Source: an optimization exercise on an open RTL-to-GDS flow (aim: small area). Production flows keep margins and buffers that such runs may drop.
At most, simulation tests tie the RTL to the original design; equivalence was not proved.
The series may have gaps, and a smaller design here may also do less where the tests do not look.
For runs 2 to 4, only the layout was checked, not whether the RTL still works.

==> design/flow/design.v <==
`timescale 1ns / 1ps
module svo_term #(parameter FGN = 14, parameter FGTAP = 14) (
	input clk, resetn, pe,
	input        in_axis_tvalid,
	output       in_axis_tready,
	input  [7:0] in_axis_tdata,
	output fg
);
	reg [6:0] mem [0:255];
	reg [7:0] mem_start, mem_stop;
	reg [7:0] mem_portA_addr;
	reg [6:0] mem_portA_rdata;
	reg [6:0] mem_portA_wdata;
	reg mem_portA_wen;
	reg [7:0] mem_portB_addr;
	reg [6:0] mem_portB_rdata;
	reg [7:0] mem_start_B1, mem_stop_B1;
	reg [7:0] mem_start_B2, mem_stop_B2;
	reg [7:0] mem_start_B3, mem_stop_B3;
	reg [7:0] mem_start_B4, mem_stop_B4;
	reg [7:0] mem_stop_B;
	wire portA_nl = &mem_portA_rdata[6:5];
	wire portB_nl = &mem_portB_rdata[6:5];
	wire [6:0] in_code = in_axis_tdata[7] ? 7'd0 :
	                     in_axis_tdata == 8'd10 ? 7'b1100000 : in_axis_tdata[6:0] - 7'd32;
	always @(posedge clk) begin
		if (mem_portA_wen) begin
			mem_portA_rdata <= 0;
			mem[mem_portA_addr] <= mem_portA_wdata;
		end else begin
			mem_portA_rdata <= mem[mem_portA_addr];
		end
		if (pe)
			mem_portB_rdata <= mem_portB_addr != mem_stop_B ? mem[mem_portB_addr] : 7'd0;
		mem_start_B1 <= mem_start;
		mem_start_B2 <= mem_start_B1;
		mem_start_B3 <= mem_start_B2;
		mem_start_B4 <= mem_start_B3;
		mem_stop_B1 <= mem_stop;
		mem_stop_B2 <= mem_stop_B1;
		mem_stop_B3 <= mem_stop_B2;
		mem_stop_B4 <= mem_stop_B3;
	end
	reg request_remove_line_oclk;
	reg request_remove_line_syn1;
	reg request_remove_line_syn2;
	reg request_remove_line_syn3;
	reg request_remove_line;
	always @(posedge clk) begin
		request_remove_line_syn1 <= request_remove_line_oclk;
		request_remove_line_syn2 <= request_remove_line_syn1;
		request_remove_line_syn3 <= request_remove_line_syn2;
		request_remove_line <= request_remove_line_syn2 != request_remove_line_syn3;
	end
	reg remove_line;
	wire [7:0] next_mem_start = mem_start + 8'd1;
	wire [7:0] next_mem_stop = mem_stop + 8'd1;
	assign in_axis_tready = next_mem_stop != mem_start && !remove_line;
	always @(posedge clk) begin
		mem_portA_wen <= 0;
		mem_portA_wdata <= in_code;
		mem_portA_addr <= mem_start;
		if (request_remove_line && mem_start != mem_stop) begin
			mem_portA_addr <= next_mem_start;
			mem_start <= next_mem_start;
			remove_line <= 1;
		end
		if (!resetn) begin
			remove_line <= 0;
			mem_start <= 0;
			mem_stop <= 0;
		end else begin
			if (remove_line) begin
				if (portA_nl || mem_start == mem_stop) begin
					remove_line <= 0;
				end else begin
					mem_portA_addr <= next_mem_start;
					mem_start <= next_mem_start;
				end
			end else
			if (next_mem_stop == mem_start) begin
				if (mem_portA_addr == mem_start) begin
					mem_portA_addr <= next_mem_start;
					mem_start <= next_mem_start;
					remove_line <= 1;
				end
			end else
			if (in_axis_tvalid && in_axis_tready) begin
				if (in_axis_tdata >= 32 || in_axis_tdata == 8'd10) begin
					mem_stop <= next_mem_stop;
					mem_portA_addr <= mem_stop;
					mem_portA_wen <= 1;
				end else
				if (in_axis_tdata == 4) begin
					mem_stop <= mem_start;
				end else
				if (in_axis_tdata == 8) begin
					if (mem_stop != mem_start)
						mem_stop <= mem_stop - 8'd1;
				end
			end
		end
	end
	localparam [8191:0] fontmem = {
		8'b00000000, 8'b00000000, 8'b00000000, 8'b00000000, 8'b00000000, 8'b00000000, 8'b00000000, 8'b00000000,
		8'b00000000, 8'b00000000, 8'b00000000, 8'b01100000, 8'b10010010, 8'b00001100, 8'b00000000, 8'b00000000,
		8'b00000000, 8'b00001100, 8'b00010000, 8'b00010000, 8'b00100000, 8'b00010000, 8'b00010000, 8'b00001100,
		8'b00000000, 8'b00010000, 8'b00010000, 8'b00010000, 8'b00010000, 8'b00010000, 8'b00010000, 8'b00010000,
		8'b00000000, 8'b00110000, 8'b00001000, 8'b00001000, 8'b00000100, 8'b00001000, 8'b00001000, 8'b00110000,
		8'b00000000, 8'b00111100, 8'b00001000, 8'b00010000, 8'b00100000, 8'b00111100, 8'b00000000, 8'b00000000,
		8'b00111000, 8'b01000000, 8'b01110000, 8'b01001000, 8'b01001000, 8'b01001000, 8'b00000000, 8'b00000000,
		8'b00000000, 8'b01000100, 8'b00101000, 8'b00010000, 8'b00101000, 8'b01000100, 8'b00000000, 8'b00000000,
		8'b00000000, 8'b01000100, 8'b10101010, 8'b10010010, 8'b10000010, 8'b10000010, 8'b00000000, 8'b00000000,
		8'b00000000, 8'b00010000, 8'b00101000, 8'b01000100, 8'b01000100, 8'b01000100, 8'b00000000, 8'b00000000,
		8'b00000000, 8'b01011000, 8'b00100100, 8'b00100100, 8'b00100100, 8'b00100100, 8'b00000000, 8'b00000000,
		8'b00000000, 8'b00010000, 8'b00010000, 8'b00010000, 8'b00010000, 8'b00111000, 8'b00010000, 8'b00000000,
		8'b00000000, 8'b00011100, 8'b00100000, 8'b00011000, 8'b00000100, 8'b00111000, 8'b00000000, 8'b00000000,
		8'b00000000, 8'b00000100, 8'b00000100, 8'b00000100, 8'b00001100, 8'b00110100, 8'b00000000, 8'b00000000,
		8'b00100000, 8'b00100000, 8'b00111000, 8'b00100100, 8'b00100100, 8'b01011000, 8'b00000000, 8'b00000000,
		8'b00001000, 8'b00001000, 8'b00111000, 8'b01001000, 8'b01001000, 8'b00110100, 8'b00000000, 8'b00000000,
		8'b00000000, 8'b00111000, 8'b01000100, 8'b01000100, 8'b01000100, 8'b00111000, 8'b00000000, 8'b00000000,
		8'b00000000, 8'b01001000, 8'b01001000, 8'b01001000, 8'b01001000, 8'b00110100, 8'b00000000, 8'b00000000,
		8'b00000000, 8'b10000010, 8'b10000010, 8'b10010010, 8'b10010010, 8'b01101101, 8'b00000000, 8'b00000000,
		8'b00000000, 8'b00010000, 8'b00010000, 8'b00010000, 8'b00010000, 8'b00010000, 8'b00010000, 8'b00011000,
		8'b00000000, 8'b00100100, 8'b00010100, 8'b00001100, 8'b00010100, 8'b00100100, 8'b00000100, 8'b00000100,
		8'b00001100, 8'b00010000, 8'b00010000, 8'b00010000, 8'b00010000, 8'b00000000, 8'b00010000, 8'b00000000,
		8'b00000000, 8'b00010000, 8'b00010000, 8'b00010000, 8'b00010000, 8'b00000000, 8'b00010000, 8'b00000000,
		8'b00000000, 8'b01000100, 8'b01000100, 8'b01000100, 8'b01001100, 8'b00110100, 8'b00000100, 8'b00000100,
		8'b00111000, 8'b01000000, 8'b01111000, 8'b01000100, 8'b01000100, 8'b10111000, 8'b00000000, 8'b00000000,
		8'b00000000, 8'b00001000, 8'b00001000, 8'b00001000, 8'b00011100, 8'b00001000, 8'b01001000, 8'b00110000,
		8'b00000000, 8'b00111000, 8'b00000100, 8'b01111100, 8'b01000100, 8'b00111000, 8'b00000000, 8'b00000000,
		8'b00000000, 8'b10110000, 8'b01001000, 8'b01001000, 8'b01001000, 8'b01110000, 8'b01000000, 8'b01000000,
		8'b00000000, 8'b00111000, 8'b00000100, 8'b00000100, 8'b00000100, 8'b00111000, 8'b00000000, 8'b00000000,
		8'b00000000, 8'b00110100, 8'b01001000, 8'b01001000, 8'b01001000, 8'b00111000, 8'b00001000, 8'b00001000,
		8'b00000000, 8'b10111000, 8'b01000100, 8'b01000100, 8'b01111000, 8'b01000000, 8'b00111000, 8'b00000000,
		8'b00000000, 8'b00000000, 8'b00000000, 8'b00000000, 8'b00000000, 8'b00000000, 8'b00010000, 8'b00001000,
		8'b11111110, 8'b00000000, 8'b00000000, 8'b00000000, 8'b00000000, 8'b00000000, 8'b00000000, 8'b00000000,
		8'b00000000, 8'b00000000, 8'b00000000, 8'b00000000, 8'b00000000, 8'b01000100, 8'b00101000, 8'b00010000,
		8'b00000000, 8'b00111000, 8'b00100000, 8'b00100000, 8'b00100000, 8'b00100000, 8'b00100000, 8'b00111000,
		8'b00000000, 8'b10000000, 8'b01000000, 8'b00100000, 8'b00010000, 8'b00001000, 8'b00000100, 8'b00000010,
		8'b00000000, 8'b00111000, 8'b00001000, 8'b00001000, 8'b00001000, 8'b00001000, 8'b00001000, 8'b00111000,
		8'b00000000, 8'b01111100, 8'b00000100, 8'b00001000, 8'b00010000, 8'b00100000, 8'b01000000, 8'b01111100,
		8'b00000000, 8'b00010000, 8'b00010000, 8'b00010000, 8'b00010000, 8'b00101000, 8'b01000100, 8'b01000100,
		8'b00000000, 8'b01000100, 8'b01000100, 8'b00101000, 8'b00010000, 8'b00101000, 8'b01000100, 8'b01000100,
		8'b00000000, 8'b00101000, 8'b00101000, 8'b01010100, 8'b01010100, 8'b10000010, 8'b10000010, 8'b10000010,
		8'b00000000, 8'b00010000, 8'b00010000, 8'b00101000, 8'b00101000, 8'b01000100, 8'b01000100, 8'b01000100,
		8'b00000000, 8'b00111000, 8'b01000100, 8'b01000100, 8'b01000100, 8'b01000100, 8'b01000100, 8'b01000100,
		8'b00000000, 8'b00010000, 8'b00010000, 8'b00010000, 8'b00010000, 8'b00010000, 8'b00010000, 8'b01111100,
		8'b00000000, 8'b00111000, 8'b01000100, 8'b01000000, 8'b00111000, 8'b00000100, 8'b01000100, 8'b00111000,
		8'b00000000, 8'b01000100, 8'b00100100, 8'b00010100, 8'b00111100, 8'b01000100, 8'b01000100, 8'b00111100,
		8'b01100000, 8'b00111000, 8'b01000100, 8'b01000100, 8'b01000100, 8'b01000100, 8'b01000100, 8'b00111000,
		8'b00000000, 8'b00001000, 8'b00001000, 8'b00001000, 8'b00111000, 8'b01001000, 8'b01001000, 8'b00111000,
		8'b00000000, 8'b00111000, 8'b01000100, 8'b01000100, 8'b01000100, 8'b01000100, 8'b01000100, 8'b00111000,
		8'b00000000, 8'b01000100, 8'b01000100, 8'b01100100, 8'b01010100, 8'b01010100, 8'b01001100, 8'b01000100,
		8'b00000000, 8'b10000010, 8'b10000010, 8'b10000010, 8'b10010010, 8'b10101010, 8'b11000110, 8'b10000010,
		8'b00000000, 8'b01111000, 8'b00001000, 8'b00001000, 8'b00001000, 8'b00001000, 8'b00001000, 8'b00001000,
		8'b00000000, 8'b01000100, 8'b01000100, 8'b00100100, 8'b00011100, 8'b00100100, 8'b01000100, 8'b01000100,
		8'b00000000, 8'b00011000, 8'b00100100, 8'b00100100, 8'b00100000, 8'b00100000, 8'b00100000, 8'b01110000,
		8'b00000000, 8'b00111000, 8'b00010000, 8'b00010000, 8'b00010000, 8'b00010000, 8'b00010000, 8'b00111000,
		8'b00000000, 8'b01000100, 8'b01000100, 8'b01000100, 8'b01111100, 8'b01000100, 8'b01000100, 8'b01000100,
		8'b00000000, 8'b00111000, 8'b01000100, 8'b01000100, 8'b01110100, 8'b00000100, 8'b01000100, 8'b00111000,
		8'b00000000, 8'b00000100, 8'b00000100, 8'b00000100, 8'b01111100, 8'b00000100, 8'b00000100, 8'b01111100,
		8'b00000000, 8'b01111100, 8'b00000100, 8'b00000100, 8'b00111100, 8'b00000100, 8'b00000100, 8'b01111100,
		8'b00000000, 8'b00111100, 8'b01000100, 8'b01000100, 8'b01000100, 8'b01000100, 8'b01000100, 8'b00111100,
		8'b00000000, 8'b00111000, 8'b01000100, 8'b00000100, 8'b00000100, 8'b00000100, 8'b01000100, 8'b00111000,
		8'b00000000, 8'b00111100, 8'b01000100, 8'b01000100, 8'b00111100, 8'b01000100, 8'b01000100, 8'b00111100,
		8'b00000000, 8'b01000100, 8'b01000100, 8'b01000100, 8'b01111100, 8'b01000100, 8'b01000100, 8'b00111000,
		8'b00000000, 8'b00111000, 8'b00000100, 8'b01110100, 8'b01010100, 8'b01110100, 8'b01000100, 8'b00111000,
		8'b00000000, 8'b00010000, 8'b00000000, 8'b00010000, 8'b00100000, 8'b01000000, 8'b01000100, 8'b00111000,
		8'b00000000, 8'b00000100, 8'b00001000, 8'b00010000, 8'b00100000, 8'b00010000, 8'b00001000, 8'b00000100,
		8'b00000000, 8'b00000000, 8'b00000000, 8'b11111110, 8'b00000000, 8'b11111110, 8'b00000000, 8'b00000000,
		8'b00000000, 8'b00100000, 8'b00010000, 8'b00001000, 8'b00000100, 8'b00001000, 8'b00010000, 8'b00100000,
		8'b00010000, 8'b00100000, 8'b00110000, 8'b00110000, 8'b00000000, 8'b00110000, 8'b00110000, 8'b00000000,
		8'b00000000, 8'b00000000, 8'b00110000, 8'b00110000, 8'b00000000, 8'b00110000, 8'b00110000, 8'b00000000,
		8'b00000000, 8'b00111000, 8'b01000100, 8'b01000000, 8'b01111000, 8'b01000100, 8'b01000100, 8'b00111000,
		8'b00000000, 8'b00111000, 8'b01000100, 8'b01000100, 8'b00111000, 8'b01000100, 8'b01000100, 8'b00111000,
		8'b00000000, 8'b00001000, 8'b00001000, 8'b00001000, 8'b00010000, 8'b00100000, 8'b01000000, 8'b01111100,
		8'b00000000, 8'b00111000, 8'b01000100, 8'b01000100, 8'b00111100, 8'b00000100, 8'b01000100, 8'b00111000,
		8'b00000000, 8'b00111000, 8'b01000100, 8'b01000000, 8'b00111100, 8'b00000100, 8'b00000100, 8'b01111100,
		8'b00000000, 8'b01110000, 8'b00100000, 8'b00100000, 8'b01111100, 8'b00100100, 8'b00101000, 8'b00110000,
		8'b00000000, 8'b00111000, 8'b01000100, 8'b01000000, 8'b00110000, 8'b01000000, 8'b01000100, 8'b00111000,
		8'b00000000, 8'b01111100, 8'b00001000, 8'b00010000, 8'b00100000, 8'b01000000, 8'b01000100, 8'b00111000,
		8'b00000000, 8'b00111000, 8'b00010000, 8'b00010000, 8'b00010000, 8'b00010000, 8'b00011000, 8'b00010000,
		8'b00000000, 8'b00111000, 8'b01000100, 8'b01000100, 8'b01010100, 8'b01000100, 8'b01000100, 8'b00111000,
		8'b00000000, 8'b00000010, 8'b00000100, 8'b00001000, 8'b00010000, 8'b00100000, 8'b01000000, 8'b10000000,
		8'b00000000, 8'b00110000, 8'b00110000, 8'b00000000, 8'b00000000, 8'b00000000, 8'b00000000, 8'b00000000,
		8'b00000000, 8'b00000000, 8'b00000000, 8'b00000000, 8'b11111110, 8'b00000000, 8'b00000000, 8'b00000000,
		8'b00010000, 8'b00100000, 8'b00110000, 8'b00110000, 8'b00000000, 8'b00000000, 8'b00000000, 8'b00000000,
		8'b00000000, 8'b00010000, 8'b00010000, 8'b00010000, 8'b11111110, 8'b00010000, 8'b00010000, 8'b00010000,
		8'b00000000, 8'b00010000, 8'b10010010, 8'b01010100, 8'b00111000, 8'b01010100, 8'b10010010, 8'b00010000,
		8'b00000000, 8'b00001000, 8'b00010000, 8'b00100000, 8'b00100000, 8'b00100000, 8'b00010000, 8'b00001000,
		8'b00000000, 8'b00100000, 8'b00010000, 8'b00001000, 8'b00001000, 8'b00001000, 8'b00010000, 8'b00100000,
		8'b00000000, 8'b00000000, 8'b00000000, 8'b00000000, 8'b00000000, 8'b00000000, 8'b00010000, 8'b00010000,
		8'b00000000, 8'b01011100, 8'b00100010, 8'b01100010, 8'b00010100, 8'b00001000, 8'b00010100, 8'b00011000,
		8'b00000000, 8'b00000000, 8'b01100100, 8'b01101000, 8'b00010000, 8'b00101100, 8'b01001100, 8'b00000000,
		8'b00000000, 8'b00010000, 8'b00111100, 8'b01010000, 8'b00111000, 8'b00010100, 8'b01111000, 8'b00010000,
		8'b00000000, 8'b00101000, 8'b00101000, 8'b11111110, 8'b00101000, 8'b11111110, 8'b00101000, 8'b00101000,
		8'b00000000, 8'b00000000, 8'b00000000, 8'b00000000, 8'b00000000, 8'b00000000, 8'b00101000, 8'b00101000,
		8'b00000000, 8'b00010000, 8'b00000000, 8'b00010000, 8'b00010000, 8'b00010000, 8'b00010000, 8'b00010000,
		8'b00000000, 8'b00000000, 8'b00000000, 8'b00000000, 8'b00000000, 8'b00000000, 8'b00000000, 8'b00000000,
		8'b00000000, 8'b00000000, 8'b00000000, 8'b00000000, 8'b00000000, 8'b00000000, 8'b00000000, 8'b00000000,
		8'b00000000, 8'b00000000, 8'b00000000, 8'b00000000, 8'b00000000, 8'b00000000, 8'b00000000, 8'b00000000,
		8'b00000000, 8'b00000000, 8'b00000000, 8'b00000000, 8'b00000000, 8'b00000000, 8'b00000000, 8'b00000000,
		8'b00000000, 8'b00000000, 8'b00000000, 8'b00000000, 8'b00000000, 8'b00000000, 8'b00000000, 8'b00000000,
		8'b00000000, 8'b00000000, 8'b00000000, 8'b00000000, 8'b00000000, 8'b00000000, 8'b00000000, 8'b00000000,
		8'b00000000, 8'b00000000, 8'b00000000, 8'b00000000, 8'b00000000, 8'b00000000, 8'b00000000, 8'b00000000,
		8'b00000000, 8'b00000000, 8'b00000000, 8'b00000000, 8'b00000000, 8'b00000000, 8'b00000000, 8'b00000000,
		8'b00000000, 8'b00000000, 8'b00000000, 8'b00000000, 8'b00000000, 8'b00000000, 8'b00000000, 8'b00000000,
		8'b00000000, 8'b00000000, 8'b00000000, 8'b00000000, 8'b00000000, 8'b00000000, 8'b00000000, 8'b00000000,
		8'b00000000, 8'b00000000, 8'b00000000, 8'b00000000, 8'b00000000, 8'b00000000, 8'b00000000, 8'b00000000,
		8'b00000000, 8'b00000000, 8'b00000000, 8'b00000000, 8'b00000000, 8'b00000000, 8'b00000000, 8'b00000000,
		8'b00000000, 8'b00000000, 8'b00000000, 8'b00000000, 8'b00000000, 8'b00000000, 8'b00000000, 8'b00000000,
		8'b00000000, 8'b00000000, 8'b00000000, 8'b00000000, 8'b00000000, 8'b00000000, 8'b00000000, 8'b00000000,
		8'b00000000, 8'b00000000, 8'b00000000, 8'b00000000, 8'b00000000, 8'b00000000, 8'b00000000, 8'b00000000,
		8'b00000000, 8'b00000000, 8'b00000000, 8'b00000000, 8'b00000000, 8'b00000000, 8'b00000000, 8'b00000000,
		8'b00000000, 8'b00000000, 8'b00000000, 8'b00000000, 8'b00000000, 8'b00000000, 8'b00000000, 8'b00000000,
		8'b00000000, 8'b00000000, 8'b00000000, 8'b00000000, 8'b00000000, 8'b00000000, 8'b00000000, 8'b00000000,
		8'b00000000, 8'b00000000, 8'b00000000, 8'b00000000, 8'b00000000, 8'b00000000, 8'b00000000, 8'b00000000,
		8'b00000000, 8'b00000000, 8'b00000000, 8'b00000000, 8'b00000000, 8'b00000000, 8'b00000000, 8'b00000000,
		8'b00000000, 8'b00000000, 8'b00000000, 8'b00000000, 8'b00000000, 8'b00000000, 8'b00000000, 8'b00000000,
		8'b00000000, 8'b00000000, 8'b00000000, 8'b00000000, 8'b00000000, 8'b00000000, 8'b00000000, 8'b00000000,
		8'b00000000, 8'b00000000, 8'b00000000, 8'b00000000, 8'b00000000, 8'b00000000, 8'b00000000, 8'b00000000,
		8'b00000000, 8'b00000000, 8'b00000000, 8'b00000000, 8'b00000000, 8'b00000000, 8'b00000000, 8'b00000000,
		8'b00000000, 8'b00000000, 8'b00000000, 8'b00000000, 8'b00000000, 8'b00000000, 8'b00000000, 8'b00000000,
		8'b00000000, 8'b00000000, 8'b00000000, 8'b00000000, 8'b00000000, 8'b00000000, 8'b00000000, 8'b00000000,
		8'b00000000, 8'b00000000, 8'b00000000, 8'b00000000, 8'b00000000, 8'b00000000, 8'b00000000, 8'b00000000,
		8'b00000000, 8'b00000000, 8'b00000000, 8'b00000000, 8'b00000000, 8'b00000000, 8'b00000000, 8'b00000000,
		8'b00000000, 8'b00000000, 8'b00000000, 8'b00000000, 8'b00000000, 8'b00000000, 8'b00000000, 8'b00000000,
		8'b00000000, 8'b00000000, 8'b00000000, 8'b00000000, 8'b00000000, 8'b00000000, 8'b00000000, 8'b00000000,
		8'b00000000, 8'b00000000, 8'b00000000, 8'b00000000, 8'b00000000, 8'b00000000, 8'b00000000, 8'b00000000,
		8'b00000000, 8'b00000000, 8'b00000000, 8'b00000000, 8'b00000000, 8'b00000000, 8'b00000000, 8'b00000000,
		8'b00000000, 8'b00000000, 8'b00000000, 8'b00000000, 8'b00000000, 8'b00000000, 8'b00000000, 8'b00000000
	};
	localparam [8191:0] fontmem2 = fontmem >> 2048;
	reg [4:0] oresetn_q;
	always @(posedge clk)
		oresetn_q <= {oresetn_q[3:0], resetn};
	wire oresetn = oresetn_q[4];
	wire adv = oresetn && pe;
	reg p1_start_of_frame;
	reg p1_start_of_line;
	reg [10:0] p1_xpos;
	reg [9:0] p1_ypos;
	always @(posedge clk) begin
		if (!oresetn) begin
			p1_xpos <= 0;
			p1_ypos <= 0;
		end else
		if (pe) begin
			p1_start_of_frame <= !p1_xpos && !p1_ypos;
			p1_start_of_line <= !p1_xpos;
			if (p1_xpos == 1279) begin
				p1_xpos <= 0;
				p1_ypos <= p1_ypos == 719 ? 10'd0 : p1_ypos + 10'd1;
			end else begin
				p1_xpos <= p1_xpos + 11'd1;
			end
		end
	end
	reg [2:0] p2_x, p2_y;
	reg p2_found_end, p2_last_req_remline;
	reg [7:0] p2_line_start_addr;
	wire [7:0] next_mem_portB_addr = mem_portB_addr + 8'd1;
	always @(posedge clk) begin
		if (!oresetn) begin
			p2_found_end <= 1;
			p2_last_req_remline <= 1;
			request_remove_line_oclk <= 0;
		end else
		if (pe) begin
			if (mem_portB_addr == mem_stop_B)
				p2_found_end <= 1;
			if (p1_start_of_frame) begin
				if (!p2_found_end && !p2_last_req_remline) begin
					request_remove_line_oclk <= ~request_remove_line_oclk;
					p2_last_req_remline <= 1;
				end else
					p2_last_req_remline <= 0;
				mem_stop_B <= mem_stop_B4;
				mem_portB_addr <= mem_start_B4;
				p2_line_start_addr <= mem_start_B4;
				p2_found_end <= 0;
				p2_x <= 0;
				p2_y <= 0;
			end else
			if (p1_start_of_line) begin
				if (p2_y == 7) begin
					if (mem_portB_addr != mem_stop_B) begin
						mem_portB_addr <= next_mem_portB_addr;
						p2_line_start_addr <= next_mem_portB_addr;
					end else begin
						p2_line_start_addr <= mem_stop_B;
					end
				end else begin
					mem_portB_addr <= p2_line_start_addr;
				end
				p2_x <= 0;
				p2_y <= p2_y + 3'd1;
			end else begin
				if (p2_x == 7) begin
					if (mem_portB_addr != mem_stop_B && !portB_nl)
						mem_portB_addr <= next_mem_portB_addr;
				end
				p2_x <= p2_x + 3'd1;
			end
		end
	end
	reg [2:0] p3_x, p3_y, p4_x, p4_y;
	reg [6:0] p4_c;
	reg [FGN:1] fgq;
	always @(posedge clk) begin
		if (oresetn && pe) begin
			p3_x <= p2_x;
			p3_y <= p2_y;
			p4_c <= mem_portB_rdata;
			p4_x <= p3_x;
			p4_y <= p3_y;
			fgq <= {fgq[FGN-1:1], fontmem2[{p4_c, p4_y, p4_x}]};
		end
	end
	assign fg = fgq[FGTAP];
endmodule
`timescale 1ns / 1ps
module svo_tmds #(parameter CH0 = 0) (
	input clk, zero, dead, blank, hsync, vsync,
	input white, black, gray,
	input [2:0] c,
	output reg [9:0] dout
);
	reg signed [3:0] cnt;    
	reg [2:0] k;
	always @* begin
		if (dead || black) k = 3'd0;
		else if (white) k = 3'd6;
		else if (gray) k = 3'd3;
		else case (c)
			3'b000: k = 3'd0;
			3'b001, 3'b010: k = 3'd1;
			3'b011: k = 3'd3;
			3'b100: k = 3'd2;
			3'b101, 3'b110: k = 3'd4;
			default: k = 3'd5;
		endcase
	end
	wire neg = cnt[3];
	reg [9:0] sym;
	reg signed [3:0] step;
	always @* begin
		case ({k, neg})
			{3'd0, 1'b1}: begin sym = 10'h3ff; step =  4'sd5; end
			{3'd0, 1'b0}: begin sym = 10'h100; step = -4'sd4; end
			{3'd1, 1'b1}: begin sym = 10'h1f0; step =  4'sd0; end
			{3'd1, 1'b0}: begin sym = 10'h1f0; step =  4'sd0; end
			{3'd2, 1'b1}: begin sym = 10'h05f; step =  4'sd1; end
			{3'd2, 1'b0}: begin sym = 10'h2a0; step = -4'sd2; end
			{3'd3, 1'b1}: begin sym = 10'h31f; step =  4'sd2; end
			{3'd3, 1'b0}: begin sym = 10'h1e0; step = -4'sd1; end
			{3'd4, 1'b1}: begin sym = 10'h04f; step =  4'sd0; end
			{3'd4, 1'b0}: begin sym = 10'h2b0; step = -4'sd1; end
			{3'd5, 1'b1}: begin sym = 10'h0bf; step =  4'sd2; end
			{3'd5, 1'b0}: begin sym = 10'h240; step = -4'sd3; end
			{3'd6, 1'b1}: begin sym = 10'h0ff; step =  4'sd3; end
			default:      begin sym = 10'h200; step = -4'sd4; end
		endcase
	end
	always @* begin
		if (zero)
			dout = 10'd0;
		else if (blank && !dead)
			case (CH0 ? {vsync, hsync} : 2'b00)
				2'b00: dout = 10'b1101010100;
				2'b01: dout = 10'b0010101011;
				2'b10: dout = 10'b0101010100;
				default: dout = 10'b1010101011;
			endcase
		else
			dout = sym;
	end
	always @(posedge clk) begin
		if (zero || (blank && !dead))
			cnt <= 0;
		else
			cnt <= cnt + step;
	end
endmodule
`timescale 1ns / 1ps
module svo_hdmi_top (
	input clk,
	input resetn,
	input term_in_tvalid,
	output term_in_tready,
	input [7:0] term_in_tdata,
	output [9:0] tmds_ch0,
	output [9:0] tmds_ch1,
	output [9:0] tmds_ch2
);
	reg [10:0] hh;
	reg [9:0] vw;
	reg dead;
	wire h_last = hh == 11'd1663;
	wire h_eol = hh == 11'd1279;
	always @(posedge clk) begin
		if (!resetn) begin
			hh <= 11'd1512;
			vw <= 10'd174;
			dead <= 1;
		end else begin
			hh <= h_last ? 11'd0 : hh + 11'd1;
			if (h_eol) begin
				vw <= vw == 10'd747 ? 10'd0 : vw + 10'd1;
				if (vw == 10'd727)
					dead <= 0;
			end
		end
	end
	wire h_act = hh < 11'd1280;
	wire v_act = vw >= 10'd8 && vw < 10'd728;
	wire hsync = hh >= 11'd1344 && hh < 11'd1472;
	wire vsync = vw >= 10'd731 && vw < 10'd736;
	wire blank = !(h_act && v_act);
	wire zero = dead && vw == 10'd174 && hh >= 11'd1512 && hh < 11'd1519;
	wire win1 = vw == 10'd174 && hh >= 11'd1512 && hh <= 11'd1524;
	wire win2 = vw == 10'd727 && hh >= 11'd1266 && hh <= 11'd1275;
	wire pe = dead ? (win1 || win2) : !blank;
	wire fg;
	svo_term svo_term (
		.clk(clk),
		.resetn(resetn),
		.pe(pe),
		.in_axis_tvalid(term_in_tvalid),
		.in_axis_tready(term_in_tready),
		.in_axis_tdata(term_in_tdata),
		.fg(fg)
	);
	wire [32*32-1:0] bolt_bitmap = {
		32'b 00000000000000000000000000000000,
		32'b 01111111000000000000000001111111,
		32'b 01111100000000000000000000011111,
		32'b 01110000000000000000000000000111,
		32'b 01100000000000000000000000000011,
		32'b 01100000000000000000000000000011,
		32'b 01000000000000000000000000000001,
		32'b 01000000000000000000000000000001,
		32'b 00000000000000000000000000000000,
		32'b 00000000000000000000000000000000,
		32'b 00000000000000000000000000000000,
		32'b 00000000000000000000000000000000,
		32'b 00000000000000111100000000000000,
		32'b 00000000000001111110000000000000,
		32'b 00000000000011111111000000000000,
		32'b 00000000000011111111000000000000,
		32'b 00000000000011111111000000000000,
		32'b 00000000000011111111000000000000,
		32'b 00000000000001111110000000000000,
		32'b 00000000000000111100000000000000,
		32'b 00000000000000000000000000000000,
		32'b 00000000000000000000000000000000,
		32'b 00000000000000000000000000000000,
		32'b 00000000000000000000000000000000,
		32'b 00000000000000000000000000000000,
		32'b 01000000000000000000000000000001,
		32'b 01000000000000000000000000000001,
		32'b 01100000000000000000000000000011,
		32'b 01100000000000000000000000000011,
		32'b 01110000000000000000000000000111,
		32'b 01111100000000000000000000011111,
		32'b 01111111000000000000000001111111
	};
	function [31:0] xorshift(input [31:0] s);
		reg [31:0] t;
		begin
			t = s ^ (s << 13);
			t = t ^ (t >> 17);
			xorshift = t ^ (t << 5);
		end
	endfunction
	reg [31:0] rng;
	reg [8:0] col;
	wire [31:0] rng_next = xorshift(h_last ? {27'd0, vw[9:5]} ^ 32'd123456789 : rng);
	always @(posedge clk) begin
		rng <= rng_next;
		if (&hh[4:0])
			col <= rng_next[8:0];
	end
	wire [5:0] cx = hh[10:5];
	wire [4:0] cy = vw[9:5];
	wire bolt_cell = (cx == 6'd1 || cx == 6'd38) && (cy == 5'd1 || cy == 5'd21);
	wire bolt_on = bolt_bitmap[{vw[4:0], hh[4:0]}];
	wire grid = &hh[4:0] || &vw[4:0];
	wire white = fg || (bolt_cell && bolt_on);
	wire black = !white && (bolt_cell || grid);
	wire gray = col == 9'd0;
	svo_tmds #(.CH0(1)) svo_tmds_0 (
		.clk(clk), .zero(zero), .dead(dead), .blank(blank), .hsync(hsync), .vsync(vsync),
		.white(white), .black(black), .gray(gray), .c(col[8:6]), .dout(tmds_ch0));
	svo_tmds #(.CH0(0)) svo_tmds_1 (
		.clk(clk), .zero(zero), .dead(dead), .blank(blank), .hsync(1'b0), .vsync(1'b0),
		.white(white), .black(black), .gray(gray), .c(col[5:3]), .dout(tmds_ch1));
	svo_tmds #(.CH0(0)) svo_tmds_2 (
		.clk(clk), .zero(zero), .dead(dead), .blank(blank), .hsync(1'b0), .vsync(1'b0),
		.white(white), .black(black), .gray(gray), .c(col[2:0]), .dout(tmds_ch2));
endmodule
==> design/flow/run.sh <==
#!/bin/bash
# synth_recipe.tcl (not shown) runs the flow's synth.tcl, then flattens the netlist and writes it again
# the make line also repeats each setting of config.mk as NAME=value (left out here)
make -C /OpenROAD-flow-scripts/flow DESIGN_CONFIG=/design/flow/config.mk WORK_HOME=/design/flow/orfs CLKGATE_MAP_FILE= SYNTH_SCRIPT=/design/flow/synth_recipe.tcl finish
==> design/flow/config.mk <==
export PLATFORM = sky130hd
export DESIGN_NAME = svo_hdmi_top
export DESIGN_NICKNAME = svo_hdmi_top
export VERILOG_FILES = /design/flow/design.v
export SDC_FILE = /design/flow/constraint.sdc
export NUM_CORES = 4
export LEC_CHECK = 0
export CAP_MARGIN = 20
export CORE_MARGIN = 2
export CORE_UTILIZATION = 40
export SLEW_MARGIN = 20
==> design/flow/constraint.sdc <==
create_clock -name core_clock -period 13.4 [get_ports {clk}]
set_input_delay 2.6800 -clock core_clock [delete_from_list [all_inputs] [get_ports {clk}]]
set_output_delay 2.6800 -clock core_clock [all_outputs]
set_load 0.01 [all_outputs]
Figure 1. Nets reached from selected ports (run 1).
The bar under the picture is 100 um long.
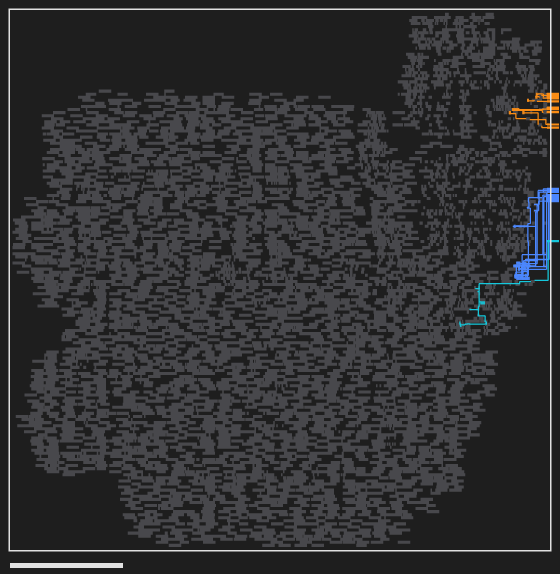
- term_in_tdata: blue (bits 8; direction input; edge east; end cells 22; buffers 8; wire 907 um)
- tmds_ch1: orange (bits 10; direction output; edge east; end cells 7; buffers 10; wire 186 um)
- term_in_tready: cyan (bits 1; direction output; edge east; end cells 1; buffers 1; wire 185 um)

Figure 2. Supply voltage drop heat map (run 1).
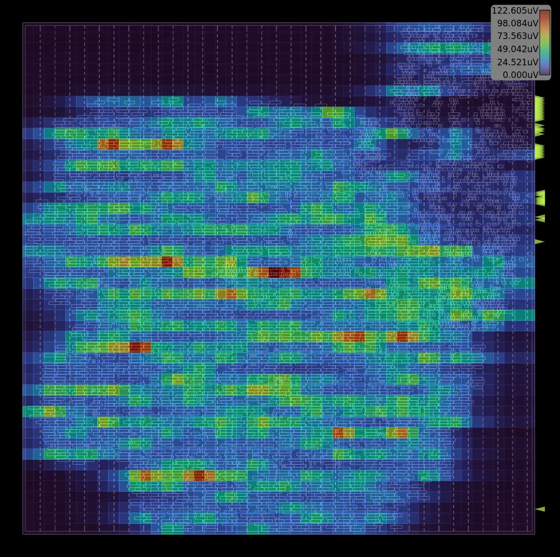

Figure 3. Sequential cells grouped by signal name (run 1).
Other sequential cells in the stronger grey, the rest of the logic in the fainter grey.
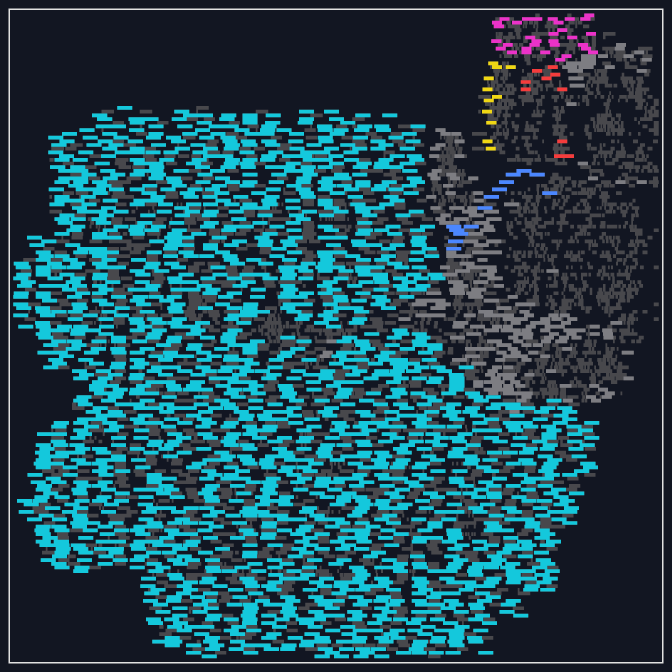
- rng: magenta (placed flops 32; where north-east)
- hh: yellow (placed flops 11; where north-east)
- svo_term.mem: cyan (placed flops 1,792)
- svo_term.fgq: blue (placed flops 14)
- vw: red (placed flops 10; where north-east)

Figure 4. Cells coloured by class (run 1).
The bar under the picture is 100 um long. Fill, decap, tap and diode cells in grey.
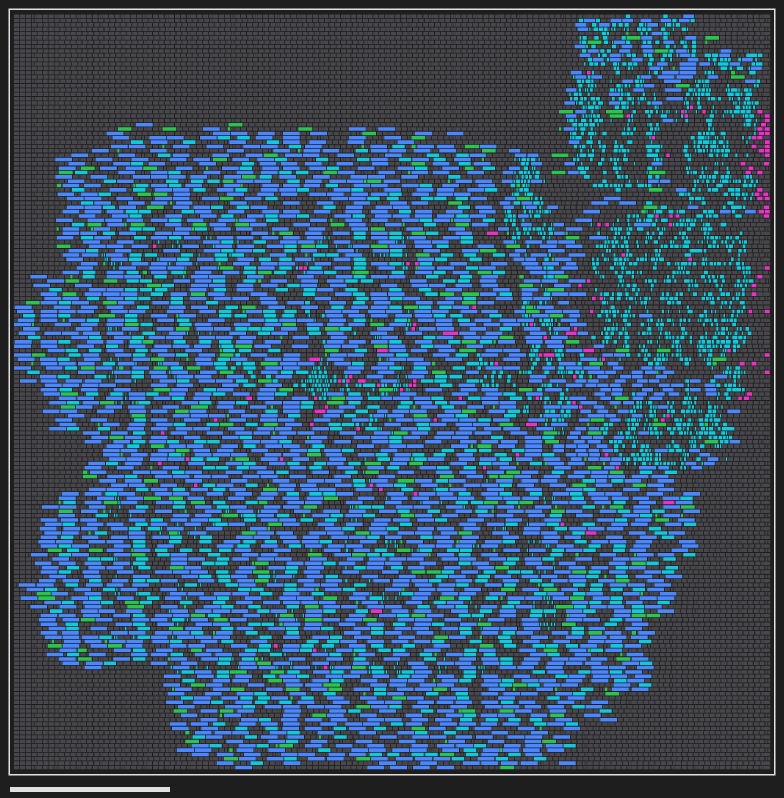
- clock drivers and dummy loads: green (cells 402; share of their area 7.3%)
- other buffers and delay cells: magenta (cells 130; share of their area 1.3%)
- flops: blue (cells 2,071; share of their area 62%)
- all other logic: cyan (cells 2,630; share of their area 29%)

## run 1: cell usage in the layout (no fill, tap or decap), drive strengths merged, types with 29 or more instances in the layout
| cell type | count |
|---|---|
| nor2 | 418 |
| clkdlybuf4s50 | 41 |
| xor2 | 60 |
| nand2b | 32 |
| a21oi | 133 |
| o21ai | 134 |
| nand2 | 166 |
| buf | 89 |
| ha | 54 |
| clkbuf | 264 |
| nand3 | 75 |
| nor2b | 41 |
| nand4 | 29 |
| mux2i | 33 |
| dfxtp | 198 |
| edfxtp | 1873 |
| mux4 | 757 |
| clkinv | 100 |
| inv | 67 |
| nor3 | 58 |
| xnor2 | 96 |
| a211oi | 38 |
## run 1: worst max-delay path: stages (launching register included)
cell,delay [ns]
dfxtp_1,0.67
inv_1,0.18
ha_1,0.26
nand3b_1,0.11
a211oi_1,0.09
nor3_1,0.51
o311ai_4,0.22
o211ai_4,0.10
buf_4,0.39
o211ai_1,0.28
ha_1,0.39
and4_4,0.18
or4_1,0.53
a21oi_1,0.20
clkdlybuf4s50_1,0.56
## run 1: final cells by class
| type | count | area share, % |
|---|---|---|
| Sequential cell | 2071 | 59.83 |
| Multi-Input combinational cell | 2572 | 28.00 |
| Tap cell | 2992 | 3.718 |
| Antenna cell | 3 | 0.007456 |
| Inverter | 58 | 0.2162 |
| Timing Repair Buffer | 130 | 1.239 |
| Clock buffer | 264 | 5.537 |
| Clock inverter | 138 | 1.453 |
## run 1: state kept, by name (all words and copies together) (netlist names), 9 cells and up
| name | cells |
|---|---|
| rng | 32 |
| vw | 10 |
| svo_term.mem | 1792 |
| svo_term.fgq | 14 |
| hh | 11 |
| svo_term.p1_ypos | 10 |
| col | 9 |
| svo_term.p1_xpos | 11 |
## run 1: path summary, 6_finish.rpt
check                                                start                     endpoint  slack [ns]
worst max-delay path                                 hh[2]                  tmds_ch1[9]        5.19
worst min-delay path                 svo_term.oresetn_q[1]        svo_term.oresetn_q[2]        0.32
worst max register to register  svo_term.mem_portB_addr[0]  svo_term.mem_portB_rdata[3]        7.86
worst min register to register       svo_term.oresetn_q[1]        svo_term.oresetn_q[2]        0.32
==> reports/qor.yml, run 1 <==
cts_setup_buffers: 0
startpoint_type: "flip-flop"
grt_busiest_layer: "met2"
tightest_slew_ns: 1.154
grt_util_met1_pct: 29.21
synth_top_family_by_area: "multiplexers"
cts_buffer_depth: 3
highest_layer: "met4"
numCtsBuffers: 213
timing.hold.ws_ns: 0.3177
final_util_pct: 44.90
synthSimpleGateAreaFrac_pct: 5.101
detailed_place_hpwl_um: 142800
regArea_um2: 60250
synthArstFlopShare_pct: 0
drt_iter0_drc: 6454
ant_nets: 0
setup_viol: 0
tritoncts: "done"
mappedNetlistArea_um2: 90060
grt-ovfl-total: 0
crit_required_ns: 10.72
drt_wl_total_um: 232900
period_minus_slack_ns: 8.212
firstDrtPassIters: 6
rr_worst_depth: 8
routed-wl-met3_um: 18460
timing.final.ws_setup_ns: 5.188
ys.flop_type: "edfxtp_1"
path_class: "reg -> out"
wl_per_cell_um: 28.31
grt_max_degree: 257
die_x_um: 478.5
gr-usage-all-layers_pct: 20.18
place_ws_ns: 6.086
cts_hold_buf: 0
dp_cells: 7820
numPortBuffers: 41
hold_path_class: "reg -> reg"
ys_seq_elements: 2071
synthAdderAreaFrac_pct: 0.8391
synth_nets: 5137
wl_met2_um: 109100
synth_compound_area_share_pct: 4.348
grt_pass1_wl_um: 342700
start_util_pct: 40.16
met1_length_um: 99770
grt_use_met3_pct: 3.765
clock_skew_ns: 0.05090
clock.fmax_mhz: 121.8
cp_max_fo: 37
ys_seq_area_share_pct: 66.85
multi_input_area_um2: 28190
drc: 0
muxShareOfSynthArea_pct: 19.40
vias: 48967
timing.final.crit_share_pct: 61.28
rows: 174
vias_per_cell: 5.951
routabilityCongestion: 0.9376
dieArea_um2: 229000
syn_area_per_cell_um2: 17.77
n_fill_cell: 19193
slew_viol_final: 0
use_met2_pct: 31.51
synth_edf_count: 1873
holdPathStages: 0
rsz0062_at_grt: "false"
cts_sinks: 2071
setup_tns_ns: 0
clkTransAtPathRegs_ns: 0.06
cts_root_buffer: "clkbuf_16"
synth_xor_xnor_area_share_pct: 1.542
coreArea_um2: 224200
clock_latency_ns: 0.87
ios: 42
end_kind: "output port"
slew_headroom_pct: 22.85
synth_area_leader_cell: "edfxtp_1"
synthTopCellsByCount: "edfxtp_1 (1,873), mux4_2 (757), nor2_1 (418), clkbuf_1 (242), dfxtp_1 (198)"
worstPathArrival_ns: 5.53
yosysWarningCount: 4
finalHoldViolCount: 0
maxCapViolations: 0
yosysMostFrequentCell: "edfxtp_1"
layout-drive-gt1-share_pct: 23.29
syn_inst: 5069
grt_pass1_vias: 48794
yosys.area.top_type_share_pct: 62.45
synthTopCellsByArea: "edfxtp_1 (62%), mux4_2 (19%), dfxtp_1 (4.4%)"
fin_area_um2: 100700
final_nets: 5114
ys_types: 94
cts_resized: 0
die_h_um: 478.5
cts_htree_levels: 4
antenna_found_initial: 4
syn_to_final_growth_pct: 11.80
stdcell_count: 8228
place_area_um2: 93570
status: "timing/DRC/antenna clean"
Figure 5. Placement density heat map (run 1).
The bar under the picture is 100 um long. The die is cut into 24 by 24 equal tiles; dark blue is low, red is high, 0 to 100% covered.
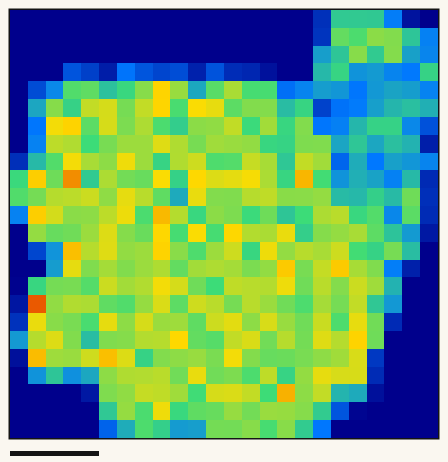

==> run 2: changes to the inputs <==
--- a/design/flow/design.v
+++ b/design/flow/design.v
@@ -2,3 +2,3 @@
 module svo_term #(parameter FGN = 14, parameter FGTAP = 14) (
-	input clk, resetn, pe,
+	input clk, resetn, pe, sof, sol, cap,
 	input        in_axis_tvalid,
@@ -8,6 +8,4 @@
 );
-	reg [6:0] mem [0:255];
 	reg [7:0] mem_start, mem_stop;
 	reg [7:0] mem_portA_addr;
-	reg [6:0] mem_portA_rdata;
 	reg [6:0] mem_portA_wdata;
@@ -16,8 +14,4 @@
 	reg [6:0] mem_portB_rdata;
-	reg [7:0] mem_start_B1, mem_stop_B1;
-	reg [7:0] mem_start_B2, mem_stop_B2;
-	reg [7:0] mem_start_B3, mem_stop_B3;
-	reg [7:0] mem_start_B4, mem_stop_B4;
+	reg [7:0] mem_start_C, mem_stop_C;
 	reg [7:0] mem_stop_B;
-	wire portA_nl = &mem_portA_rdata[6:5];
 	wire portB_nl = &mem_portB_rdata[6:5];
@@ -25,19 +19,49 @@
 	                     in_axis_tdata == 8'd10 ? 7'b1100000 : in_axis_tdata[6:0] - 7'd32;
-	always @(posedge clk) begin
-		if (mem_portA_wen) begin
-			mem_portA_rdata <= 0;
-			mem[mem_portA_addr] <= mem_portA_wdata;
-		end else begin
-			mem_portA_rdata <= mem[mem_portA_addr];
+	wire [15:0] a_lo, a_hi, b_lo, b_hi;
+	genvar gi;
+	generate for (gi = 0; gi < 16; gi = gi + 1) begin : predec
+		assign a_lo[gi] = mem_portA_addr[3:0] == gi;
+		assign a_hi[gi] = mem_portA_addr[7:4] == gi;
+		assign b_lo[gi] = mem_portB_addr[3:0] == gi;
+		assign b_hi[gi] = mem_portB_addr[7:4] == gi;
+	end endgenerate
+	wire [255:0] nl_flags;
+	wire [7*256-1:0] ents;
+	generate for (gi = 0; gi < 256; gi = gi + 1) begin : ent
+		reg [6:0] q;
+		always @(posedge clk)
+			if (mem_portA_wen && a_hi[gi / 16] && a_lo[gi % 16])
+				q <= mem_portA_wdata;
+		assign nl_flags[gi] = &q[6:5];
+		assign ents[7*gi +: 7] = q;
+	end endgenerate
+	reg rdA;
+	reg [15:0] rowA;
+	reg [6:0] rdB, colB [0:15];
+	integer i, j;
+	always @* begin
+		rdA = 0;
+		for (j = 0; j < 16; j = j + 1) begin
+			rowA[j] = 0;
+			for (i = 0; i < 16; i = i + 1)
+				rowA[j] = rowA[j] | (nl_flags[16*j+i] & a_lo[i]);
+			rdA = rdA | (rowA[j] & a_hi[j]);
+		end
+		rdB = 0;
+		for (j = 0; j < 16; j = j + 1) begin
+			colB[j] = 0;
+			for (i = 0; i < 16; i = i + 1)
+				colB[j] = colB[j] | (ents[7*(16*j+i) +: 7] & {7{b_lo[i]}});
+			rdB = rdB | (colB[j] & {7{b_hi[j]}});
 		end
+	end
+	reg portA_nl;
+	always @(posedge clk) begin
+		portA_nl <= !mem_portA_wen && rdA;
 		if (pe)
-			mem_portB_rdata <= mem_portB_addr != mem_stop_B ? mem[mem_portB_addr] : 7'd0;
-		mem_start_B1 <= mem_start;
-		mem_start_B2 <= mem_start_B1;
-		mem_start_B3 <= mem_start_B2;
-		mem_start_B4 <= mem_start_B3;
-		mem_stop_B1 <= mem_stop;
-		mem_stop_B2 <= mem_stop_B1;
-		mem_stop_B3 <= mem_stop_B2;
-		mem_stop_B4 <= mem_stop_B3;
+			mem_portB_rdata <= mem_portB_addr != mem_stop_B ? rdB : 7'd0;
+		if (cap) begin
+			mem_start_C <= mem_start;
+			mem_stop_C <= mem_stop;
+		end
 	end
@@ -234,27 +258,5 @@
 	localparam [8191:0] fontmem2 = fontmem >> 2048;
-	reg [4:0] oresetn_q;
-	always @(posedge clk)
-		oresetn_q <= {oresetn_q[3:0], resetn};
-	wire oresetn = oresetn_q[4];
-	wire adv = oresetn && pe;
-	reg p1_start_of_frame;
-	reg p1_start_of_line;
-	reg [10:0] p1_xpos;
-	reg [9:0] p1_ypos;
-	always @(posedge clk) begin
-		if (!oresetn) begin
-			p1_xpos <= 0;
-			p1_ypos <= 0;
-		end else
-		if (pe) begin
-			p1_start_of_frame <= !p1_xpos && !p1_ypos;
-			p1_start_of_line <= !p1_xpos;
-			if (p1_xpos == 1279) begin
-				p1_xpos <= 0;
-				p1_ypos <= p1_ypos == 719 ? 10'd0 : p1_ypos + 10'd1;
-			end else begin
-				p1_xpos <= p1_xpos + 11'd1;
-			end
-		end
-	end
+	wire adv = pe;
+	wire p1_start_of_frame = sof;
+	wire p1_start_of_line = sol;
 	reg [2:0] p2_x, p2_y;
@@ -264,3 +266,3 @@
 	always @(posedge clk) begin
-		if (!oresetn) begin
+		if (!resetn) begin
 			p2_found_end <= 1;
@@ -278,5 +280,5 @@
 					p2_last_req_remline <= 0;
-				mem_stop_B <= mem_stop_B4;
-				mem_portB_addr <= mem_start_B4;
-				p2_line_start_addr <= mem_start_B4;
+				mem_stop_B <= mem_stop_C;
+				mem_portB_addr <= mem_start_C;
+				p2_line_start_addr <= mem_start_C;
 				p2_found_end <= 0;
@@ -311,3 +313,3 @@
 	always @(posedge clk) begin
-		if (oresetn && pe) begin
+		if (pe) begin
 			p3_x <= p2_x;
@@ -421,5 +423,9 @@
 	wire zero = dead && vw == 10'd174 && hh >= 11'd1512 && hh < 11'd1519;
-	wire win1 = vw == 10'd174 && hh >= 11'd1512 && hh <= 11'd1524;
+	wire win1 = vw == 10'd174 && hh >= 11'd1517 && hh <= 11'd1524;
 	wire win2 = vw == 10'd727 && hh >= 11'd1266 && hh <= 11'd1275;
 	wire pe = dead ? (win1 || win2) : !blank;
+	wire first = vw == 10'd174 && hh == 11'd1518;
+	wire sof = dead ? first : vw == 10'd727 && hh == 11'd1263;
+	wire sol = dead ? first : hh == 11'd1263;
+	wire cap = dead ? vw == 10'd174 && hh == 11'd1514 : vw == 10'd727 && hh == 11'd1259;
 	wire fg;
@@ -428,3 +434,3 @@
 		.resetn(resetn),
-		.pe(pe),
+		.pe(pe), .sof(sof), .sol(sol), .cap(cap),
 		.in_axis_tvalid(term_in_tvalid),
--- a/design/flow/config.mk
+++ b/design/flow/config.mk
@@ -9,3 +9,5 @@
 export CORE_MARGIN = 2
-export CORE_UTILIZATION = 40
+export CORE_UTILIZATION = 60
+export CTS_BUF_LIST = sky130_fd_sc_hd__clkbuf_8
+export CTS_CLUSTER_SIZE = 30
 export SLEW_MARGIN = 20
Figure 6. Placement density heat map (run 2).
The bar under the picture is 100 um long. The die is cut into 38 by 38 equal tiles; dark blue is low, red is high, 0 to 100% covered.
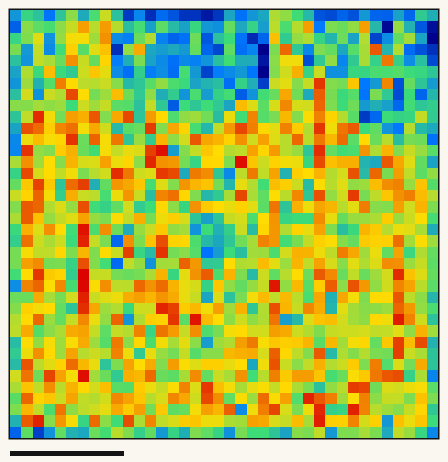
- tiles over 75% full: 30%
- nearly empty tiles: 0.30%
- fullest tile: 100%
- mean over tiles: 63%

Figure 7. Supply voltage drop heat map (run 2).
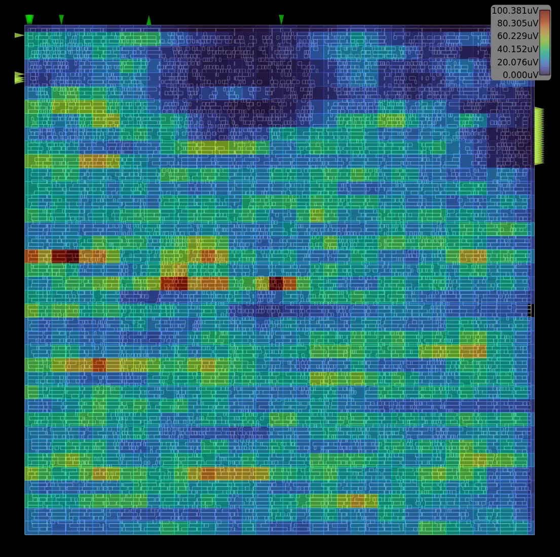

==> reports/qor.yml, run 2 <==
status: "timing/DRC/antenna clean"
cts_root_buffer: "clkbuf_8"
critPathLaunch: "hh[1]"
multi_input_area_um2: 22040  # -22%
clock.fmax_mhz: 122.2  # +0.33%
synthTopCellsByCount: "edfxtp_1 (1,887), nor2_1 (503), a22oi_1 (496), nand3_1 (408), a221oi_1 (212)"
ys_seq_area_share_pct: 71.19  # +4.3 points
n_all_buffers: 164  # +26%
yosys.area.top_type_share_pct: 68.59  # +6.1 points
cts_hold_buf: 0  # unchanged
routabilityCongestion: 1.005  # +7.2%
ys_types: 115  # +22%
grt_pass1_vias: 54860  # +12%
buf_share_pct: 1.616  # +0.38 points
drt_wl_total_um: 275700  # +18%
cts_resized: 0  # unchanged
seq_cell_count: 1994  # -3.7%
grt-ovfl-total: 0  # unchanged
seq_share_pct: 64.84  # +5.0 points
final_common_cell: "edfxtp_1"
timing.final.crit_share_pct: 61.08  # -0.20 points
startpoint_type: "flip-flop"
largest_class: "flip-flops and latches"
rr_worst_depth: 9  # +1
worstPathArrival_ns: 5.50  # -0.03 ns
setup_tns_ns: 0  # unchanged
layout_common_cells: "edfxtp_1 (1,887), a22oi_1 (496), nor2_1 (494)"
synthTopCellsByArea: "edfxtp_1 (69%), a22oi_1 (4.5%), dfxtp_1 (2.6%)"
slew_viol_final: 0  # unchanged
start_util_pct: 60.31  # +20 points
inverters: 50  # -14%
final_util_pct: 66.24  # +21 points
numCtsBuffers: 329  # +54%
vias_per_cell: 7.208  # +21%
grt_pass1_wl_um: 389600  # +14%
clkCellAreaFrac_pct: 6.561  # -0.43 points
syn_to_final_growth_pct: 9.837
period_minus_slack_ns: 8.185  # -0.02724 ns
largest-register: "svo_term.ent.q"
ys_seq_elements: 1994  # -3.7%
antenna_found_initial: 7  # +3
maxCapViolations: 0  # unchanged
regArea_um2: 58830  # -2.3%
ant_nets: 0  # unchanged
cts_setup_buffers: 0  # unchanged
multi_input_cells: 3383  # +32%
yosysWarningCount: 5  # +1
cts_htree_levels: 5  # +1
synth_area_leader_cell: "edfxtp_1"
nWellTaps: 1794  # -40%
yosysMostFrequentCell: "edfxtp_1"
tritoncts: "done"
timing.rr.end: "svo_term.mem_portB_rdata[6]"
rrSetupSlack_ns: 8.20  # +0.34 ns
coreArea_um2: 137000  # -39%
rsz0062_at_grt: "false"
die_h_um: 375.1  # -22%
clkbuf_count: 343  # +30%
place_area_um2: 84740  # -9.4%
firstDrtPassIters: 13  # +7
largest_reg_flops: 1792  # unchanged
drt_iter0_drc: 9218  # +43%
mappedNetlistArea_um2: 82610  # -8.3%
clkTransAtPathRegs_ns: 0.06  # about the same
tightest_slew_ns: 1.276  # +0.1219 ns
syn_area_per_cell_um2: 14.18  # -20%
crit_required_ns: 10.72  # about the same
grt_max_degree: 184  # -28%
dieArea_um2: 140700  # -39%
layout-drive-gt1-share_pct: 10.54  # -13 points
hold_path_class: "reg -> reg"
clock_skew_ns: 0.09105  # +0.04015 ns
setup_viol: 0  # unchanged
finalHoldViolCount: 0  # unchanged
diodes: 3  # unchanged
endpoint: "tmds_ch1[9]"
holdPathStages: 0  # unchanged
synth_edf_count: 1887  # +0.75%
multi_input_area_share_pct: 24.29  # -3.7 points
detailed_place_hpwl_um: 166300  # +16%
rows: 136  # -22%
drc: 0  # unchanged
cts_sinks: 1994  # -3.7%
vias: 57353  # +17%
fin_area_um2: 90740  # -9.9%
slew_headroom_pct: 14.84  # -8.0 points
gr-usage-all-layers_pct: 38.64  # +18 points
die_x_um: 375.1  # -22%
cts_buffer_depth: 4  # +1
n_fill_cell: 9896  # -48%
wl_per_cell_um: 34.65  # +22%
synth_nets: 5892  # +15%
dp_cells: 7383  # -5.6%
stdcell_count: 7957  # -3.3%
reg.largest.list: "svo_term.ent.q x1792, rng x32, svo_term.fgq x14"
clock_latency_ns: 1.03  # +0.16 ns
synthArstFlopShare_pct: 0  # unchanged
cp_max_fo: 12  # -68%
path_class: "reg -> out"
syn_inst: 5827  # +15%
r2r_start: "svo_term.mem_portB_addr[3]"
end_kind: "output port"
ys.flop_type: "edfxtp_1"
final_nets: 5987  # +17%
Figure 8. Nets reached from selected ports (run 2).
The bar under the picture is 100 um long.
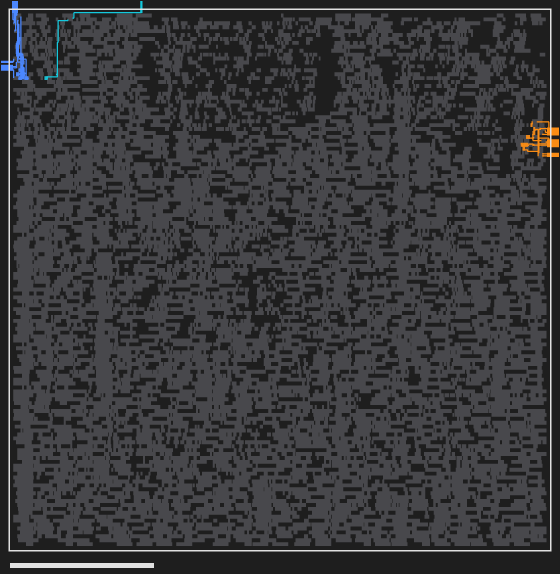
Port Buffers: 41
Ports: 42

[run 2: changes by cell type after synthesis, moves of 85 or more]
cell | before | now
dfxtp_1 | 198 | 107
a22oi_1 | 14 | 496
nor2_1 | 418 | 503
a22o_1 | 2 | 211
nand3_1 | 75 | 408
nand4_1 | 29 | 141
a221oi_1 | 13 | 212
mux4_2 | 757 | 1
[run 2: stage by stage]
stage	worst slack, ns	hold WS (ns)
2_1_floorplan	7.414	0.3096
3_5_place_dp	6.195	0.3157
4_1_cts	5.144	0.3341
5_1_grt	4.699	0.3515
6_report	5.215	0.3364
3_3_place_gp	6.079	0.3106
[run 2: worst max-delay path, stage by stage (launching register included)]
cell             delay (ns)
dfxtp_1                0.44
ha_1                   0.34
inv_1                  0.14
nor2_1                 0.06
ha_1                   0.33
or3_1                  0.59
nor3_1                 0.56
o21ai_0                0.40
ha_1                   0.41
inv_1                  0.17
o32ai_1                0.11
a221oi_1               0.29
o31a_1                 0.16
clkdlybuf4s50_1        0.53
[run 2: kinds of logic (layout without fill, tap and decap cells)]
kind of cell,Yosys count,count (layout),share of synthesized area (%)
flops,1994,1994,71.19
simple gates,1613,1613,9.665
compound gates,1539,1539,13.94
buf+inv,450,783,2.411
xor+xnor,141,141,1.495
fa+ha+maj,54,54,0.8451
mux,36,36,0.4604
other cells,0,3,0
[run 2: worst min-delay path by stage]
| stage | to | startpoint | slack (ns) |
|---|---|---|---|
| 2_1_floorplan | svo_term.request_remove_line_syn2 | svo_term.request_remove_line_syn1 | 0.31 |
| 3_3_place_gp | svo_term.request_remove_line_syn2 | svo_term.request_remove_line_syn1 | 0.31 |
| 3_5_place_dp | svo_term.request_remove_line_syn2 | svo_term.request_remove_line_syn1 | 0.32 |
| 4_1_cts | svo_term.request_remove_line_syn2 | svo_term.request_remove_line_syn1 | 0.33 |
| 5_1_grt | svo_term.request_remove_line_syn2 | svo_term.request_remove_line_syn1 | 0.35 |
| 6_report | svo_term.request_remove_line_syn2 | svo_term.request_remove_line_syn1 | 0.34 |
[run 2: routing by layer]
layer / track usage (%) / up-vias / part of all wire, %
met4: 16.82 / 4 / 4.9
met3: 12.35 / 859 / 14
met2: 56.71 / 4565 / 43
met1: 53.39 / 28286 / 37
li1: - / 23639 / -
met5: 0 / - / 0.0098
Figure 9. Cells coloured by class (run 2).
The bar under the picture is 100 um long. Fill, decap, tap and diode cells in grey.
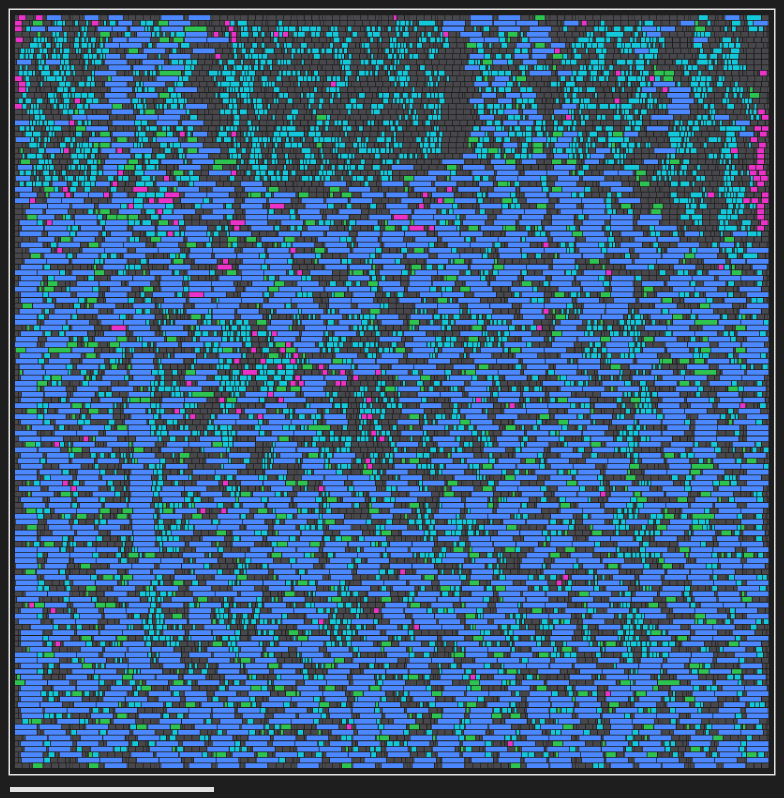

==> run 3: changes to the inputs <==
--- a/design/flow/design.v
+++ b/design/flow/design.v
@@ -46,3 +46,3 @@
 			for (i = 0; i < 16; i = i + 1)
-				rowA[j] = rowA[j] | (nl_flags[16*j+i] & a_lo[i]);
+				rowA[j] = rowA[j] | (ents[7*(16*j+i)+6] & ents[7*(16*j+i)+5] & a_lo[i]);
 			rdA = rdA | (rowA[j] & a_hi[j]);
==> design/flow/flow/run.sh (new file) <==
#!/bin/bash
# Standard layout; only the clock tree is built differently: larger sink
# clusters and no dummy loads, so it needs far fewer clock buffers.
set -euo pipefail
export CTS_ARGS="-sink_clustering_enable -repair_clock_nets -dont_use_dummy_load -sink_clustering_size 25 -sink_clustering_max_diameter 80"
bash standard.sh finish > standard.log 2>&1
==> design/flow/standard.sh (new file) <==
#!/bin/bash
# synth_recipe.tcl (not shown) runs the flow's synth.tcl, then flattens the netlist and writes it again
# the make line also repeats each setting of config.mk as NAME=value (left out here)
make -C /OpenROAD-flow-scripts/flow DESIGN_CONFIG=/design/flow/config.mk WORK_HOME=/design/flow/orfs CLKGATE_MAP_FILE= SYNTH_SCRIPT=/design/flow/synth_recipe.tcl "${@:-finish}"
--- a/design/flow/config.mk
+++ b/design/flow/config.mk
@@ -10,4 +10,2 @@
 export CORE_UTILIZATION = 60
-export CTS_BUF_LIST = sky130_fd_sc_hd__clkbuf_8
-export CTS_CLUSTER_SIZE = 30
 export SLEW_MARGIN = 20
removed: design/flow/run.sh
Figure 10. Cells coloured by class (run 3).
The bar under the picture is 100 um long. Fill, decap, tap and diode cells in grey.
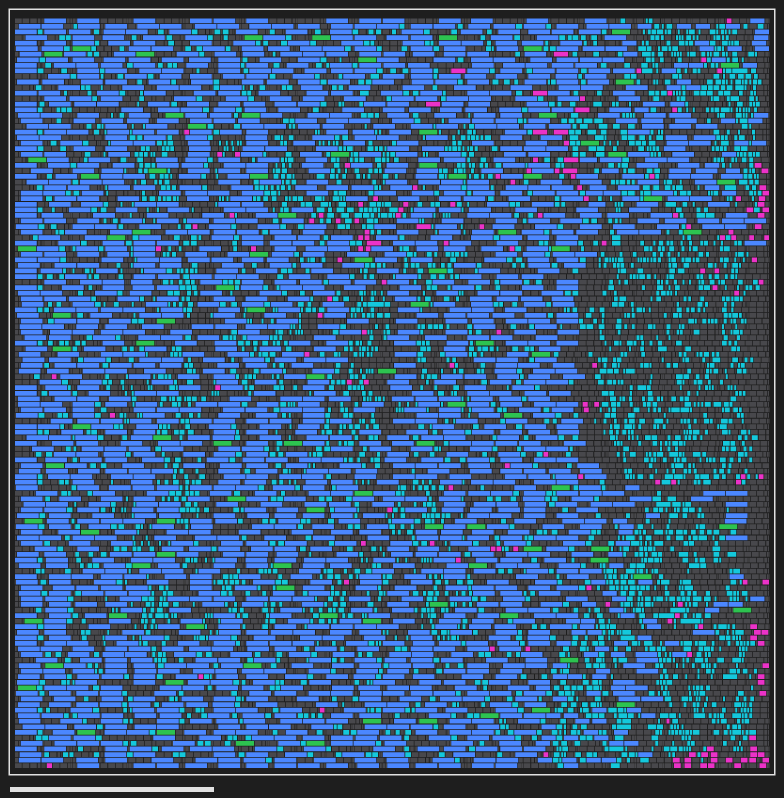
Core ar.: 135,600 um^2
Seq area share: 67.74%

Figure 11. Sequential cells grouped by signal name (run 3).
Other sequential cells in the stronger grey, the rest of the logic in the fainter grey.
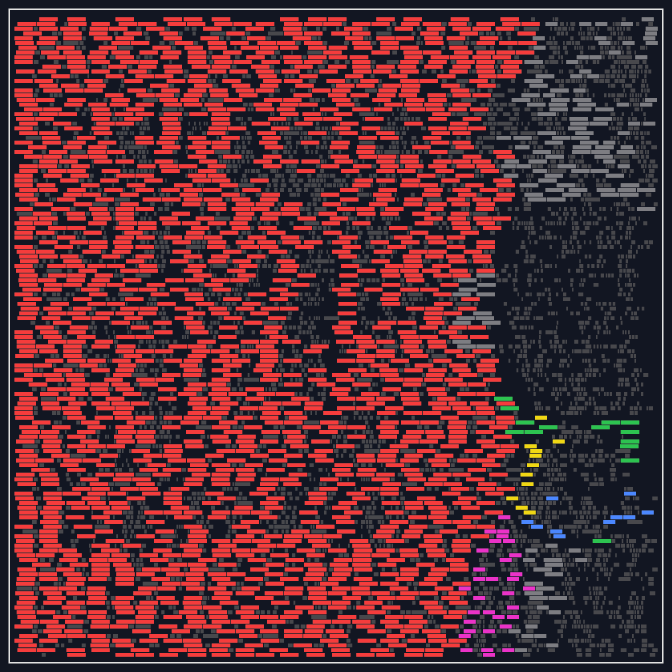
- vw: blue (placed flops 10; where south-east)
- svo_term.ent.q: red (placed flops 1,792; where widely spread)
- rng: magenta (placed flops 32; where south-east)
- svo_term.fgq: green (placed flops 14)
- hh: yellow (placed flops 11)

Figure 12. Nets reached from selected ports (run 3).
The bar under the picture is 100 um long.
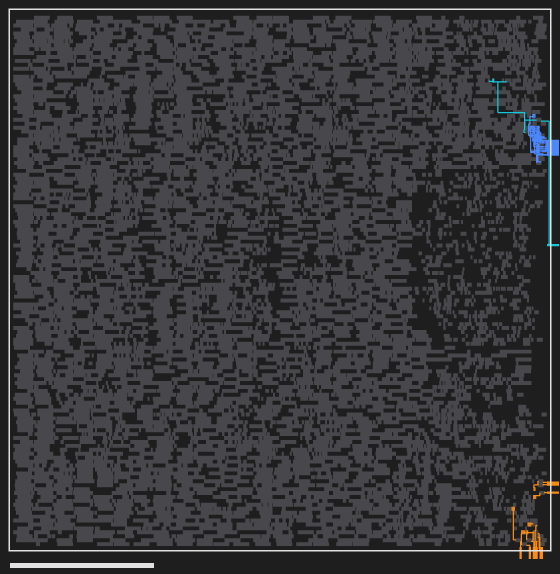

==> reports/qor.yml, run 3 <==
cts_buffer_depth: 3  # -1
min_from: "svo_term.request_remove_line_syn1"
fin_area_um2: 86860  # -4.3%
vias: 55496  # -3.2%
finalHoldViolCount: 0  # unchanged
final_common_cell: "edfxtp_1"
ys_seq_area_share_pct: 71.64  # +0.45 points
end_kind: "output port"
period_minus_slack_ns: 7.384  # -0.8010 ns
syn_inst: 5792  # -0.60%
n_fill_cell: 9925  # +0.29%
rows: 135  # -0.74%
synthSimpleGateAreaFrac_pct: 9.236  # -0.43 points
die_x_um: 373.9  # -0.31%
layout-drive-gt1-share_pct: 5.721  # -4.8 points
status: "timing/DRC/antenna clean"
synth_edf_count: 1887  # unchanged
synth_xor_xnor_area_share_pct: 1.472  # -0.022 points
ios: 42  # unchanged
grt_pass1_vias: 51847  # -5.5%
multi_input_area_um2: 21710  # -1.5%
stdcell_count: 7433  # -6.6%
ys_seq_elements: 1994  # unchanged
numPortBuffers: 41  # unchanged
grt_pass1_wl_um: 379500  # -2.6%
cp_max_fo: 12  # unchanged
dp_cells: 7327  # -0.76%
reg.largest.list: "svo_term.ent.q x1792, rng x32, svo_term.fgq x14"
synthArstFlopShare_pct: 0  # unchanged
tritoncts: "done"
dieArea_um2: 139800  # -0.63%
start_util_pct: 60.52  # +0.21 points
muxShareOfSynthArea_pct: 0.4070  # -0.053 points
wl_per_cell_um: 36.12  # +4.3%
antenna_found_initial: 13  # +6
cts_sinks: 1994  # unchanged
crit_required_ns: 10.72  # about the same
cts_hold_buf: 0  # unchanged
layout_common_cells: "edfxtp_1 (1,887), nor2_1 (529), a22oi_1 (444)"
r2r_start: "svo_term.mem_portB_addr[2]"
syn_area_per_cell_um2: 14.17  # about the same
cts_htree_levels: 3  # -2
clock_latency_ns: 0.78  # -0.25 ns
detailed_place_hpwl_um: 164200  # -1.3%
synth_nets: 5858  # -0.58%
largest-register: "svo_term.ent.q"
ys_types: 104  # -9.6%
mappedNetlistArea_um2: 82080  # -0.63%
cts_resized: 0  # unchanged
yosysMostFrequentCell: "edfxtp_1"
largest_reg_flops: 1792  # unchanged
drt_wl_total_um: 268500  # -2.6%
yosysWarningCount: 5  # unchanged
routabilityCongestion: 1.013  # +0.77%
clkTransAtPathRegs_ns: 0.08  # +0.02 ns
synthTopCellsByCount: "edfxtp_1 (1,887), nor2_1 (539), a22oi_1 (444), nand3_1 (342), clkbuf_1 (277)"
hold_path_class: "reg -> reg"
synth_area_leader_cell: "edfxtp_1"
grt-ovfl-total: 0  # unchanged
critPathLaunch: "hh[1]"
syn_to_final_growth_pct: 5.812
tightest_slew_ns: 1.289  # +0.01295 ns
final_nets: 5714  # -4.6%
synth_top_family_by_area: "compound AO/OA/AOI/OAI gates"
synthTopCellsByArea: "edfxtp_1 (69%), a22oi_1 (4.1%), a221oi_1 (2.6%)"
synthAdderAreaFrac_pct: 0.8902  # +0.045 points
gr-usage-all-layers_pct: 37.81  # -0.83 points
slew_viol_final: 0  # unchanged
regArea_um2: 58830  # unchanged
place_area_um2: 84350  # -0.46%
timing.final.crit_share_pct: 55.10  # -6.0 points
final_util_pct: 64.04  # -2.2 points
setup_tns_ns: 0  # unchanged
ys.flop_type: "edfxtp_1"
rrSetupSlack_ns: 8.59  # +0.39 ns
timing.rr.end: "svo_term.mem_portB_rdata[3]"
cts_root_buffer: "clkbuf_16"
slew_headroom_pct: 13.87  # -0.97 points
ant_nets: 0  # unchanged
grt_max_degree: 105  # -43%
maxCapViolations: 0  # unchanged
drt_iter0_drc: 9210  # -0.087%
vias_per_cell: 7.466  # +3.6%
yosys.area.top_type_share_pct: 69.03  # +0.44 points
die_h_um: 373.9  # -0.31%
clock.fmax_mhz: 135.4  # +11%
rr_worst_depth: 10  # +1
numCtsBuffers: 98  # -70%
firstDrtPassIters: 9  # -4
endpoint: "tmds_ch1[7]"
setup_viol: 0  # unchanged
synth_compound_area_share_pct: 14.13  # +0.19 points
clock_skew_ns: 0.1107  # +0.01964 ns
worstPathArrival_ns: 4.70  # -0.80 ns
startpoint_type: "flip-flop"
drc: 0  # unchanged
path_class: "reg -> out"
rsz0062_at_grt: "false"
cts_setup_buffers: 0  # unchanged
run 3: area by class of cell:
class | count | area share (%)
Antenna cell | 6 | 0.01729
Clock buffer | 98 | 2.823
Inverter | 45 | 0.1945
Multi-Input combinational cell | 3348 | 25.00
Sequential cell | 1994 | 67.74
Tap cell | 1781 | 2.566
Timing Repair Buffer | 161 | 1.665
run 3: worst max-delay path, stage by stage (launching register included):
cell and delay (ns):
dfxtp_1 0.41, ha_1 0.29, and3_1 0.21, ha_1 0.39, nor3_1 0.37, nand2_1 0.22
nor2_1 0.33, o21ai_0 0.28, ha_1 0.31, inv_1 0.14, nor2_1 0.09, a21oi_1 0.18
nor2_1 0.08, a21oi_1 0.14, nor2_1 0.07, clkdlybuf4s50_1 0.49
run 3: layer usage:
metal | vias to the layer above | part of all wire, % | global-route usage [%]
met5 | - | 0.035 | 0.1029
met1 | 27586 | 37 | 52.54
met2 | 4309 | 45 | 56.69
li1 | 22781 | - | -
met3 | 804 | 13 | 8.426
met4 | 16 | 5.8 | 19.20
run 3: metrics by stage:
| stage | hold slack [ns] | setup WS [ns] |
|---|---|---|
| 6_report | 0.3349 | 6.016 |
| 5_1_grt | 0.3572 | 5.561 |
| 4_1_cts | 0.3409 | 5.976 |
| 3_5_place_dp | 0.3147 | 6.712 |
| 3_3_place_gp | 0.3258 | 6.793 |
| 2_1_floorplan | 0.3096 | 7.695 |
run 3: worst min-delay path by stage:
stage	endpoint	slack (ns)	cells after the start
after floorplan	svo_term.request_remove_line_syn2	0.31	0
after global placement	svo_term.request_remove_line_syn2	0.33	0
after detailed placement	svo_term.request_remove_line_syn2	0.31	0
after CTS	svo_term.request_remove_line_syn2	0.34	0
after global routing	svo_term.request_remove_line_syn2	0.36	0
final	svo_term.request_remove_line_syn2	0.33	0
Figure 13. Supply voltage drop heat map (run 3).
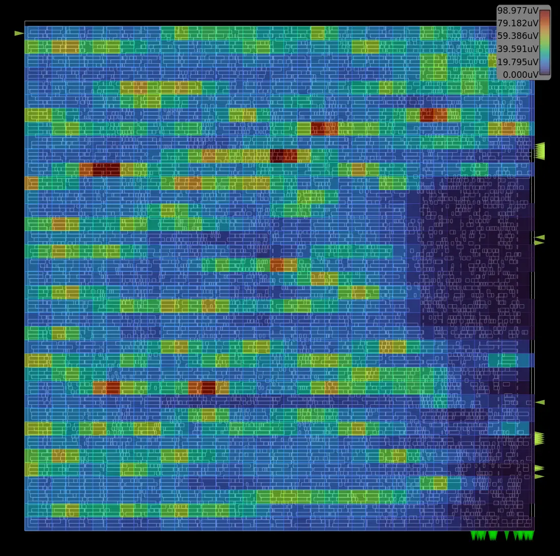

==> run 4: changes to the inputs <==
--- a/design/flow/design.v
+++ b/design/flow/design.v
@@ -309,5 +309,4 @@
 	end
-	reg [2:0] p3_x, p3_y, p4_x, p4_y;
-	reg [6:0] p4_c;
-	reg [FGN:1] fgq;
+	reg [2:0] p3_x, p3_y;
+	reg [FGN:0] fgq;
 	always @(posedge clk) begin
@@ -316,6 +315,3 @@
 			p3_y <= p2_y;
-			p4_c <= mem_portB_rdata;
-			p4_x <= p3_x;
-			p4_y <= p3_y;
-			fgq <= {fgq[FGN-1:1], fontmem2[{p4_c, p4_y, p4_x}]};
+			fgq <= {fgq[FGN-1:0], fontmem2[{mem_portB_rdata, p3_y, p3_x}]};
 		end
==> design/flow/flow/run.sh (replaced) <==
#!/bin/bash
# The standard layout with two changes:
#  - synthesis: the standard flow's synthesis script, except that ABC maps the logic with
#    flow/abc_area_nf.script (area-oriented) instead of ORFS's speed script.
#    Flip-flops are mapped before ABC runs, so the registers (names, count,
#    cell types) are exactly the standard synthesis's.
#  - clock tree: larger sink clusters and no dummy loads.
set -euo pipefail
W=$(pwd)
export CTS_ARGS="-sink_clustering_enable -repair_clock_nets -dont_use_dummy_load -sink_clustering_size 25 -sink_clustering_max_diameter 80"

sed "s|log_cmd abc {\*}\$abc_args|log_cmd abc -script $W/flow/abc_area_nf.script {*}[lrange \$abc_args 2 end]|" \
	"$FLOW_HOME/scripts/synth.tcl" > "$W/own_synth.tcl"
grep -q "abc_area_nf.script" "$W/own_synth.tcl"
sed "s|source \$::env(SCRIPTS_DIR)/synth.tcl|source $W/own_synth.tcl|" "$W/synth_recipe.tcl" > "$W/own_synth_recipe.tcl"
grep -q "own_synth.tcl" "$W/own_synth_recipe.tcl"
sed "s|SYNTH_SCRIPT=[^ ]*|SYNTH_SCRIPT=$W/own_synth_recipe.tcl|" "$W/standard.sh" > "$W/own_standard.sh"
grep -q "own_synth_recipe.tcl" "$W/own_standard.sh"

bash "$W/own_standard.sh" synth > "$W/synth.log" 2>&1
bash "$W/standard.sh" finish > "$W/standard.log" 2>&1
==> design/flow/flow/abc_area_nf.script (new file) <==
&get -n
&st
&dc2
&dch
&nf -R 1000
&st
&dc2
&dch
&nf -R 1000
&put
Figure 14. Supply voltage drop heat map (run 4).
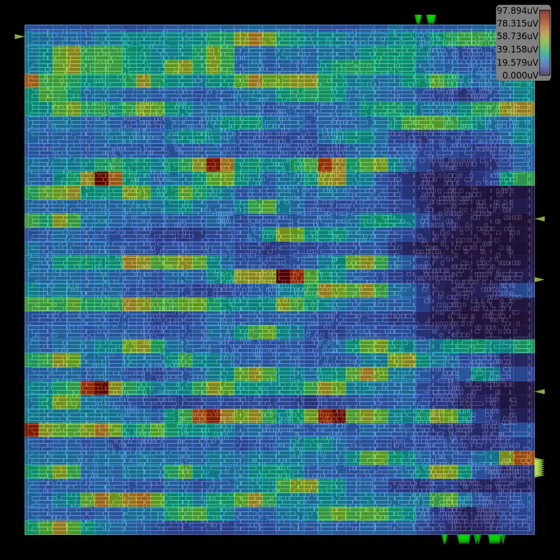

Figure 15. Cells coloured by class (run 4).
The bar under the picture is 100 um long. Fill, decap, tap and diode cells in grey.
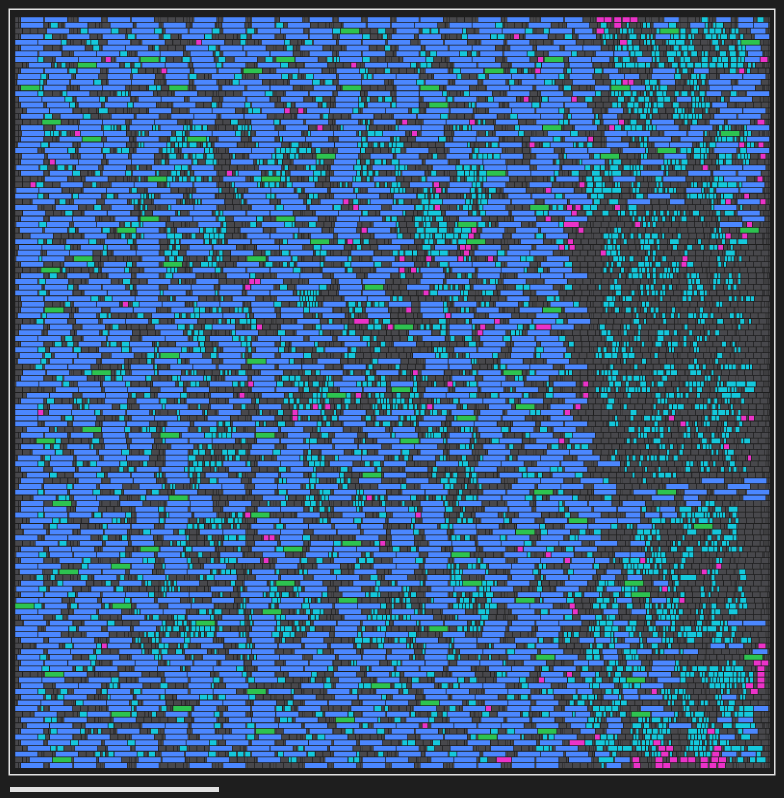
- other buffers and delay cells: magenta (cells 174; share of their area 1.8%)
- flops: blue (cells 1,982; share of their area 71%)
- all other logic: cyan (cells 3,130; share of their area 24%)
- cells driving clock nets: green (cells 96; share of their area 2.9%)

Figure 16. Nets reached from selected ports (run 4).
The bar under the picture is 100 um long.
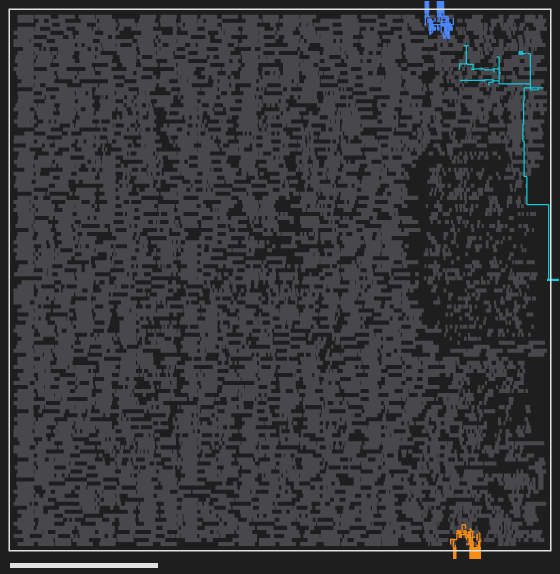

==> reports/qor.yml, run 4 <==
status: "timing/DRC/antenna clean"
crit_required_ns: 10.72  # about the same
regArea_um2: 58470  # -0.61%
synth_edf_count: 1875  # -0.64%
cts_buffer_depth: 3  # unchanged
maxCapViolations: 0  # unchanged
ys_seq_area_share_pct: 74.75  # +3.1 points
timing.final.crit_share_pct: 64.79  # +9.7 points
antenna_found_initial: 14  # +1
rsz0062_at_grt: "false"
ant_nets: 0  # unchanged
largest_reg_flops: 1792  # unchanged
synth_nets: 5186  # -11%
grt_pass1_vias: 50789  # -2.0%
tightest_slew_ns: 1.333  # +0.04459 ns
yosysMostFrequentCell: "edfxtp_1"
synth_area_leader_cell: "edfxtp_1"
muxShareOfSynthArea_pct: 0.1296  # -0.28 points
synth_compound_area_share_pct: 13.37  # -0.76 points
cpPeakStageDelay_ns: 0.79  # +0.30 ns
synth_top_family_by_area: "compound AO/OA/AOI/OAI gates"
clkTransAtPathRegs_ns: 0.08  # about the same
syn_area_per_cell_um2: 15.27  # +7.7%
ys_types: 62  # -40%
die_h_um: 365.0  # -2.4%
slowest_stage: "o21ai_0"
ys_seq_elements: 1982  # -0.60%
reg.largest.list: "svo_term.ent.q x1792, rng x32, svo_term.fgq x15"
dieArea_um2: 133200  # -4.7%
clock.fmax_mhz: 115.2  # -15%
firstDrtPassIters: 11  # +2
numCtsBuffers: 96  # -2.0%
start_util_pct: 60.38  # -0.14 points
cts_htree_levels: 3  # unchanged
drc: 0  # unchanged
yosys.area.top_type_share_pct: 72.01  # +3.0 points
drt_iter0_drc: 11830  # +28%
cp.buffers_inverters: 2  # unchanged
gr-usage-all-layers_pct: 39.60  # +1.8 points
startpoint_type: "flip-flop"
cts_sinks: 1982  # -0.60%
worstPathArrival_ns: 6.00  # +1.30 ns
synthAdderAreaFrac_pct: 0.8930  # +0.0028 points
rows: 132  # -2.2%
cp_cell_sequence: "ha_1 > clkinv_1 > ha_1 > and3_1 > a2111oi_0 > nor4_1 > a41oi_1 > o21ai_0 > a31oi_1 > nand2_1 > o21ai_0 > o21ai_0 > a21o_1 > o31ai_1 > and2_0 > clkdlybuf4s50_1"
clock_latency_ns: 0.77  # about the same
die_x_um: 365.0  # -2.4%
end_kind: "output port"
ys.flop_type: "edfxtp_1"
cpMostUsedCell: "o21ai_0"
path_class: "reg -> out"
cts_resized: 0  # unchanged
vias_per_cell: 7.637  # +2.3%
hold_path_class: "reg -> reg"
synthTopCellsByArea: "edfxtp_1 (72%), a222oi_1 (4.5%), dfxtp_1 (2.7%)"
drt_wl_total_um: 266900  # -0.61%
setup_viol: 0  # unchanged
synth_xor_xnor_area_share_pct: 1.367  # -0.11 points
clock_skew_ns: 0.1300  # +0.01926 ns
routabilityCongestion: 1.032  # +1.9%
synthArstFlopShare_pct: 0  # unchanged
syn_to_final_growth_pct: 8.042
vias: 54467  # -1.9%
tritoncts: "done"
layout_common_cells: "edfxtp_1 (1,875), nor2_1 (466), a222oi_1 (355)"
largest-register: "svo_term.ent.q"
coreArea_um2: 129500  # -4.5%
wl_per_cell_um: 37.42  # +3.6%
n_fill_cell: 9302  # -6.3%
timing.hold.ws_ns: 0.3374  # +0.002492 ns
grt-ovfl-total: 0  # unchanged
cp_max_fo: 11  # -1
grt_max_degree: 103  # -1.9%
multi_input_area_um2: 19790  # -8.8%
final_common_cell: "edfxtp_1"
period_minus_slack_ns: 8.682  # +1.298 ns
synthSimpleGateAreaFrac_pct: 9.223  # -0.013 points
finalHoldViolCount: 0  # unchanged
syn_inst: 5121  # -12%
cts_hold_buf: 0  # unchanged
setup_tns_ns: 0  # unchanged
cts_setup_buffers: 0  # unchanged
yosysWarningCount: 5  # unchanged
final_nets: 5449  # -4.6%
synthTopCellsByCount: "edfxtp_1 (1,875), nor2_1 (475), a222oi_1 (355), nand2_1 (325), nand3_1 (274)"
grt_pass1_wl_um: 372900  # -1.7%
numPortBuffers: 41  # unchanged
mappedNetlistArea_um2: 78180  # -4.8%
ios: 42  # unchanged
layout-drive-gt1-share_pct: 5.314  # -0.41 points
cp_top_family: "compound AO/OA/AOI/OAI gates"
slew_headroom_pct: 10.62  # -3.3 points
cts_root_buffer: "clkbuf_16"
detailed_place_hpwl_um: 166300  # +1.3%
slew_viol_final: 0  # unchanged
==> run 4: changes by cell type after synthesis, sizes merged, moves of 119 or more <==
cell,previous run,this run
buf,128,9
a22oi,444,267
a221oi,246,37
a222oi,1,355
a22o,234,35
clkbuf,277,0
==> run 4: per-stage QoR <==
step | cells | setup slack (ns) | utilization [%] | instance area (um^2)
after floorplan | 5121 | 6.693 | - | 78190
after global placement | 7027 | 5.406 | 63.34 | 82010
after detailed placement | 7028 | 5.278 | 63.35 | 82030
after CTS | 7124 | 4.579 | 65.21 | 84430
after global routing | 7124 | 4.121 | 65.22 | 84450
final | 7132 | 4.718 | 65.24 | 84470
==> run 4: path summary, 6_finish.rpt <==
check	start	to	slack, ns	depth (start not counted)
setup reg to reg	hh[1]	svo_tmds_2.cnt[3]	7.59	21
setup / recovery	hh[1]	tmds_ch1[1]	4.72	16
hold / removal	svo_term.request_remove_line_syn1	svo_term.request_remove_line_syn2	0.34	0
hold reg to reg	svo_term.request_remove_line_syn1	svo_term.request_remove_line_syn2	0.34	0
==> run 4: kinds of logic after synthesis <==
kind of cell / Yosys count
buffers and inverters: 46
multiplexers: 10
AND/OR/NAND/NOR: 1514
flip-flops: 1982
AO/OA/AOI/OAI: 1393
XOR/XNOR: 122
adder cells (fa/ha/maj): 54
==> run 4: area by class of cell <==
type	count	share of cell area (%)
Antenna cell	8	0.02370
Clock buffer	96	2.844
Inverter	37	0.1644
Multi-Input combinational cell	3093	23.43
Sequential cell	1982	69.22
Tap cell	1742	2.580
Timing Repair Buffer	174	1.736
==> run 4: routing by layer <==
layer	share of wire, %	vias up	global-route usage, %
li1	-	21991	-
met1	35	26736	53.33
met2	44	4777	58.98
met3	15	947	10.67
met4	7.0	16	22.25
met5	0.044	-	0
Figure 17. Placement density heat map (run 4).
The bar under the picture is 100 um long. The die is cut into 36 by 36 equal tiles; dark blue is low, red is high, 0 to 100% covered.
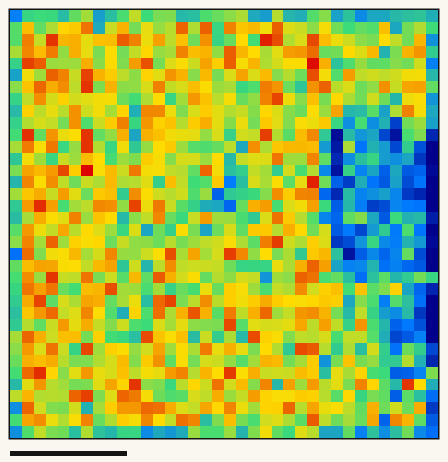

==> run 5: changes to the inputs <==
--- a/design/flow/design.v
+++ b/design/flow/design.v
@@ -3,2 +3,3 @@
 	input clk, resetn, pe, sof, sol, cap,
+	input [2:0] p2_x, p2_y, p3_x, p3_y,
 	input        in_axis_tvalid,
@@ -261,3 +262,2 @@
 	wire p1_start_of_line = sol;
-	reg [2:0] p2_x, p2_y;
 	reg p2_found_end, p2_last_req_remline;
@@ -284,4 +284,2 @@
 				p2_found_end <= 0;
-				p2_x <= 0;
-				p2_y <= 0;
 			end else
@@ -298,4 +296,2 @@
 				end
-				p2_x <= 0;
-				p2_y <= p2_y + 3'd1;
 			end else begin
@@ -305,3 +301,2 @@
 				end
-				p2_x <= p2_x + 3'd1;
 			end
@@ -309,3 +304,2 @@
 	end
-	reg [2:0] p3_x, p3_y;
 	reg [FGN:0] fgq;
@@ -313,4 +307,2 @@
 		if (pe) begin
-			p3_x <= p2_x;
-			p3_y <= p2_y;
 			fgq <= {fgq[FGN-1:0], fontmem2[{mem_portB_rdata, p3_y, p3_x}]};
@@ -425,2 +417,6 @@
 	wire sol = dead ? first : hh == 11'd1263;
+	wire [2:0] p2_x = hh[2:0] + (dead ? (vw == 10'd174 ? 3'd1 : 3'd4) : 3'd0);
+	wire [2:0] p3_x = hh[2:0] + (dead ? (vw == 10'd174 ? 3'd0 : 3'd3) : 3'd7);
+	wire [2:0] p2_y = dead ? 3'd0 : vw[2:0] + (hh >= 11'd1264 ? 3'd1 : 3'd0);
+	wire [2:0] p3_y = dead ? 3'd0 : vw[2:0] + (hh >= 11'd1265 ? 3'd1 : 3'd0);
 	wire cap = dead ? vw == 10'd174 && hh == 11'd1514 : vw == 10'd727 && hh == 11'd1259;
@@ -431,2 +427,3 @@
 		.pe(pe), .sof(sof), .sol(sol), .cap(cap),
+		.p2_x(p2_x), .p2_y(p2_y), .p3_x(p3_x), .p3_y(p3_y),
 		.in_axis_tvalid(term_in_tvalid),
Figure 18. Placement density heat map (run 5).
The bar under the picture is 100 um long. The die is cut into 37 by 37 equal tiles; dark blue is low, red is high, 0 to 100% covered.
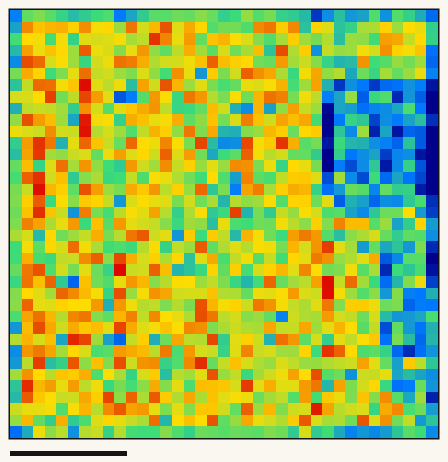
Core ar.: 129,500 um^2
Initial Util: 60.40%
Core Util, Final: 65.27%

Figure 19. Cells coloured by class (run 5).
The bar under the picture is 100 um long. Fill, decap, tap and diode cells in grey.
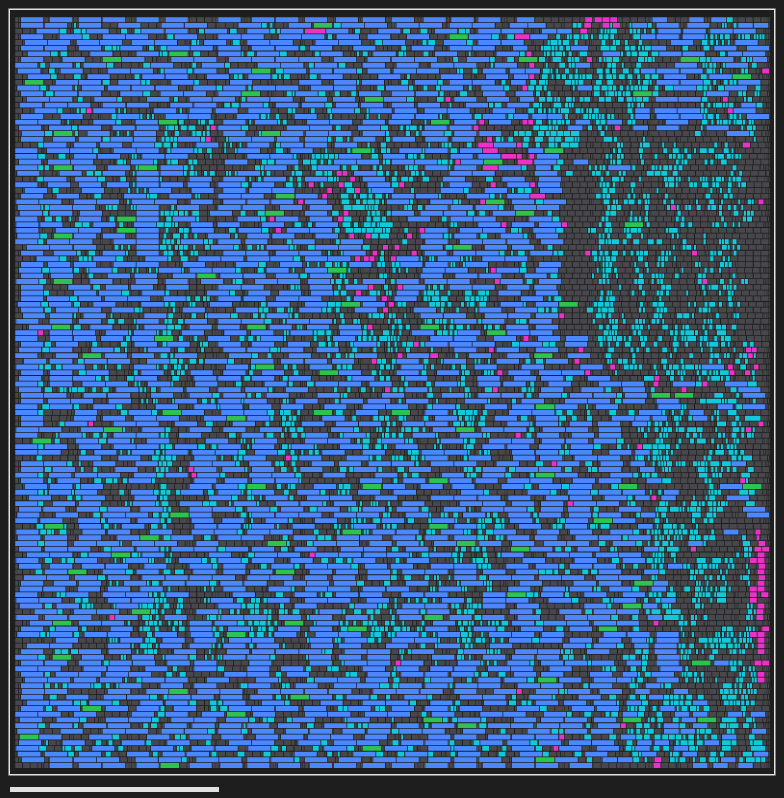
- flops: blue (cells 1,970; share of their area 71%)
- all other logic: cyan (cells 3,237; share of their area 25%)
- other buffers and delay cells: magenta (cells 163; share of their area 1.7%)
- cells driving clock nets: green (cells 97; share of their area 2.9%)

==> reports/qor.yml, run 5 <==
drt_wl_total_um: 265200  # -0.64%
ys_seq_elements: 1970  # -0.61%
clkTransAtPathRegs_ns: 0.08  # about the same
ys.flop_type: "edfxtp_1"
synth_area_leader_cell: "edfxtp_1"
firstDrtPassIters: 13  # +2
crit_required_ns: 10.72  # about the same
layout_common_cells: "edfxtp_1 (1,863), nor2_1 (503), nand2_1 (372)"
r2r_start: "vw[0]"
slew_viol_final: 0  # unchanged
endpoint: "tmds_ch2[2]"
startpoint_type: "flip-flop"
cts_htree_levels: 3  # unchanged
rrSetupSlack_ns: 6.54  # -1.05 ns
slowest_stage: "a31oi_1"
numCtsBuffers: 97  # +1.0%
clock.fmax_mhz: 111.1  # -3.5%
grt_pass1_wl_um: 372700  # about the same
place_area_um2: 82000  # about the same
gr-usage-all-layers_pct: 39.55  # -0.052 points
hold_path_class: "reg -> reg"
tritoncts: "done"
die_h_um: 365.0  # about the same
final_nets: 5535  # +1.6%
syn_area_per_cell_um2: 14.99  # -1.8%
cts_buffer_depth: 3  # unchanged
cp_max_fo: 10  # -1
antenna_found_initial: 18  # +4
grt-ovfl-total: 0  # unchanged
clock_skew_ns: 0.1321  # +0.002104 ns
end_kind: "output port"
ys_seq_area_share_pct: 74.27  # -0.48 points
slew_headroom_pct: 13.03  # +2.4 points
cp_top_family: "compound AO/OA/AOI/OAI gates"
synth_edf_count: 1863  # -0.64%
worstPathArrival_ns: 6.32  # +0.32 ns
clock_latency_ns: 0.79  # +0.02 ns
drc: 0  # unchanged
synthArstFlopShare_pct: 0  # unchanged
dp_cells: 7110  # +1.2%
tightest_slew_ns: 1.297  # -0.03598 ns
rsz0062_at_grt: "false"
ys_types: 64  # +3.2%
finalHoldViolCount: 0  # unchanged
maxCapViolations: 0  # unchanged
status: "timing/DRC/antenna clean"
layout-drive-gt1-share_pct: 5.140  # -0.17 points
wl_per_cell_um: 36.73  # -1.9%
largest_reg_flops: 1792  # unchanged
vias_per_cell: 7.538  # -1.3%
yosysWarningCount: 5  # unchanged
largest-register: "svo_term.ent.q"
cp.buffers_inverters: 2  # unchanged
yosysMostFrequentCell: "edfxtp_1"
routabilityCongestion: 1.005  # -2.6%
rr_worst_depth: 22  # +4.8%
final_common_cell: "edfxtp_1"
grt_max_degree: 179  # +74%
cpPeakStageDelay_ns: 0.74  # -0.05 ns
rows: 132  # unchanged
cts_hold_buf: 0  # unchanged
setup_viol: 0  # unchanged
mappedNetlistArea_um2: 78210  # about the same
Figure 20. Nets reached from selected ports (run 5).
The bar under the picture is 100 um long.
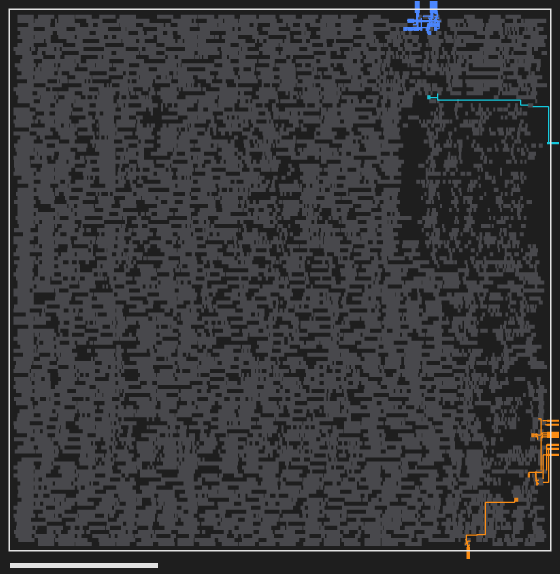
- tmds_ch1: orange (bits 10; direction output; edge 8 east, 2 south; end cells 7; buffers 10; wire 226 um)
- term_in_tdata: blue (bits 8; direction input; edge north; end cells 16; buffers 8; wire 221 um)
- term_in_tready: cyan (bits 1; direction output; edge east; end cells 1; buffers 1; wire 110 um)

run 5: cells by family after synthesis:
kind of cell | after synthesis | share of synthesized area, %
compound gates | 1396 | 13.39
xor+xnor | 119 | 1.333
fa+ha+maj | 55 | 0.9183
buf+inv | 49 | 0.2784
flops | 1970 | 74.27
mux | 9 | 0.1200
simple gates | 1618 | 9.687
run 5: how the worst min path moves through the flow:
| stage | slack [ns] | from | depth (start not counted) | endpoint |
|---|---|---|---|---|
| final | 0.36 | svo_term.request_remove_line_syn1 | 0 | svo_term.request_remove_line_syn2 |
| after global routing | 0.37 | svo_term.request_remove_line_syn1 | 0 | svo_term.request_remove_line_syn2 |
| after CTS | 0.36 | svo_term.request_remove_line_syn1 | 0 | svo_term.request_remove_line_syn2 |
| after detailed placement | 0.33 | svo_term.request_remove_line_syn1 | 0 | svo_term.request_remove_line_syn2 |
| after global placement | 0.32 | svo_term.request_remove_line_syn1 | 0 | svo_term.request_remove_line_syn2 |
| after floorplan | 0.31 | svo_term.request_remove_line_syn1 | 0 | svo_term.request_remove_line_syn2 |
run 5: through the flow:
| stage | setup WS, ns | utilization (%) | hold WS, ns |
|---|---|---|---|
| finish | 4.399 | 65.27 | 0.3630 |
| global route | 3.838 | 65.25 | 0.3692 |
| CTS | 4.361 | 65.21 | 0.3606 |
| detailed placement | 5.106 | 63.33 | 0.3303 |
| global placement | 5.254 | 63.32 | 0.3169 |
| floorplan | 6.636 | - | 0.3096 |
run 5: area by class of cell:
cell class                 instances  area [um^2]
antenna                           11        27.53
clock buffer                      97         2427
fill                            9429        44970
inverter                          40        150.1
multi-input combinational       3197        20190
sequential                      1970        58110
tap                             1742         2180
timing repair buffer             163         1433
run 5: layer usage:
layer | track usage (%) | vias up | part of all wire [%]
met5 | 0 | - | 0.059
met1 | 53.27 | 26778 | 35
met4 | 20.12 | 18 | 6.0
met3 | 11.59 | 871 | 14
li1 | - | 22180 | -
met2 | 59.15 | 4577 | 45
Figure 21. Sequential cells grouped by signal name (run 5).
Other sequential cells in the stronger grey, the rest of the logic in the fainter grey.
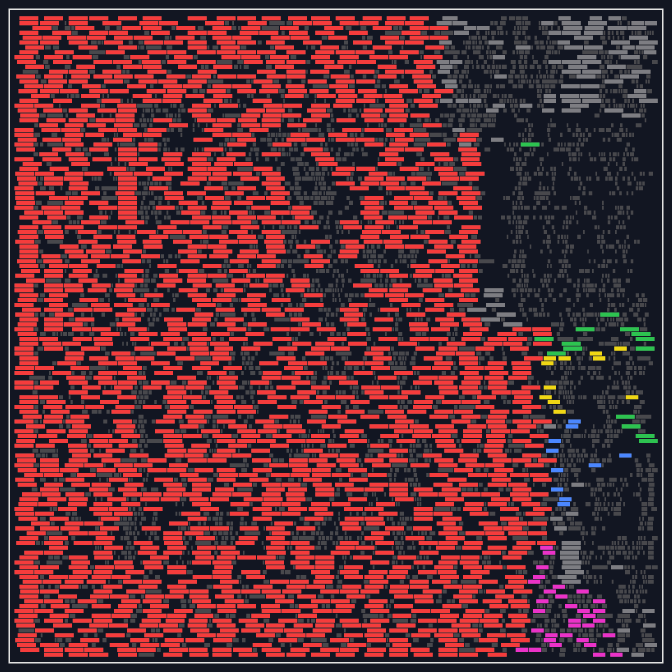

==> run 6: changes to the inputs <==
--- a/design/flow/flow/run.sh
+++ b/design/flow/flow/run.sh
@@ -7,4 +7,6 @@
 #  - clock tree: larger sink clusters and no dummy loads.
+#  - port buffers: every input and output still gets its buffer, a buf_1.
 set -euo pipefail
 W=$(pwd)
+export BUFFER_PORTS_ARGS="-buffer_cell sky130_fd_sc_hd__buf_1"
 export CTS_ARGS="-sink_clustering_enable -repair_clock_nets -dont_use_dummy_load -sink_clustering_size 25 -sink_clustering_max_diameter 80"
==> design/flow/flow/abc_area_nf.script (replaced) <==
&get -n
&st
&dc2
&dch
&nf -R 1000
&st
&dc2
&dch
&nf -R 1000
&st
&dc2
&dch
&nf -R 1000
&put
--- a/design/flow/config.mk
+++ b/design/flow/config.mk
@@ -9,3 +9,3 @@
 export CORE_MARGIN = 2
-export CORE_UTILIZATION = 60
+export CORE_UTILIZATION = 70
 export SLEW_MARGIN = 20
Figure 22. Sequential cells grouped by signal name (run 6).
Other sequential cells in the stronger grey, the rest of the logic in the fainter grey.
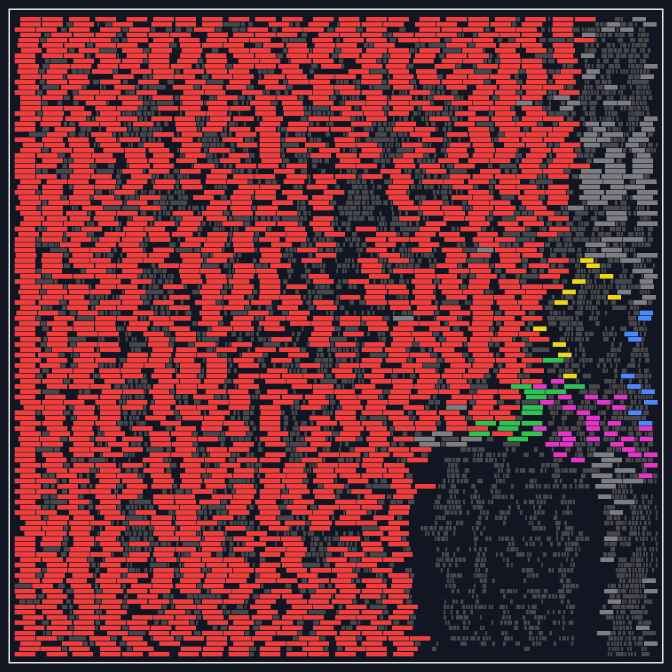
- svo_term.fgq: green (placed flops 15)
- vw: blue (placed flops 10; where east)
- svo_term.ent.q: red (placed flops 1,792; where widely spread)
- hh: yellow (placed flops 11; where east)
- rng: magenta (placed flops 32)

Figure 23. Cells coloured by class (run 6).
The bar under the picture is 100 um long. Fill, decap, tap and diode cells in grey.
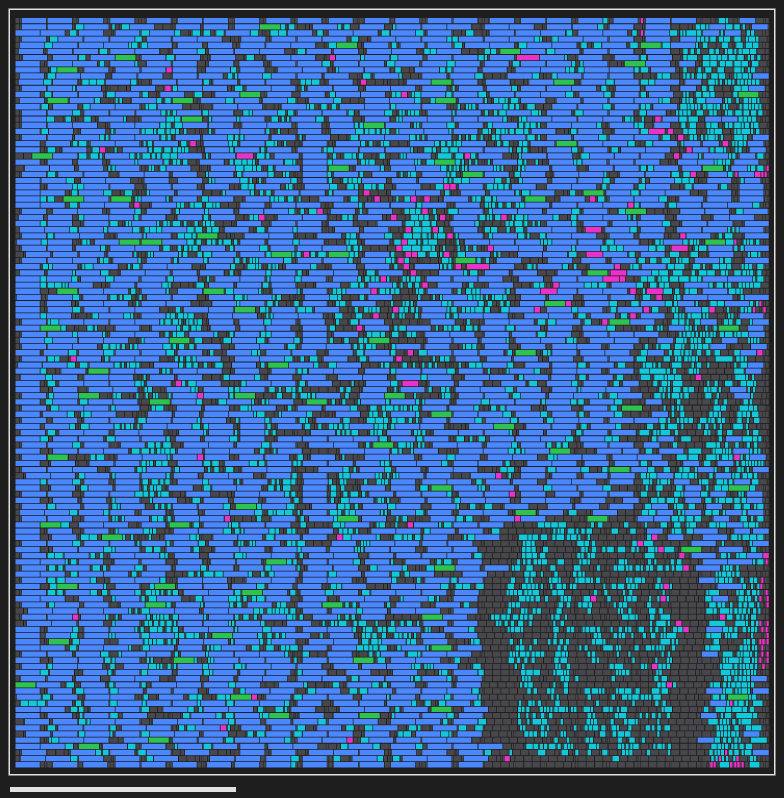
- cells driving clock nets: green (cells 90; share of their area 2.8%)
- all other logic: cyan (cells 3,204; share of their area 25%)
- flops: blue (cells 1,970; share of their area 71%)
- other buffers and delay cells: magenta (cells 150; share of their area 1.4%)

Figure 24. Placement density heat map (run 6).
The bar under the picture is 100 um long. The die is cut into 34 by 34 equal tiles; dark blue is low, red is high, 0 to 100% covered.
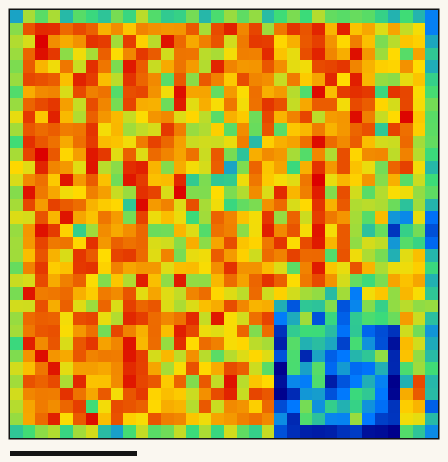
- emptiest ninth of the die: south-east
- nearly empty tiles: 0.40%
- mean over tiles: 72%
- fullest tile: 100%
- tiles over 75% full: 54%

==> reports/qor.yml, run 6 <==
status: "timing/DRC/antenna clean"
mappedNetlistArea_um2: 78050  # -0.20%
coreArea_um2: 110700  # -15%
yosysWarningCount: 5  # unchanged
clock_latency_ns: 0.76  # -0.03 ns
cp_max_fo: 10  # unchanged
ys.flop_type: "edfxtp_1"
cp.buffers_inverters: 4  # +2
worstPathArrival_ns: 5.70  # -0.62 ns
ys_types: 65  # +1.6%
place_ws_ns: 5.864  # +0.7586 ns
crit_required_ns: 10.72  # about the same
tritoncts: "done"
clock_skew_ns: 0.08697  # -0.04509 ns
met1_length_um: 82160  # -12%
grt_max_degree: 257  # +44%
hold_path_class: "reg -> reg"
final_util_pct: 75.49  # +10 points
tightest_slew_ns: 1.309  # +0.01174 ns
rsz0062_at_grt: "false"
end_kind: "output port"
wl_per_cell_um: 37.69  # +2.6%
drc: 0  # unchanged
clkTransAtPathRegs_ns: 0.09  # about the same
drt_wl_total_um: 260500  # -1.8%
final_nets: 5482  # -0.96%
ys_seq_area_share_pct: 74.42  # +0.15 points
cpPeakStageDelay_ns: 0.54  # -0.20 ns
rows: 122  # -7.6%
wl_met2_um: 112600  # -4.6%
syn_area_per_cell_um2: 15.06  # +0.43%
slew_viol_final: 0  # unchanged
synth_area_leader_cell: "edfxtp_1"
synth_edf_count: 1863  # unchanged
grt-ovfl-total: 0  # unchanged
dieArea_um2: 114200
largest-register: "svo_term.ent.q"
ys_seq_elements: 1970  # unchanged
die_h_um: 337.9  # -7.4%
highest_layer: "met5"
routed-wl-met3_um: 46060  # +22%
antenna_found_initial: 16  # -2
final_common_cell: "edfxtp_1"
grt_pass1_wl_um: 367300  # -1.4%
yosysMostFrequentCell: "edfxtp_1"
largest_reg_flops: 1792  # unchanged
finalHoldViolCount: 0  # unchanged
timing.final.ws_setup_ns: 5.024  # +0.6246 ns
slowest_stage: "dfxtp_1"
maxCapViolations: 0  # unchanged
start_util_pct: 70.53  # +10 points
cts_buffer_depth: 3  # unchanged
dp_cells: 6809  # -4.2%
layout_common_cells: "edfxtp_1 (1,863), nor2_1 (511), nand2_1 (351)"
firstDrtPassIters: 13  # unchanged
setup_viol: 0  # unchanged
cts_hold_buf: 0  # unchanged
layout-drive-gt1-share_pct: 4.710  # -0.43 points
vias_per_cell: 8.141  # +8.0%
detailed_place_hpwl_um: 157300
startpoint_type: "flip-flop"
cp_top_family: "compound AO/OA/AOI/OAI gates"
routabilityCongestion: 1.030  # +2.5%
clock.fmax_mhz: 119.4  # +7.5%
synthArstFlopShare_pct: 0  # unchanged
slew_headroom_pct: 12.51  # -0.52 points
cts_htree_levels: 3  # unchanged
==> run 6: logic make-up (layout without fill, tap and decap cells) <==
| kind of cell | count (synthesis) | after routing | synth area share [%] |
|---|---|---|---|
| multiplexers | 15 | 15 | 0.1972 |
| adder cells (fa/ha/maj) | 55 | 55 | 0.9202 |
| buffers and inverters | 51 | 282 | 0.2885 |
| XOR/XNOR | 116 | 116 | 1.302 |
| flip-flops | 1970 | 1970 | 74.42 |
| AND/OR/NAND/NOR | 1613 | 1613 | 9.690 |
| AO/OA/AOI/OAI | 1363 | 1363 | 13.18 |
| other | 0 | 9 | 0 |
==> run 6: per-layer routing <==
layer	vias up	GRT usage [%]
met3	1313	15.43
met2	6257	66.27
met5	-	0
met1	26620	60.31
met4	20	26.50
li1	22051	-
==> run 6: area by class of cell <==
type | count | area, um^2
Multi-Input combinational cell | 3162 | 20000
Clock buffer | 90 | 2252
Antenna cell | 9 | 22.52
Tap cell | 1488 | 1862
Timing Repair Buffer | 150 | 1137
Fill cell | 6503 | 27130
Inverter | 42 | 157.7
Sequential cell | 1970 | 58110
==> run 6: worst paths after layout <==
kind,start,to,slack [ns],cells past startpoint
setup / recovery,hh[1],tmds_ch1[1],5.02,21
hold / removal,svo_term.request_remove_line_syn1,svo_term.request_remove_line_syn2,0.33,0
setup reg to reg,vw[0],svo_term.fgq[0],6.74,21
hold reg to reg,svo_term.request_remove_line_syn1,svo_term.request_remove_line_syn2,0.33,0
==> run 6: per-stage QoR <==
step / hold WS, ns / cell area [um^2]
global route: 0.3474 / 83520
CTS: 0.3379 / 83420
finish: 0.3337 / 83540
detailed placement: 0.3185 / 81170
floorplan: 0.3096 / 78050
global placement: 0.3236 / 81150
Figure 25. Supply voltage drop heat map (run 6).
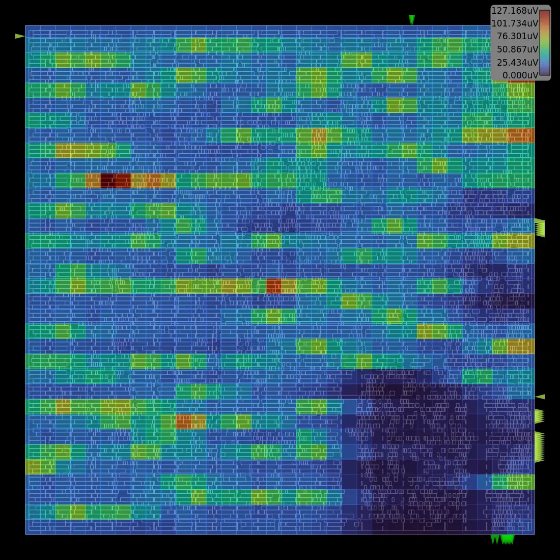

==> run 7: changes to the inputs <==
--- a/design/flow/design.v
+++ b/design/flow/design.v
@@ -1,5 +1,5 @@
 `timescale 1ns / 1ps
-module svo_term #(parameter FGN = 14, parameter FGTAP = 14) (
+module svo_term #(parameter FGN = 15, parameter FGTAP = 15) (
 	input clk, resetn, pe, sof, sol, cap,
-	input [2:0] p2_x, p2_y, p3_x, p3_y,
+	input [2:0] p2_x, p2_y,
 	input        in_axis_tvalid,
@@ -14,6 +14,5 @@
 	reg [7:0] mem_portB_addr;
-	reg [6:0] mem_portB_rdata;
+	reg portB_nl;
 	reg [7:0] mem_start_C, mem_stop_C;
 	reg [7:0] mem_stop_B;
-	wire portB_nl = &mem_portB_rdata[6:5];
 	wire [6:0] in_code = in_axis_tdata[7] ? 7'd0 :
@@ -28,3 +27,2 @@
 	end endgenerate
-	wire [255:0] nl_flags;
 	wire [7*256-1:0] ents;
@@ -35,3 +33,2 @@
 				q <= mem_portA_wdata;
-		assign nl_flags[gi] = &q[6:5];
 		assign ents[7*gi +: 7] = q;
@@ -62,3 +59,3 @@
 		if (pe)
-			mem_portB_rdata <= mem_portB_addr != mem_stop_B ? rdB : 7'd0;
+			portB_nl <= mem_portB_addr != mem_stop_B && &rdB[6:5];
 		if (cap) begin
@@ -259,3 +256,2 @@
 	localparam [8191:0] fontmem2 = fontmem >> 2048;
-	wire adv = pe;
 	wire p1_start_of_frame = sof;
@@ -306,5 +302,4 @@
 	always @(posedge clk) begin
-		if (pe) begin
-			fgq <= {fgq[FGN-1:0], fontmem2[{mem_portB_rdata, p3_y, p3_x}]};
-		end
+		if (pe)
+			fgq <= {fgq[FGN-1:0], mem_portB_addr != mem_stop_B && fontmem2[{rdB, p2_y, p2_x}]};
 	end
@@ -418,5 +413,3 @@
 	wire [2:0] p2_x = hh[2:0] + (dead ? (vw == 10'd174 ? 3'd1 : 3'd4) : 3'd0);
-	wire [2:0] p3_x = hh[2:0] + (dead ? (vw == 10'd174 ? 3'd0 : 3'd3) : 3'd7);
 	wire [2:0] p2_y = dead ? 3'd0 : vw[2:0] + (hh >= 11'd1264 ? 3'd1 : 3'd0);
-	wire [2:0] p3_y = dead ? 3'd0 : vw[2:0] + (hh >= 11'd1265 ? 3'd1 : 3'd0);
 	wire cap = dead ? vw == 10'd174 && hh == 11'd1514 : vw == 10'd727 && hh == 11'd1259;
@@ -427,3 +420,3 @@
 		.pe(pe), .sof(sof), .sol(sol), .cap(cap),
-		.p2_x(p2_x), .p2_y(p2_y), .p3_x(p3_x), .p3_y(p3_y),
+		.p2_x(p2_x), .p2_y(p2_y),
 		.in_axis_tvalid(term_in_tvalid),
Figure 26. Supply voltage drop heat map (run 7).
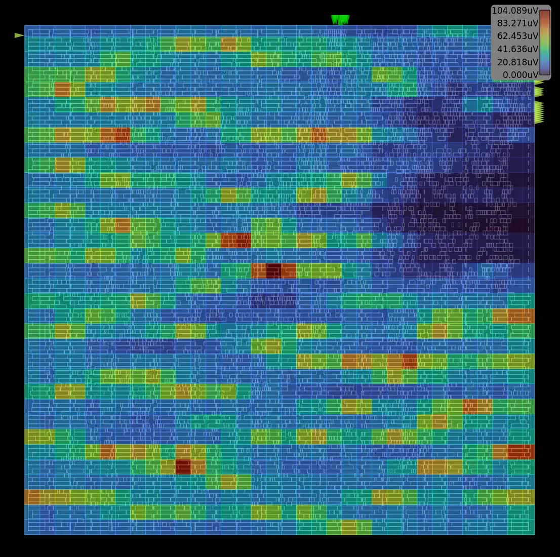

Figure 27. Cells coloured by class (run 7).
The bar under the picture is 100 um long. Fill, decap, tap and diode cells in grey.
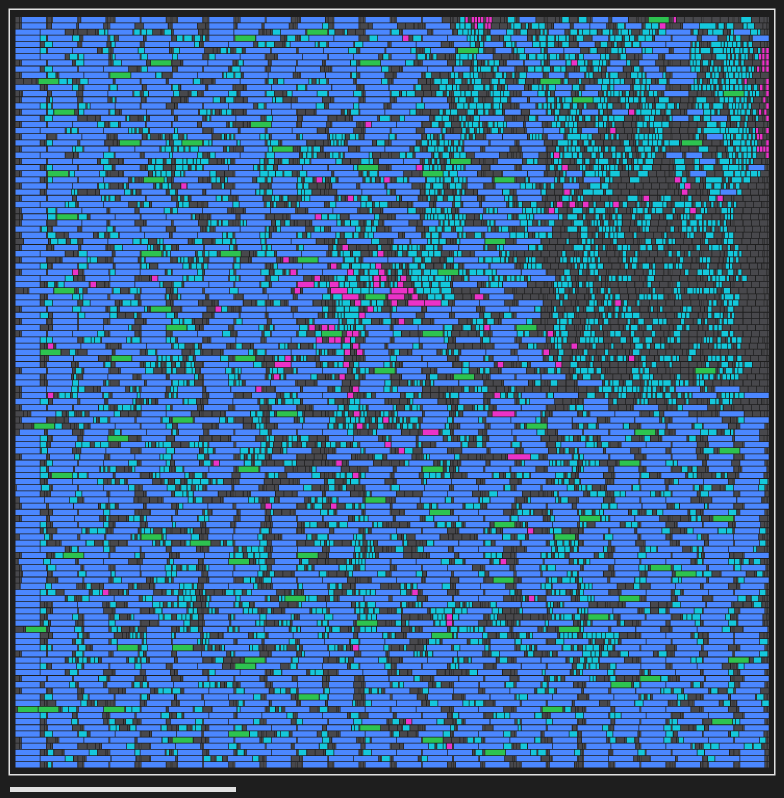
Seq area share: 69.42%
post-route cell area: 83,500 um^2

==> reports/qor.yml, run 7 <==
end_kind: "output port"
ys_seq_area_share_pct: 74.40  # about the same
cts_resized: 0
synth_compound_area_share_pct: 13.47  # +0.29 points
cts_buffer_depth: 3  # unchanged
numPortBuffers: 41
numCtsBuffers: 92
cts_root_buffer: "clkbuf_16"
hold_end: "svo_term.request_remove_line_syn2"
clkTransAtPathRegs_ns: 0.09  # about the same
yosys.area.top_type_share_pct: 71.65
tightest_slew_ns: 1.306  # -0.003466 ns
layout_common_cells: "edfxtp_1 (1,858), nor2_1 (503), nand2_1 (341)"
synthTopCellsByArea: "edfxtp_1 (72%), a222oi_1 (3.5%), a22oi_1 (3.2%)"
synth_nets: 5251
yosysMostFrequentCell: "edfxtp_1"
min_from: "svo_term.request_remove_line_syn1"
routabilityCongestion: 0.9864  # -4.2%
mappedNetlistArea_um2: 77870  # -0.23%
wl_per_cell_um: 37.14  # -1.5%
place_ws_ns: 6.202  # +0.3380 ns
yosysWarningCount: 5  # unchanged
firstDrtPassIters: 11  # -2
crit_required_ns: 10.72  # about the same
synth_top_family_by_area: "compound AO/OA/AOI/OAI gates"
period_minus_slack_ns: 7.981
slowest_stage: "a41oi_1"
ys_types: 64  # -1.5%
grt_max_degree: 115  # -55%
cp_max_fo: 10  # unchanged
place_area_um2: 81010  # -0.20%
cts_setup_buffers: 0
drt_iter0_drc: 12940
gr-usage-all-layers_pct: 45.10
vias_per_cell: 8.080  # -0.75%
syn_area_per_cell_um2: 15.01  # -0.31%
synthSimpleGateAreaFrac_pct: 9.602  # -0.088 points
rrSetupSlack_ns: 6.29  # -0.45 ns
synth_xor_xnor_area_share_pct: 1.260  # -0.042 points
worstPathArrival_ns: 5.30  # -0.40 ns
multi_input_area_um2: 19990  # about the same
die_x_um: 337.5
reg.largest.list: "svo_term.ent.q x1792, rng x32, svo_term.fgq x16"
path_class: "reg -> out"
cts_sinks: 1965
cp_top_family: "compound AO/OA/AOI/OAI gates"
slew_headroom_pct: 12.54  # +0.032 points
rr_worst_depth: 19  # -9.5%
setup_tns_ns: 0
dieArea_um2: 113900  # -0.23%
timing.final.crit_share_pct: 59.56
die_h_um: 337.5  # -0.12%
finalHoldViolCount: 0  # unchanged
grt-ovfl-total: 0  # unchanged
final_common_cell: "edfxtp_1"
critPathLaunch: "hh[0]"
drc: 0  # unchanged
coreArea_um2: 110500  # -0.14%
layout-drive-gt1-share_pct: 4.921  # +0.21 points
stdcell_count: 6938
synth_edf_count: 1858  # -0.27%
largest-register: "svo_term.ent.q"
hold_path_class: "reg -> reg"
detailed_place_hpwl_um: 155700  # -0.99%
maxCapViolations: 0  # unchanged
synth_area_leader_cell: "edfxtp_1"
cp.buffers_inverters: 2  # -2
cpPeakStageDelay_ns: 0.50  # -0.04 ns
setup_viol: 0  # unchanged
ant_nets: 0
slew_viol_final: 0  # unchanged
ys.flop_type: "edfxtp_1"
syn_to_final_growth_pct: 7.224
vias: 56058
grt_pass1_vias: 52599
r2r_start: "svo_term.mem_portB_addr[0]"
holdPathStages: 0  # unchanged
startpoint_type: "flip-flop"
synthTopCellsByCount: "edfxtp_1 (1,858), nor2_1 (516), nand2_1 (341), a22oi_1 (336), nand3_1 (291)"
largest_reg_flops: 1792  # unchanged
antenna_found_initial: 11  # -5
clock_skew_ns: 0.1021  # +0.01518 ns
cts_htree_levels: 3  # unchanged
start_util_pct: 70.46  # about the same
ys_seq_elements: 1965  # -0.25%
clock_latency_ns: 0.76  # about the same
cpMostUsedCell: "a21oi_1"
tritoncts: "done"
synthArstFlopShare_pct: 0  # unchanged
timing.final.ws_setup_ns: 5.419  # +0.3950 ns
timing.rr.end: "svo_term.fgq[0]"
cp_cell_sequence: "ha_1 > clkinv_1 > ha_1 > a221o_1 > a21oi_1 > nor4_1 > o21ai_0 > nand2b_1 > a41oi_1 > a21oi_1 > and2_0 > o21ai_0 > ha_1 > o21ai_0 > a21oi_1 > a21oi_1 > nor2_1 > buf_1"
cts_hold_buf: 0  # unchanged
n_fill_cell: 6686  # +2.8%
status: "timing/DRC/antenna clean"
syn_inst: 5187
rsz0062_at_grt: "false"
drt_wl_total_um: 257700  # -1.1%
clock.fmax_mhz: 125.3  # +4.9%
muxShareOfSynthArea_pct: 0.1173  # -0.080 points
dp_cells: 6818  # +0.13%
ios: 42
timing.hold.ws_ns: 0.3523  # +0.01858 ns
final_nets: 5492  # +0.18%
synthAdderAreaFrac_pct: 0.8805  # -0.040 points
rows: 122  # unchanged
grt_pass1_wl_um: 365500  # -0.49%
regArea_um2: 57960  # -0.26%
Figure 28. Placement density heat map (run 7).
The bar under the picture is 100 um long. The die is cut into 34 by 34 equal tiles; dark blue is low, red is high, 0 to 100% covered.
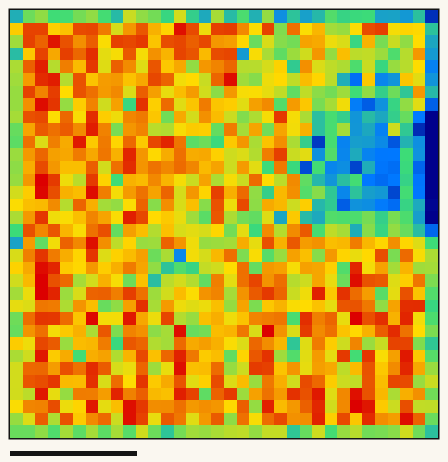
- nearly empty tiles: 0.80%
- mean over tiles: 72%
- tiles over 75% full: 52%
- fullest tile: 100%

==> run 7: cell types whose count changed in the layout (fill, tap and decap cells not counted), sizes merged, moves of 10 or more <==
cell    delta
a222oi    -54
a22oi     +90
a311oi    +10
diode     +15
nand2     -10
nand3     -33
nand4     +29
o211ai    +10
o22ai     +10
==> run 7: layer usage <==
layer	routed length (um)	part of all wire [%]	vias to the layer above	global-route usage (%)
met5	96	0.037	-	0.2128
met4	18150	7.0	12	26.96
met1	84130	33	26688	60.23
li1	-	-	22075	-
met2	110800	43	6057	64.11
met3	44480	17	1226	16.34
==> run 7: kinds of logic (layout without fill, tap and decap cells) <==
group / Yosys count / count (layout)
compound gates: 1411 / 1411
xor+xnor: 112 / 112
mux: 9 / 9
fa+ha+maj: 53 / 53
other cells: 0 / 24
buf+inv: 47 / 286
simple gates: 1590 / 1590
flops: 1965 / 1965
==> run 7: area by class of cell <==
type / count / share of cell area (%)
Inverter: 38 / 0.1708
Sequential cell: 1965 / 69.42
Antenna cell: 24 / 0.07193
Clock buffer: 92 / 2.757
Timing Repair Buffer: 156 / 1.410
Multi-Input combinational cell: 3175 / 23.94
Tap cell: 1488 / 2.230
==> run 7: metrics by stage <==
stage | utilization (%)
after floorplan | -
after global placement | 73.30
after detailed placement | 73.30
after CTS | 75.38
after global routing | 75.50
final | 75.55
==> run 7: worst max path at each step <==
stage	endpoint	slack, ns	cells past startpoint
3_3_place_gp	tmds_ch2[9]	6.38	19
3_5_place_dp	tmds_ch2[3]	6.20	18
4_1_cts	tmds_ch2[3]	5.43	18
2_1_floorplan	svo_term.fgq[0]	6.27	17
5_1_grt	tmds_ch0[9]	4.90	17
6_report	tmds_ch2[1]	5.42	18

==> what the ideal ports hide <==
How much do the figures lean on ideal ports? The routed layouts below were timed once more, with nothing changed but the port constraints. Step 1 (the two cells are an assumption about what drives the block):
set clk [get_ports {clk}]
set_driving_cell -lib_cell sky130_fd_sc_hd__clkbuf_16 $clk
set_driving_cell -lib_cell sky130_fd_sc_hd__buf_2 [delete_from_list [all_inputs] $clk]
Step 2 times the ports against the registers' clock, not the clock port: input delays grow and output delays shrink by t, the midpoint of the rising clock arrivals with the driver on. a / b / c = no drivers / after step 1 / after step 2; a / b = the first two.
| run | shift t [ns] | setup slack, ns | worst setup path after step 2 | latest minus earliest clock arrival (ns) |
|---|---|---|---|---|
| run 1 | 0.943 | 5.188 / 5.091 / 6.034 | register to output | 0.051 / 0.052 |
| run 2 | 1.063 | 5.215 / 5.133 / 6.196 | register to output | 0.102 / 0.102 |
| run 3 | 0.793 | 6.016 / 5.930 / 6.723 | register to output | 0.150 / 0.150 |
| run 4 | 0.794 | 4.718 / 4.637 / 5.431 | register to output | 0.155 / 0.155 |
| run 5 | 0.812 | 4.399 / 4.310 / 5.123 | register to output | 0.132 / 0.133 |
| run 6 | 0.775 | 5.024 / 4.947 / 5.722 | register to output | 0.119 / 0.119 |
| run 7 | 0.790 | 5.419 / 5.342 / 6.132 | register to output | 0.102 / 0.102 |
After both steps setup and hold are still met in every run listed.
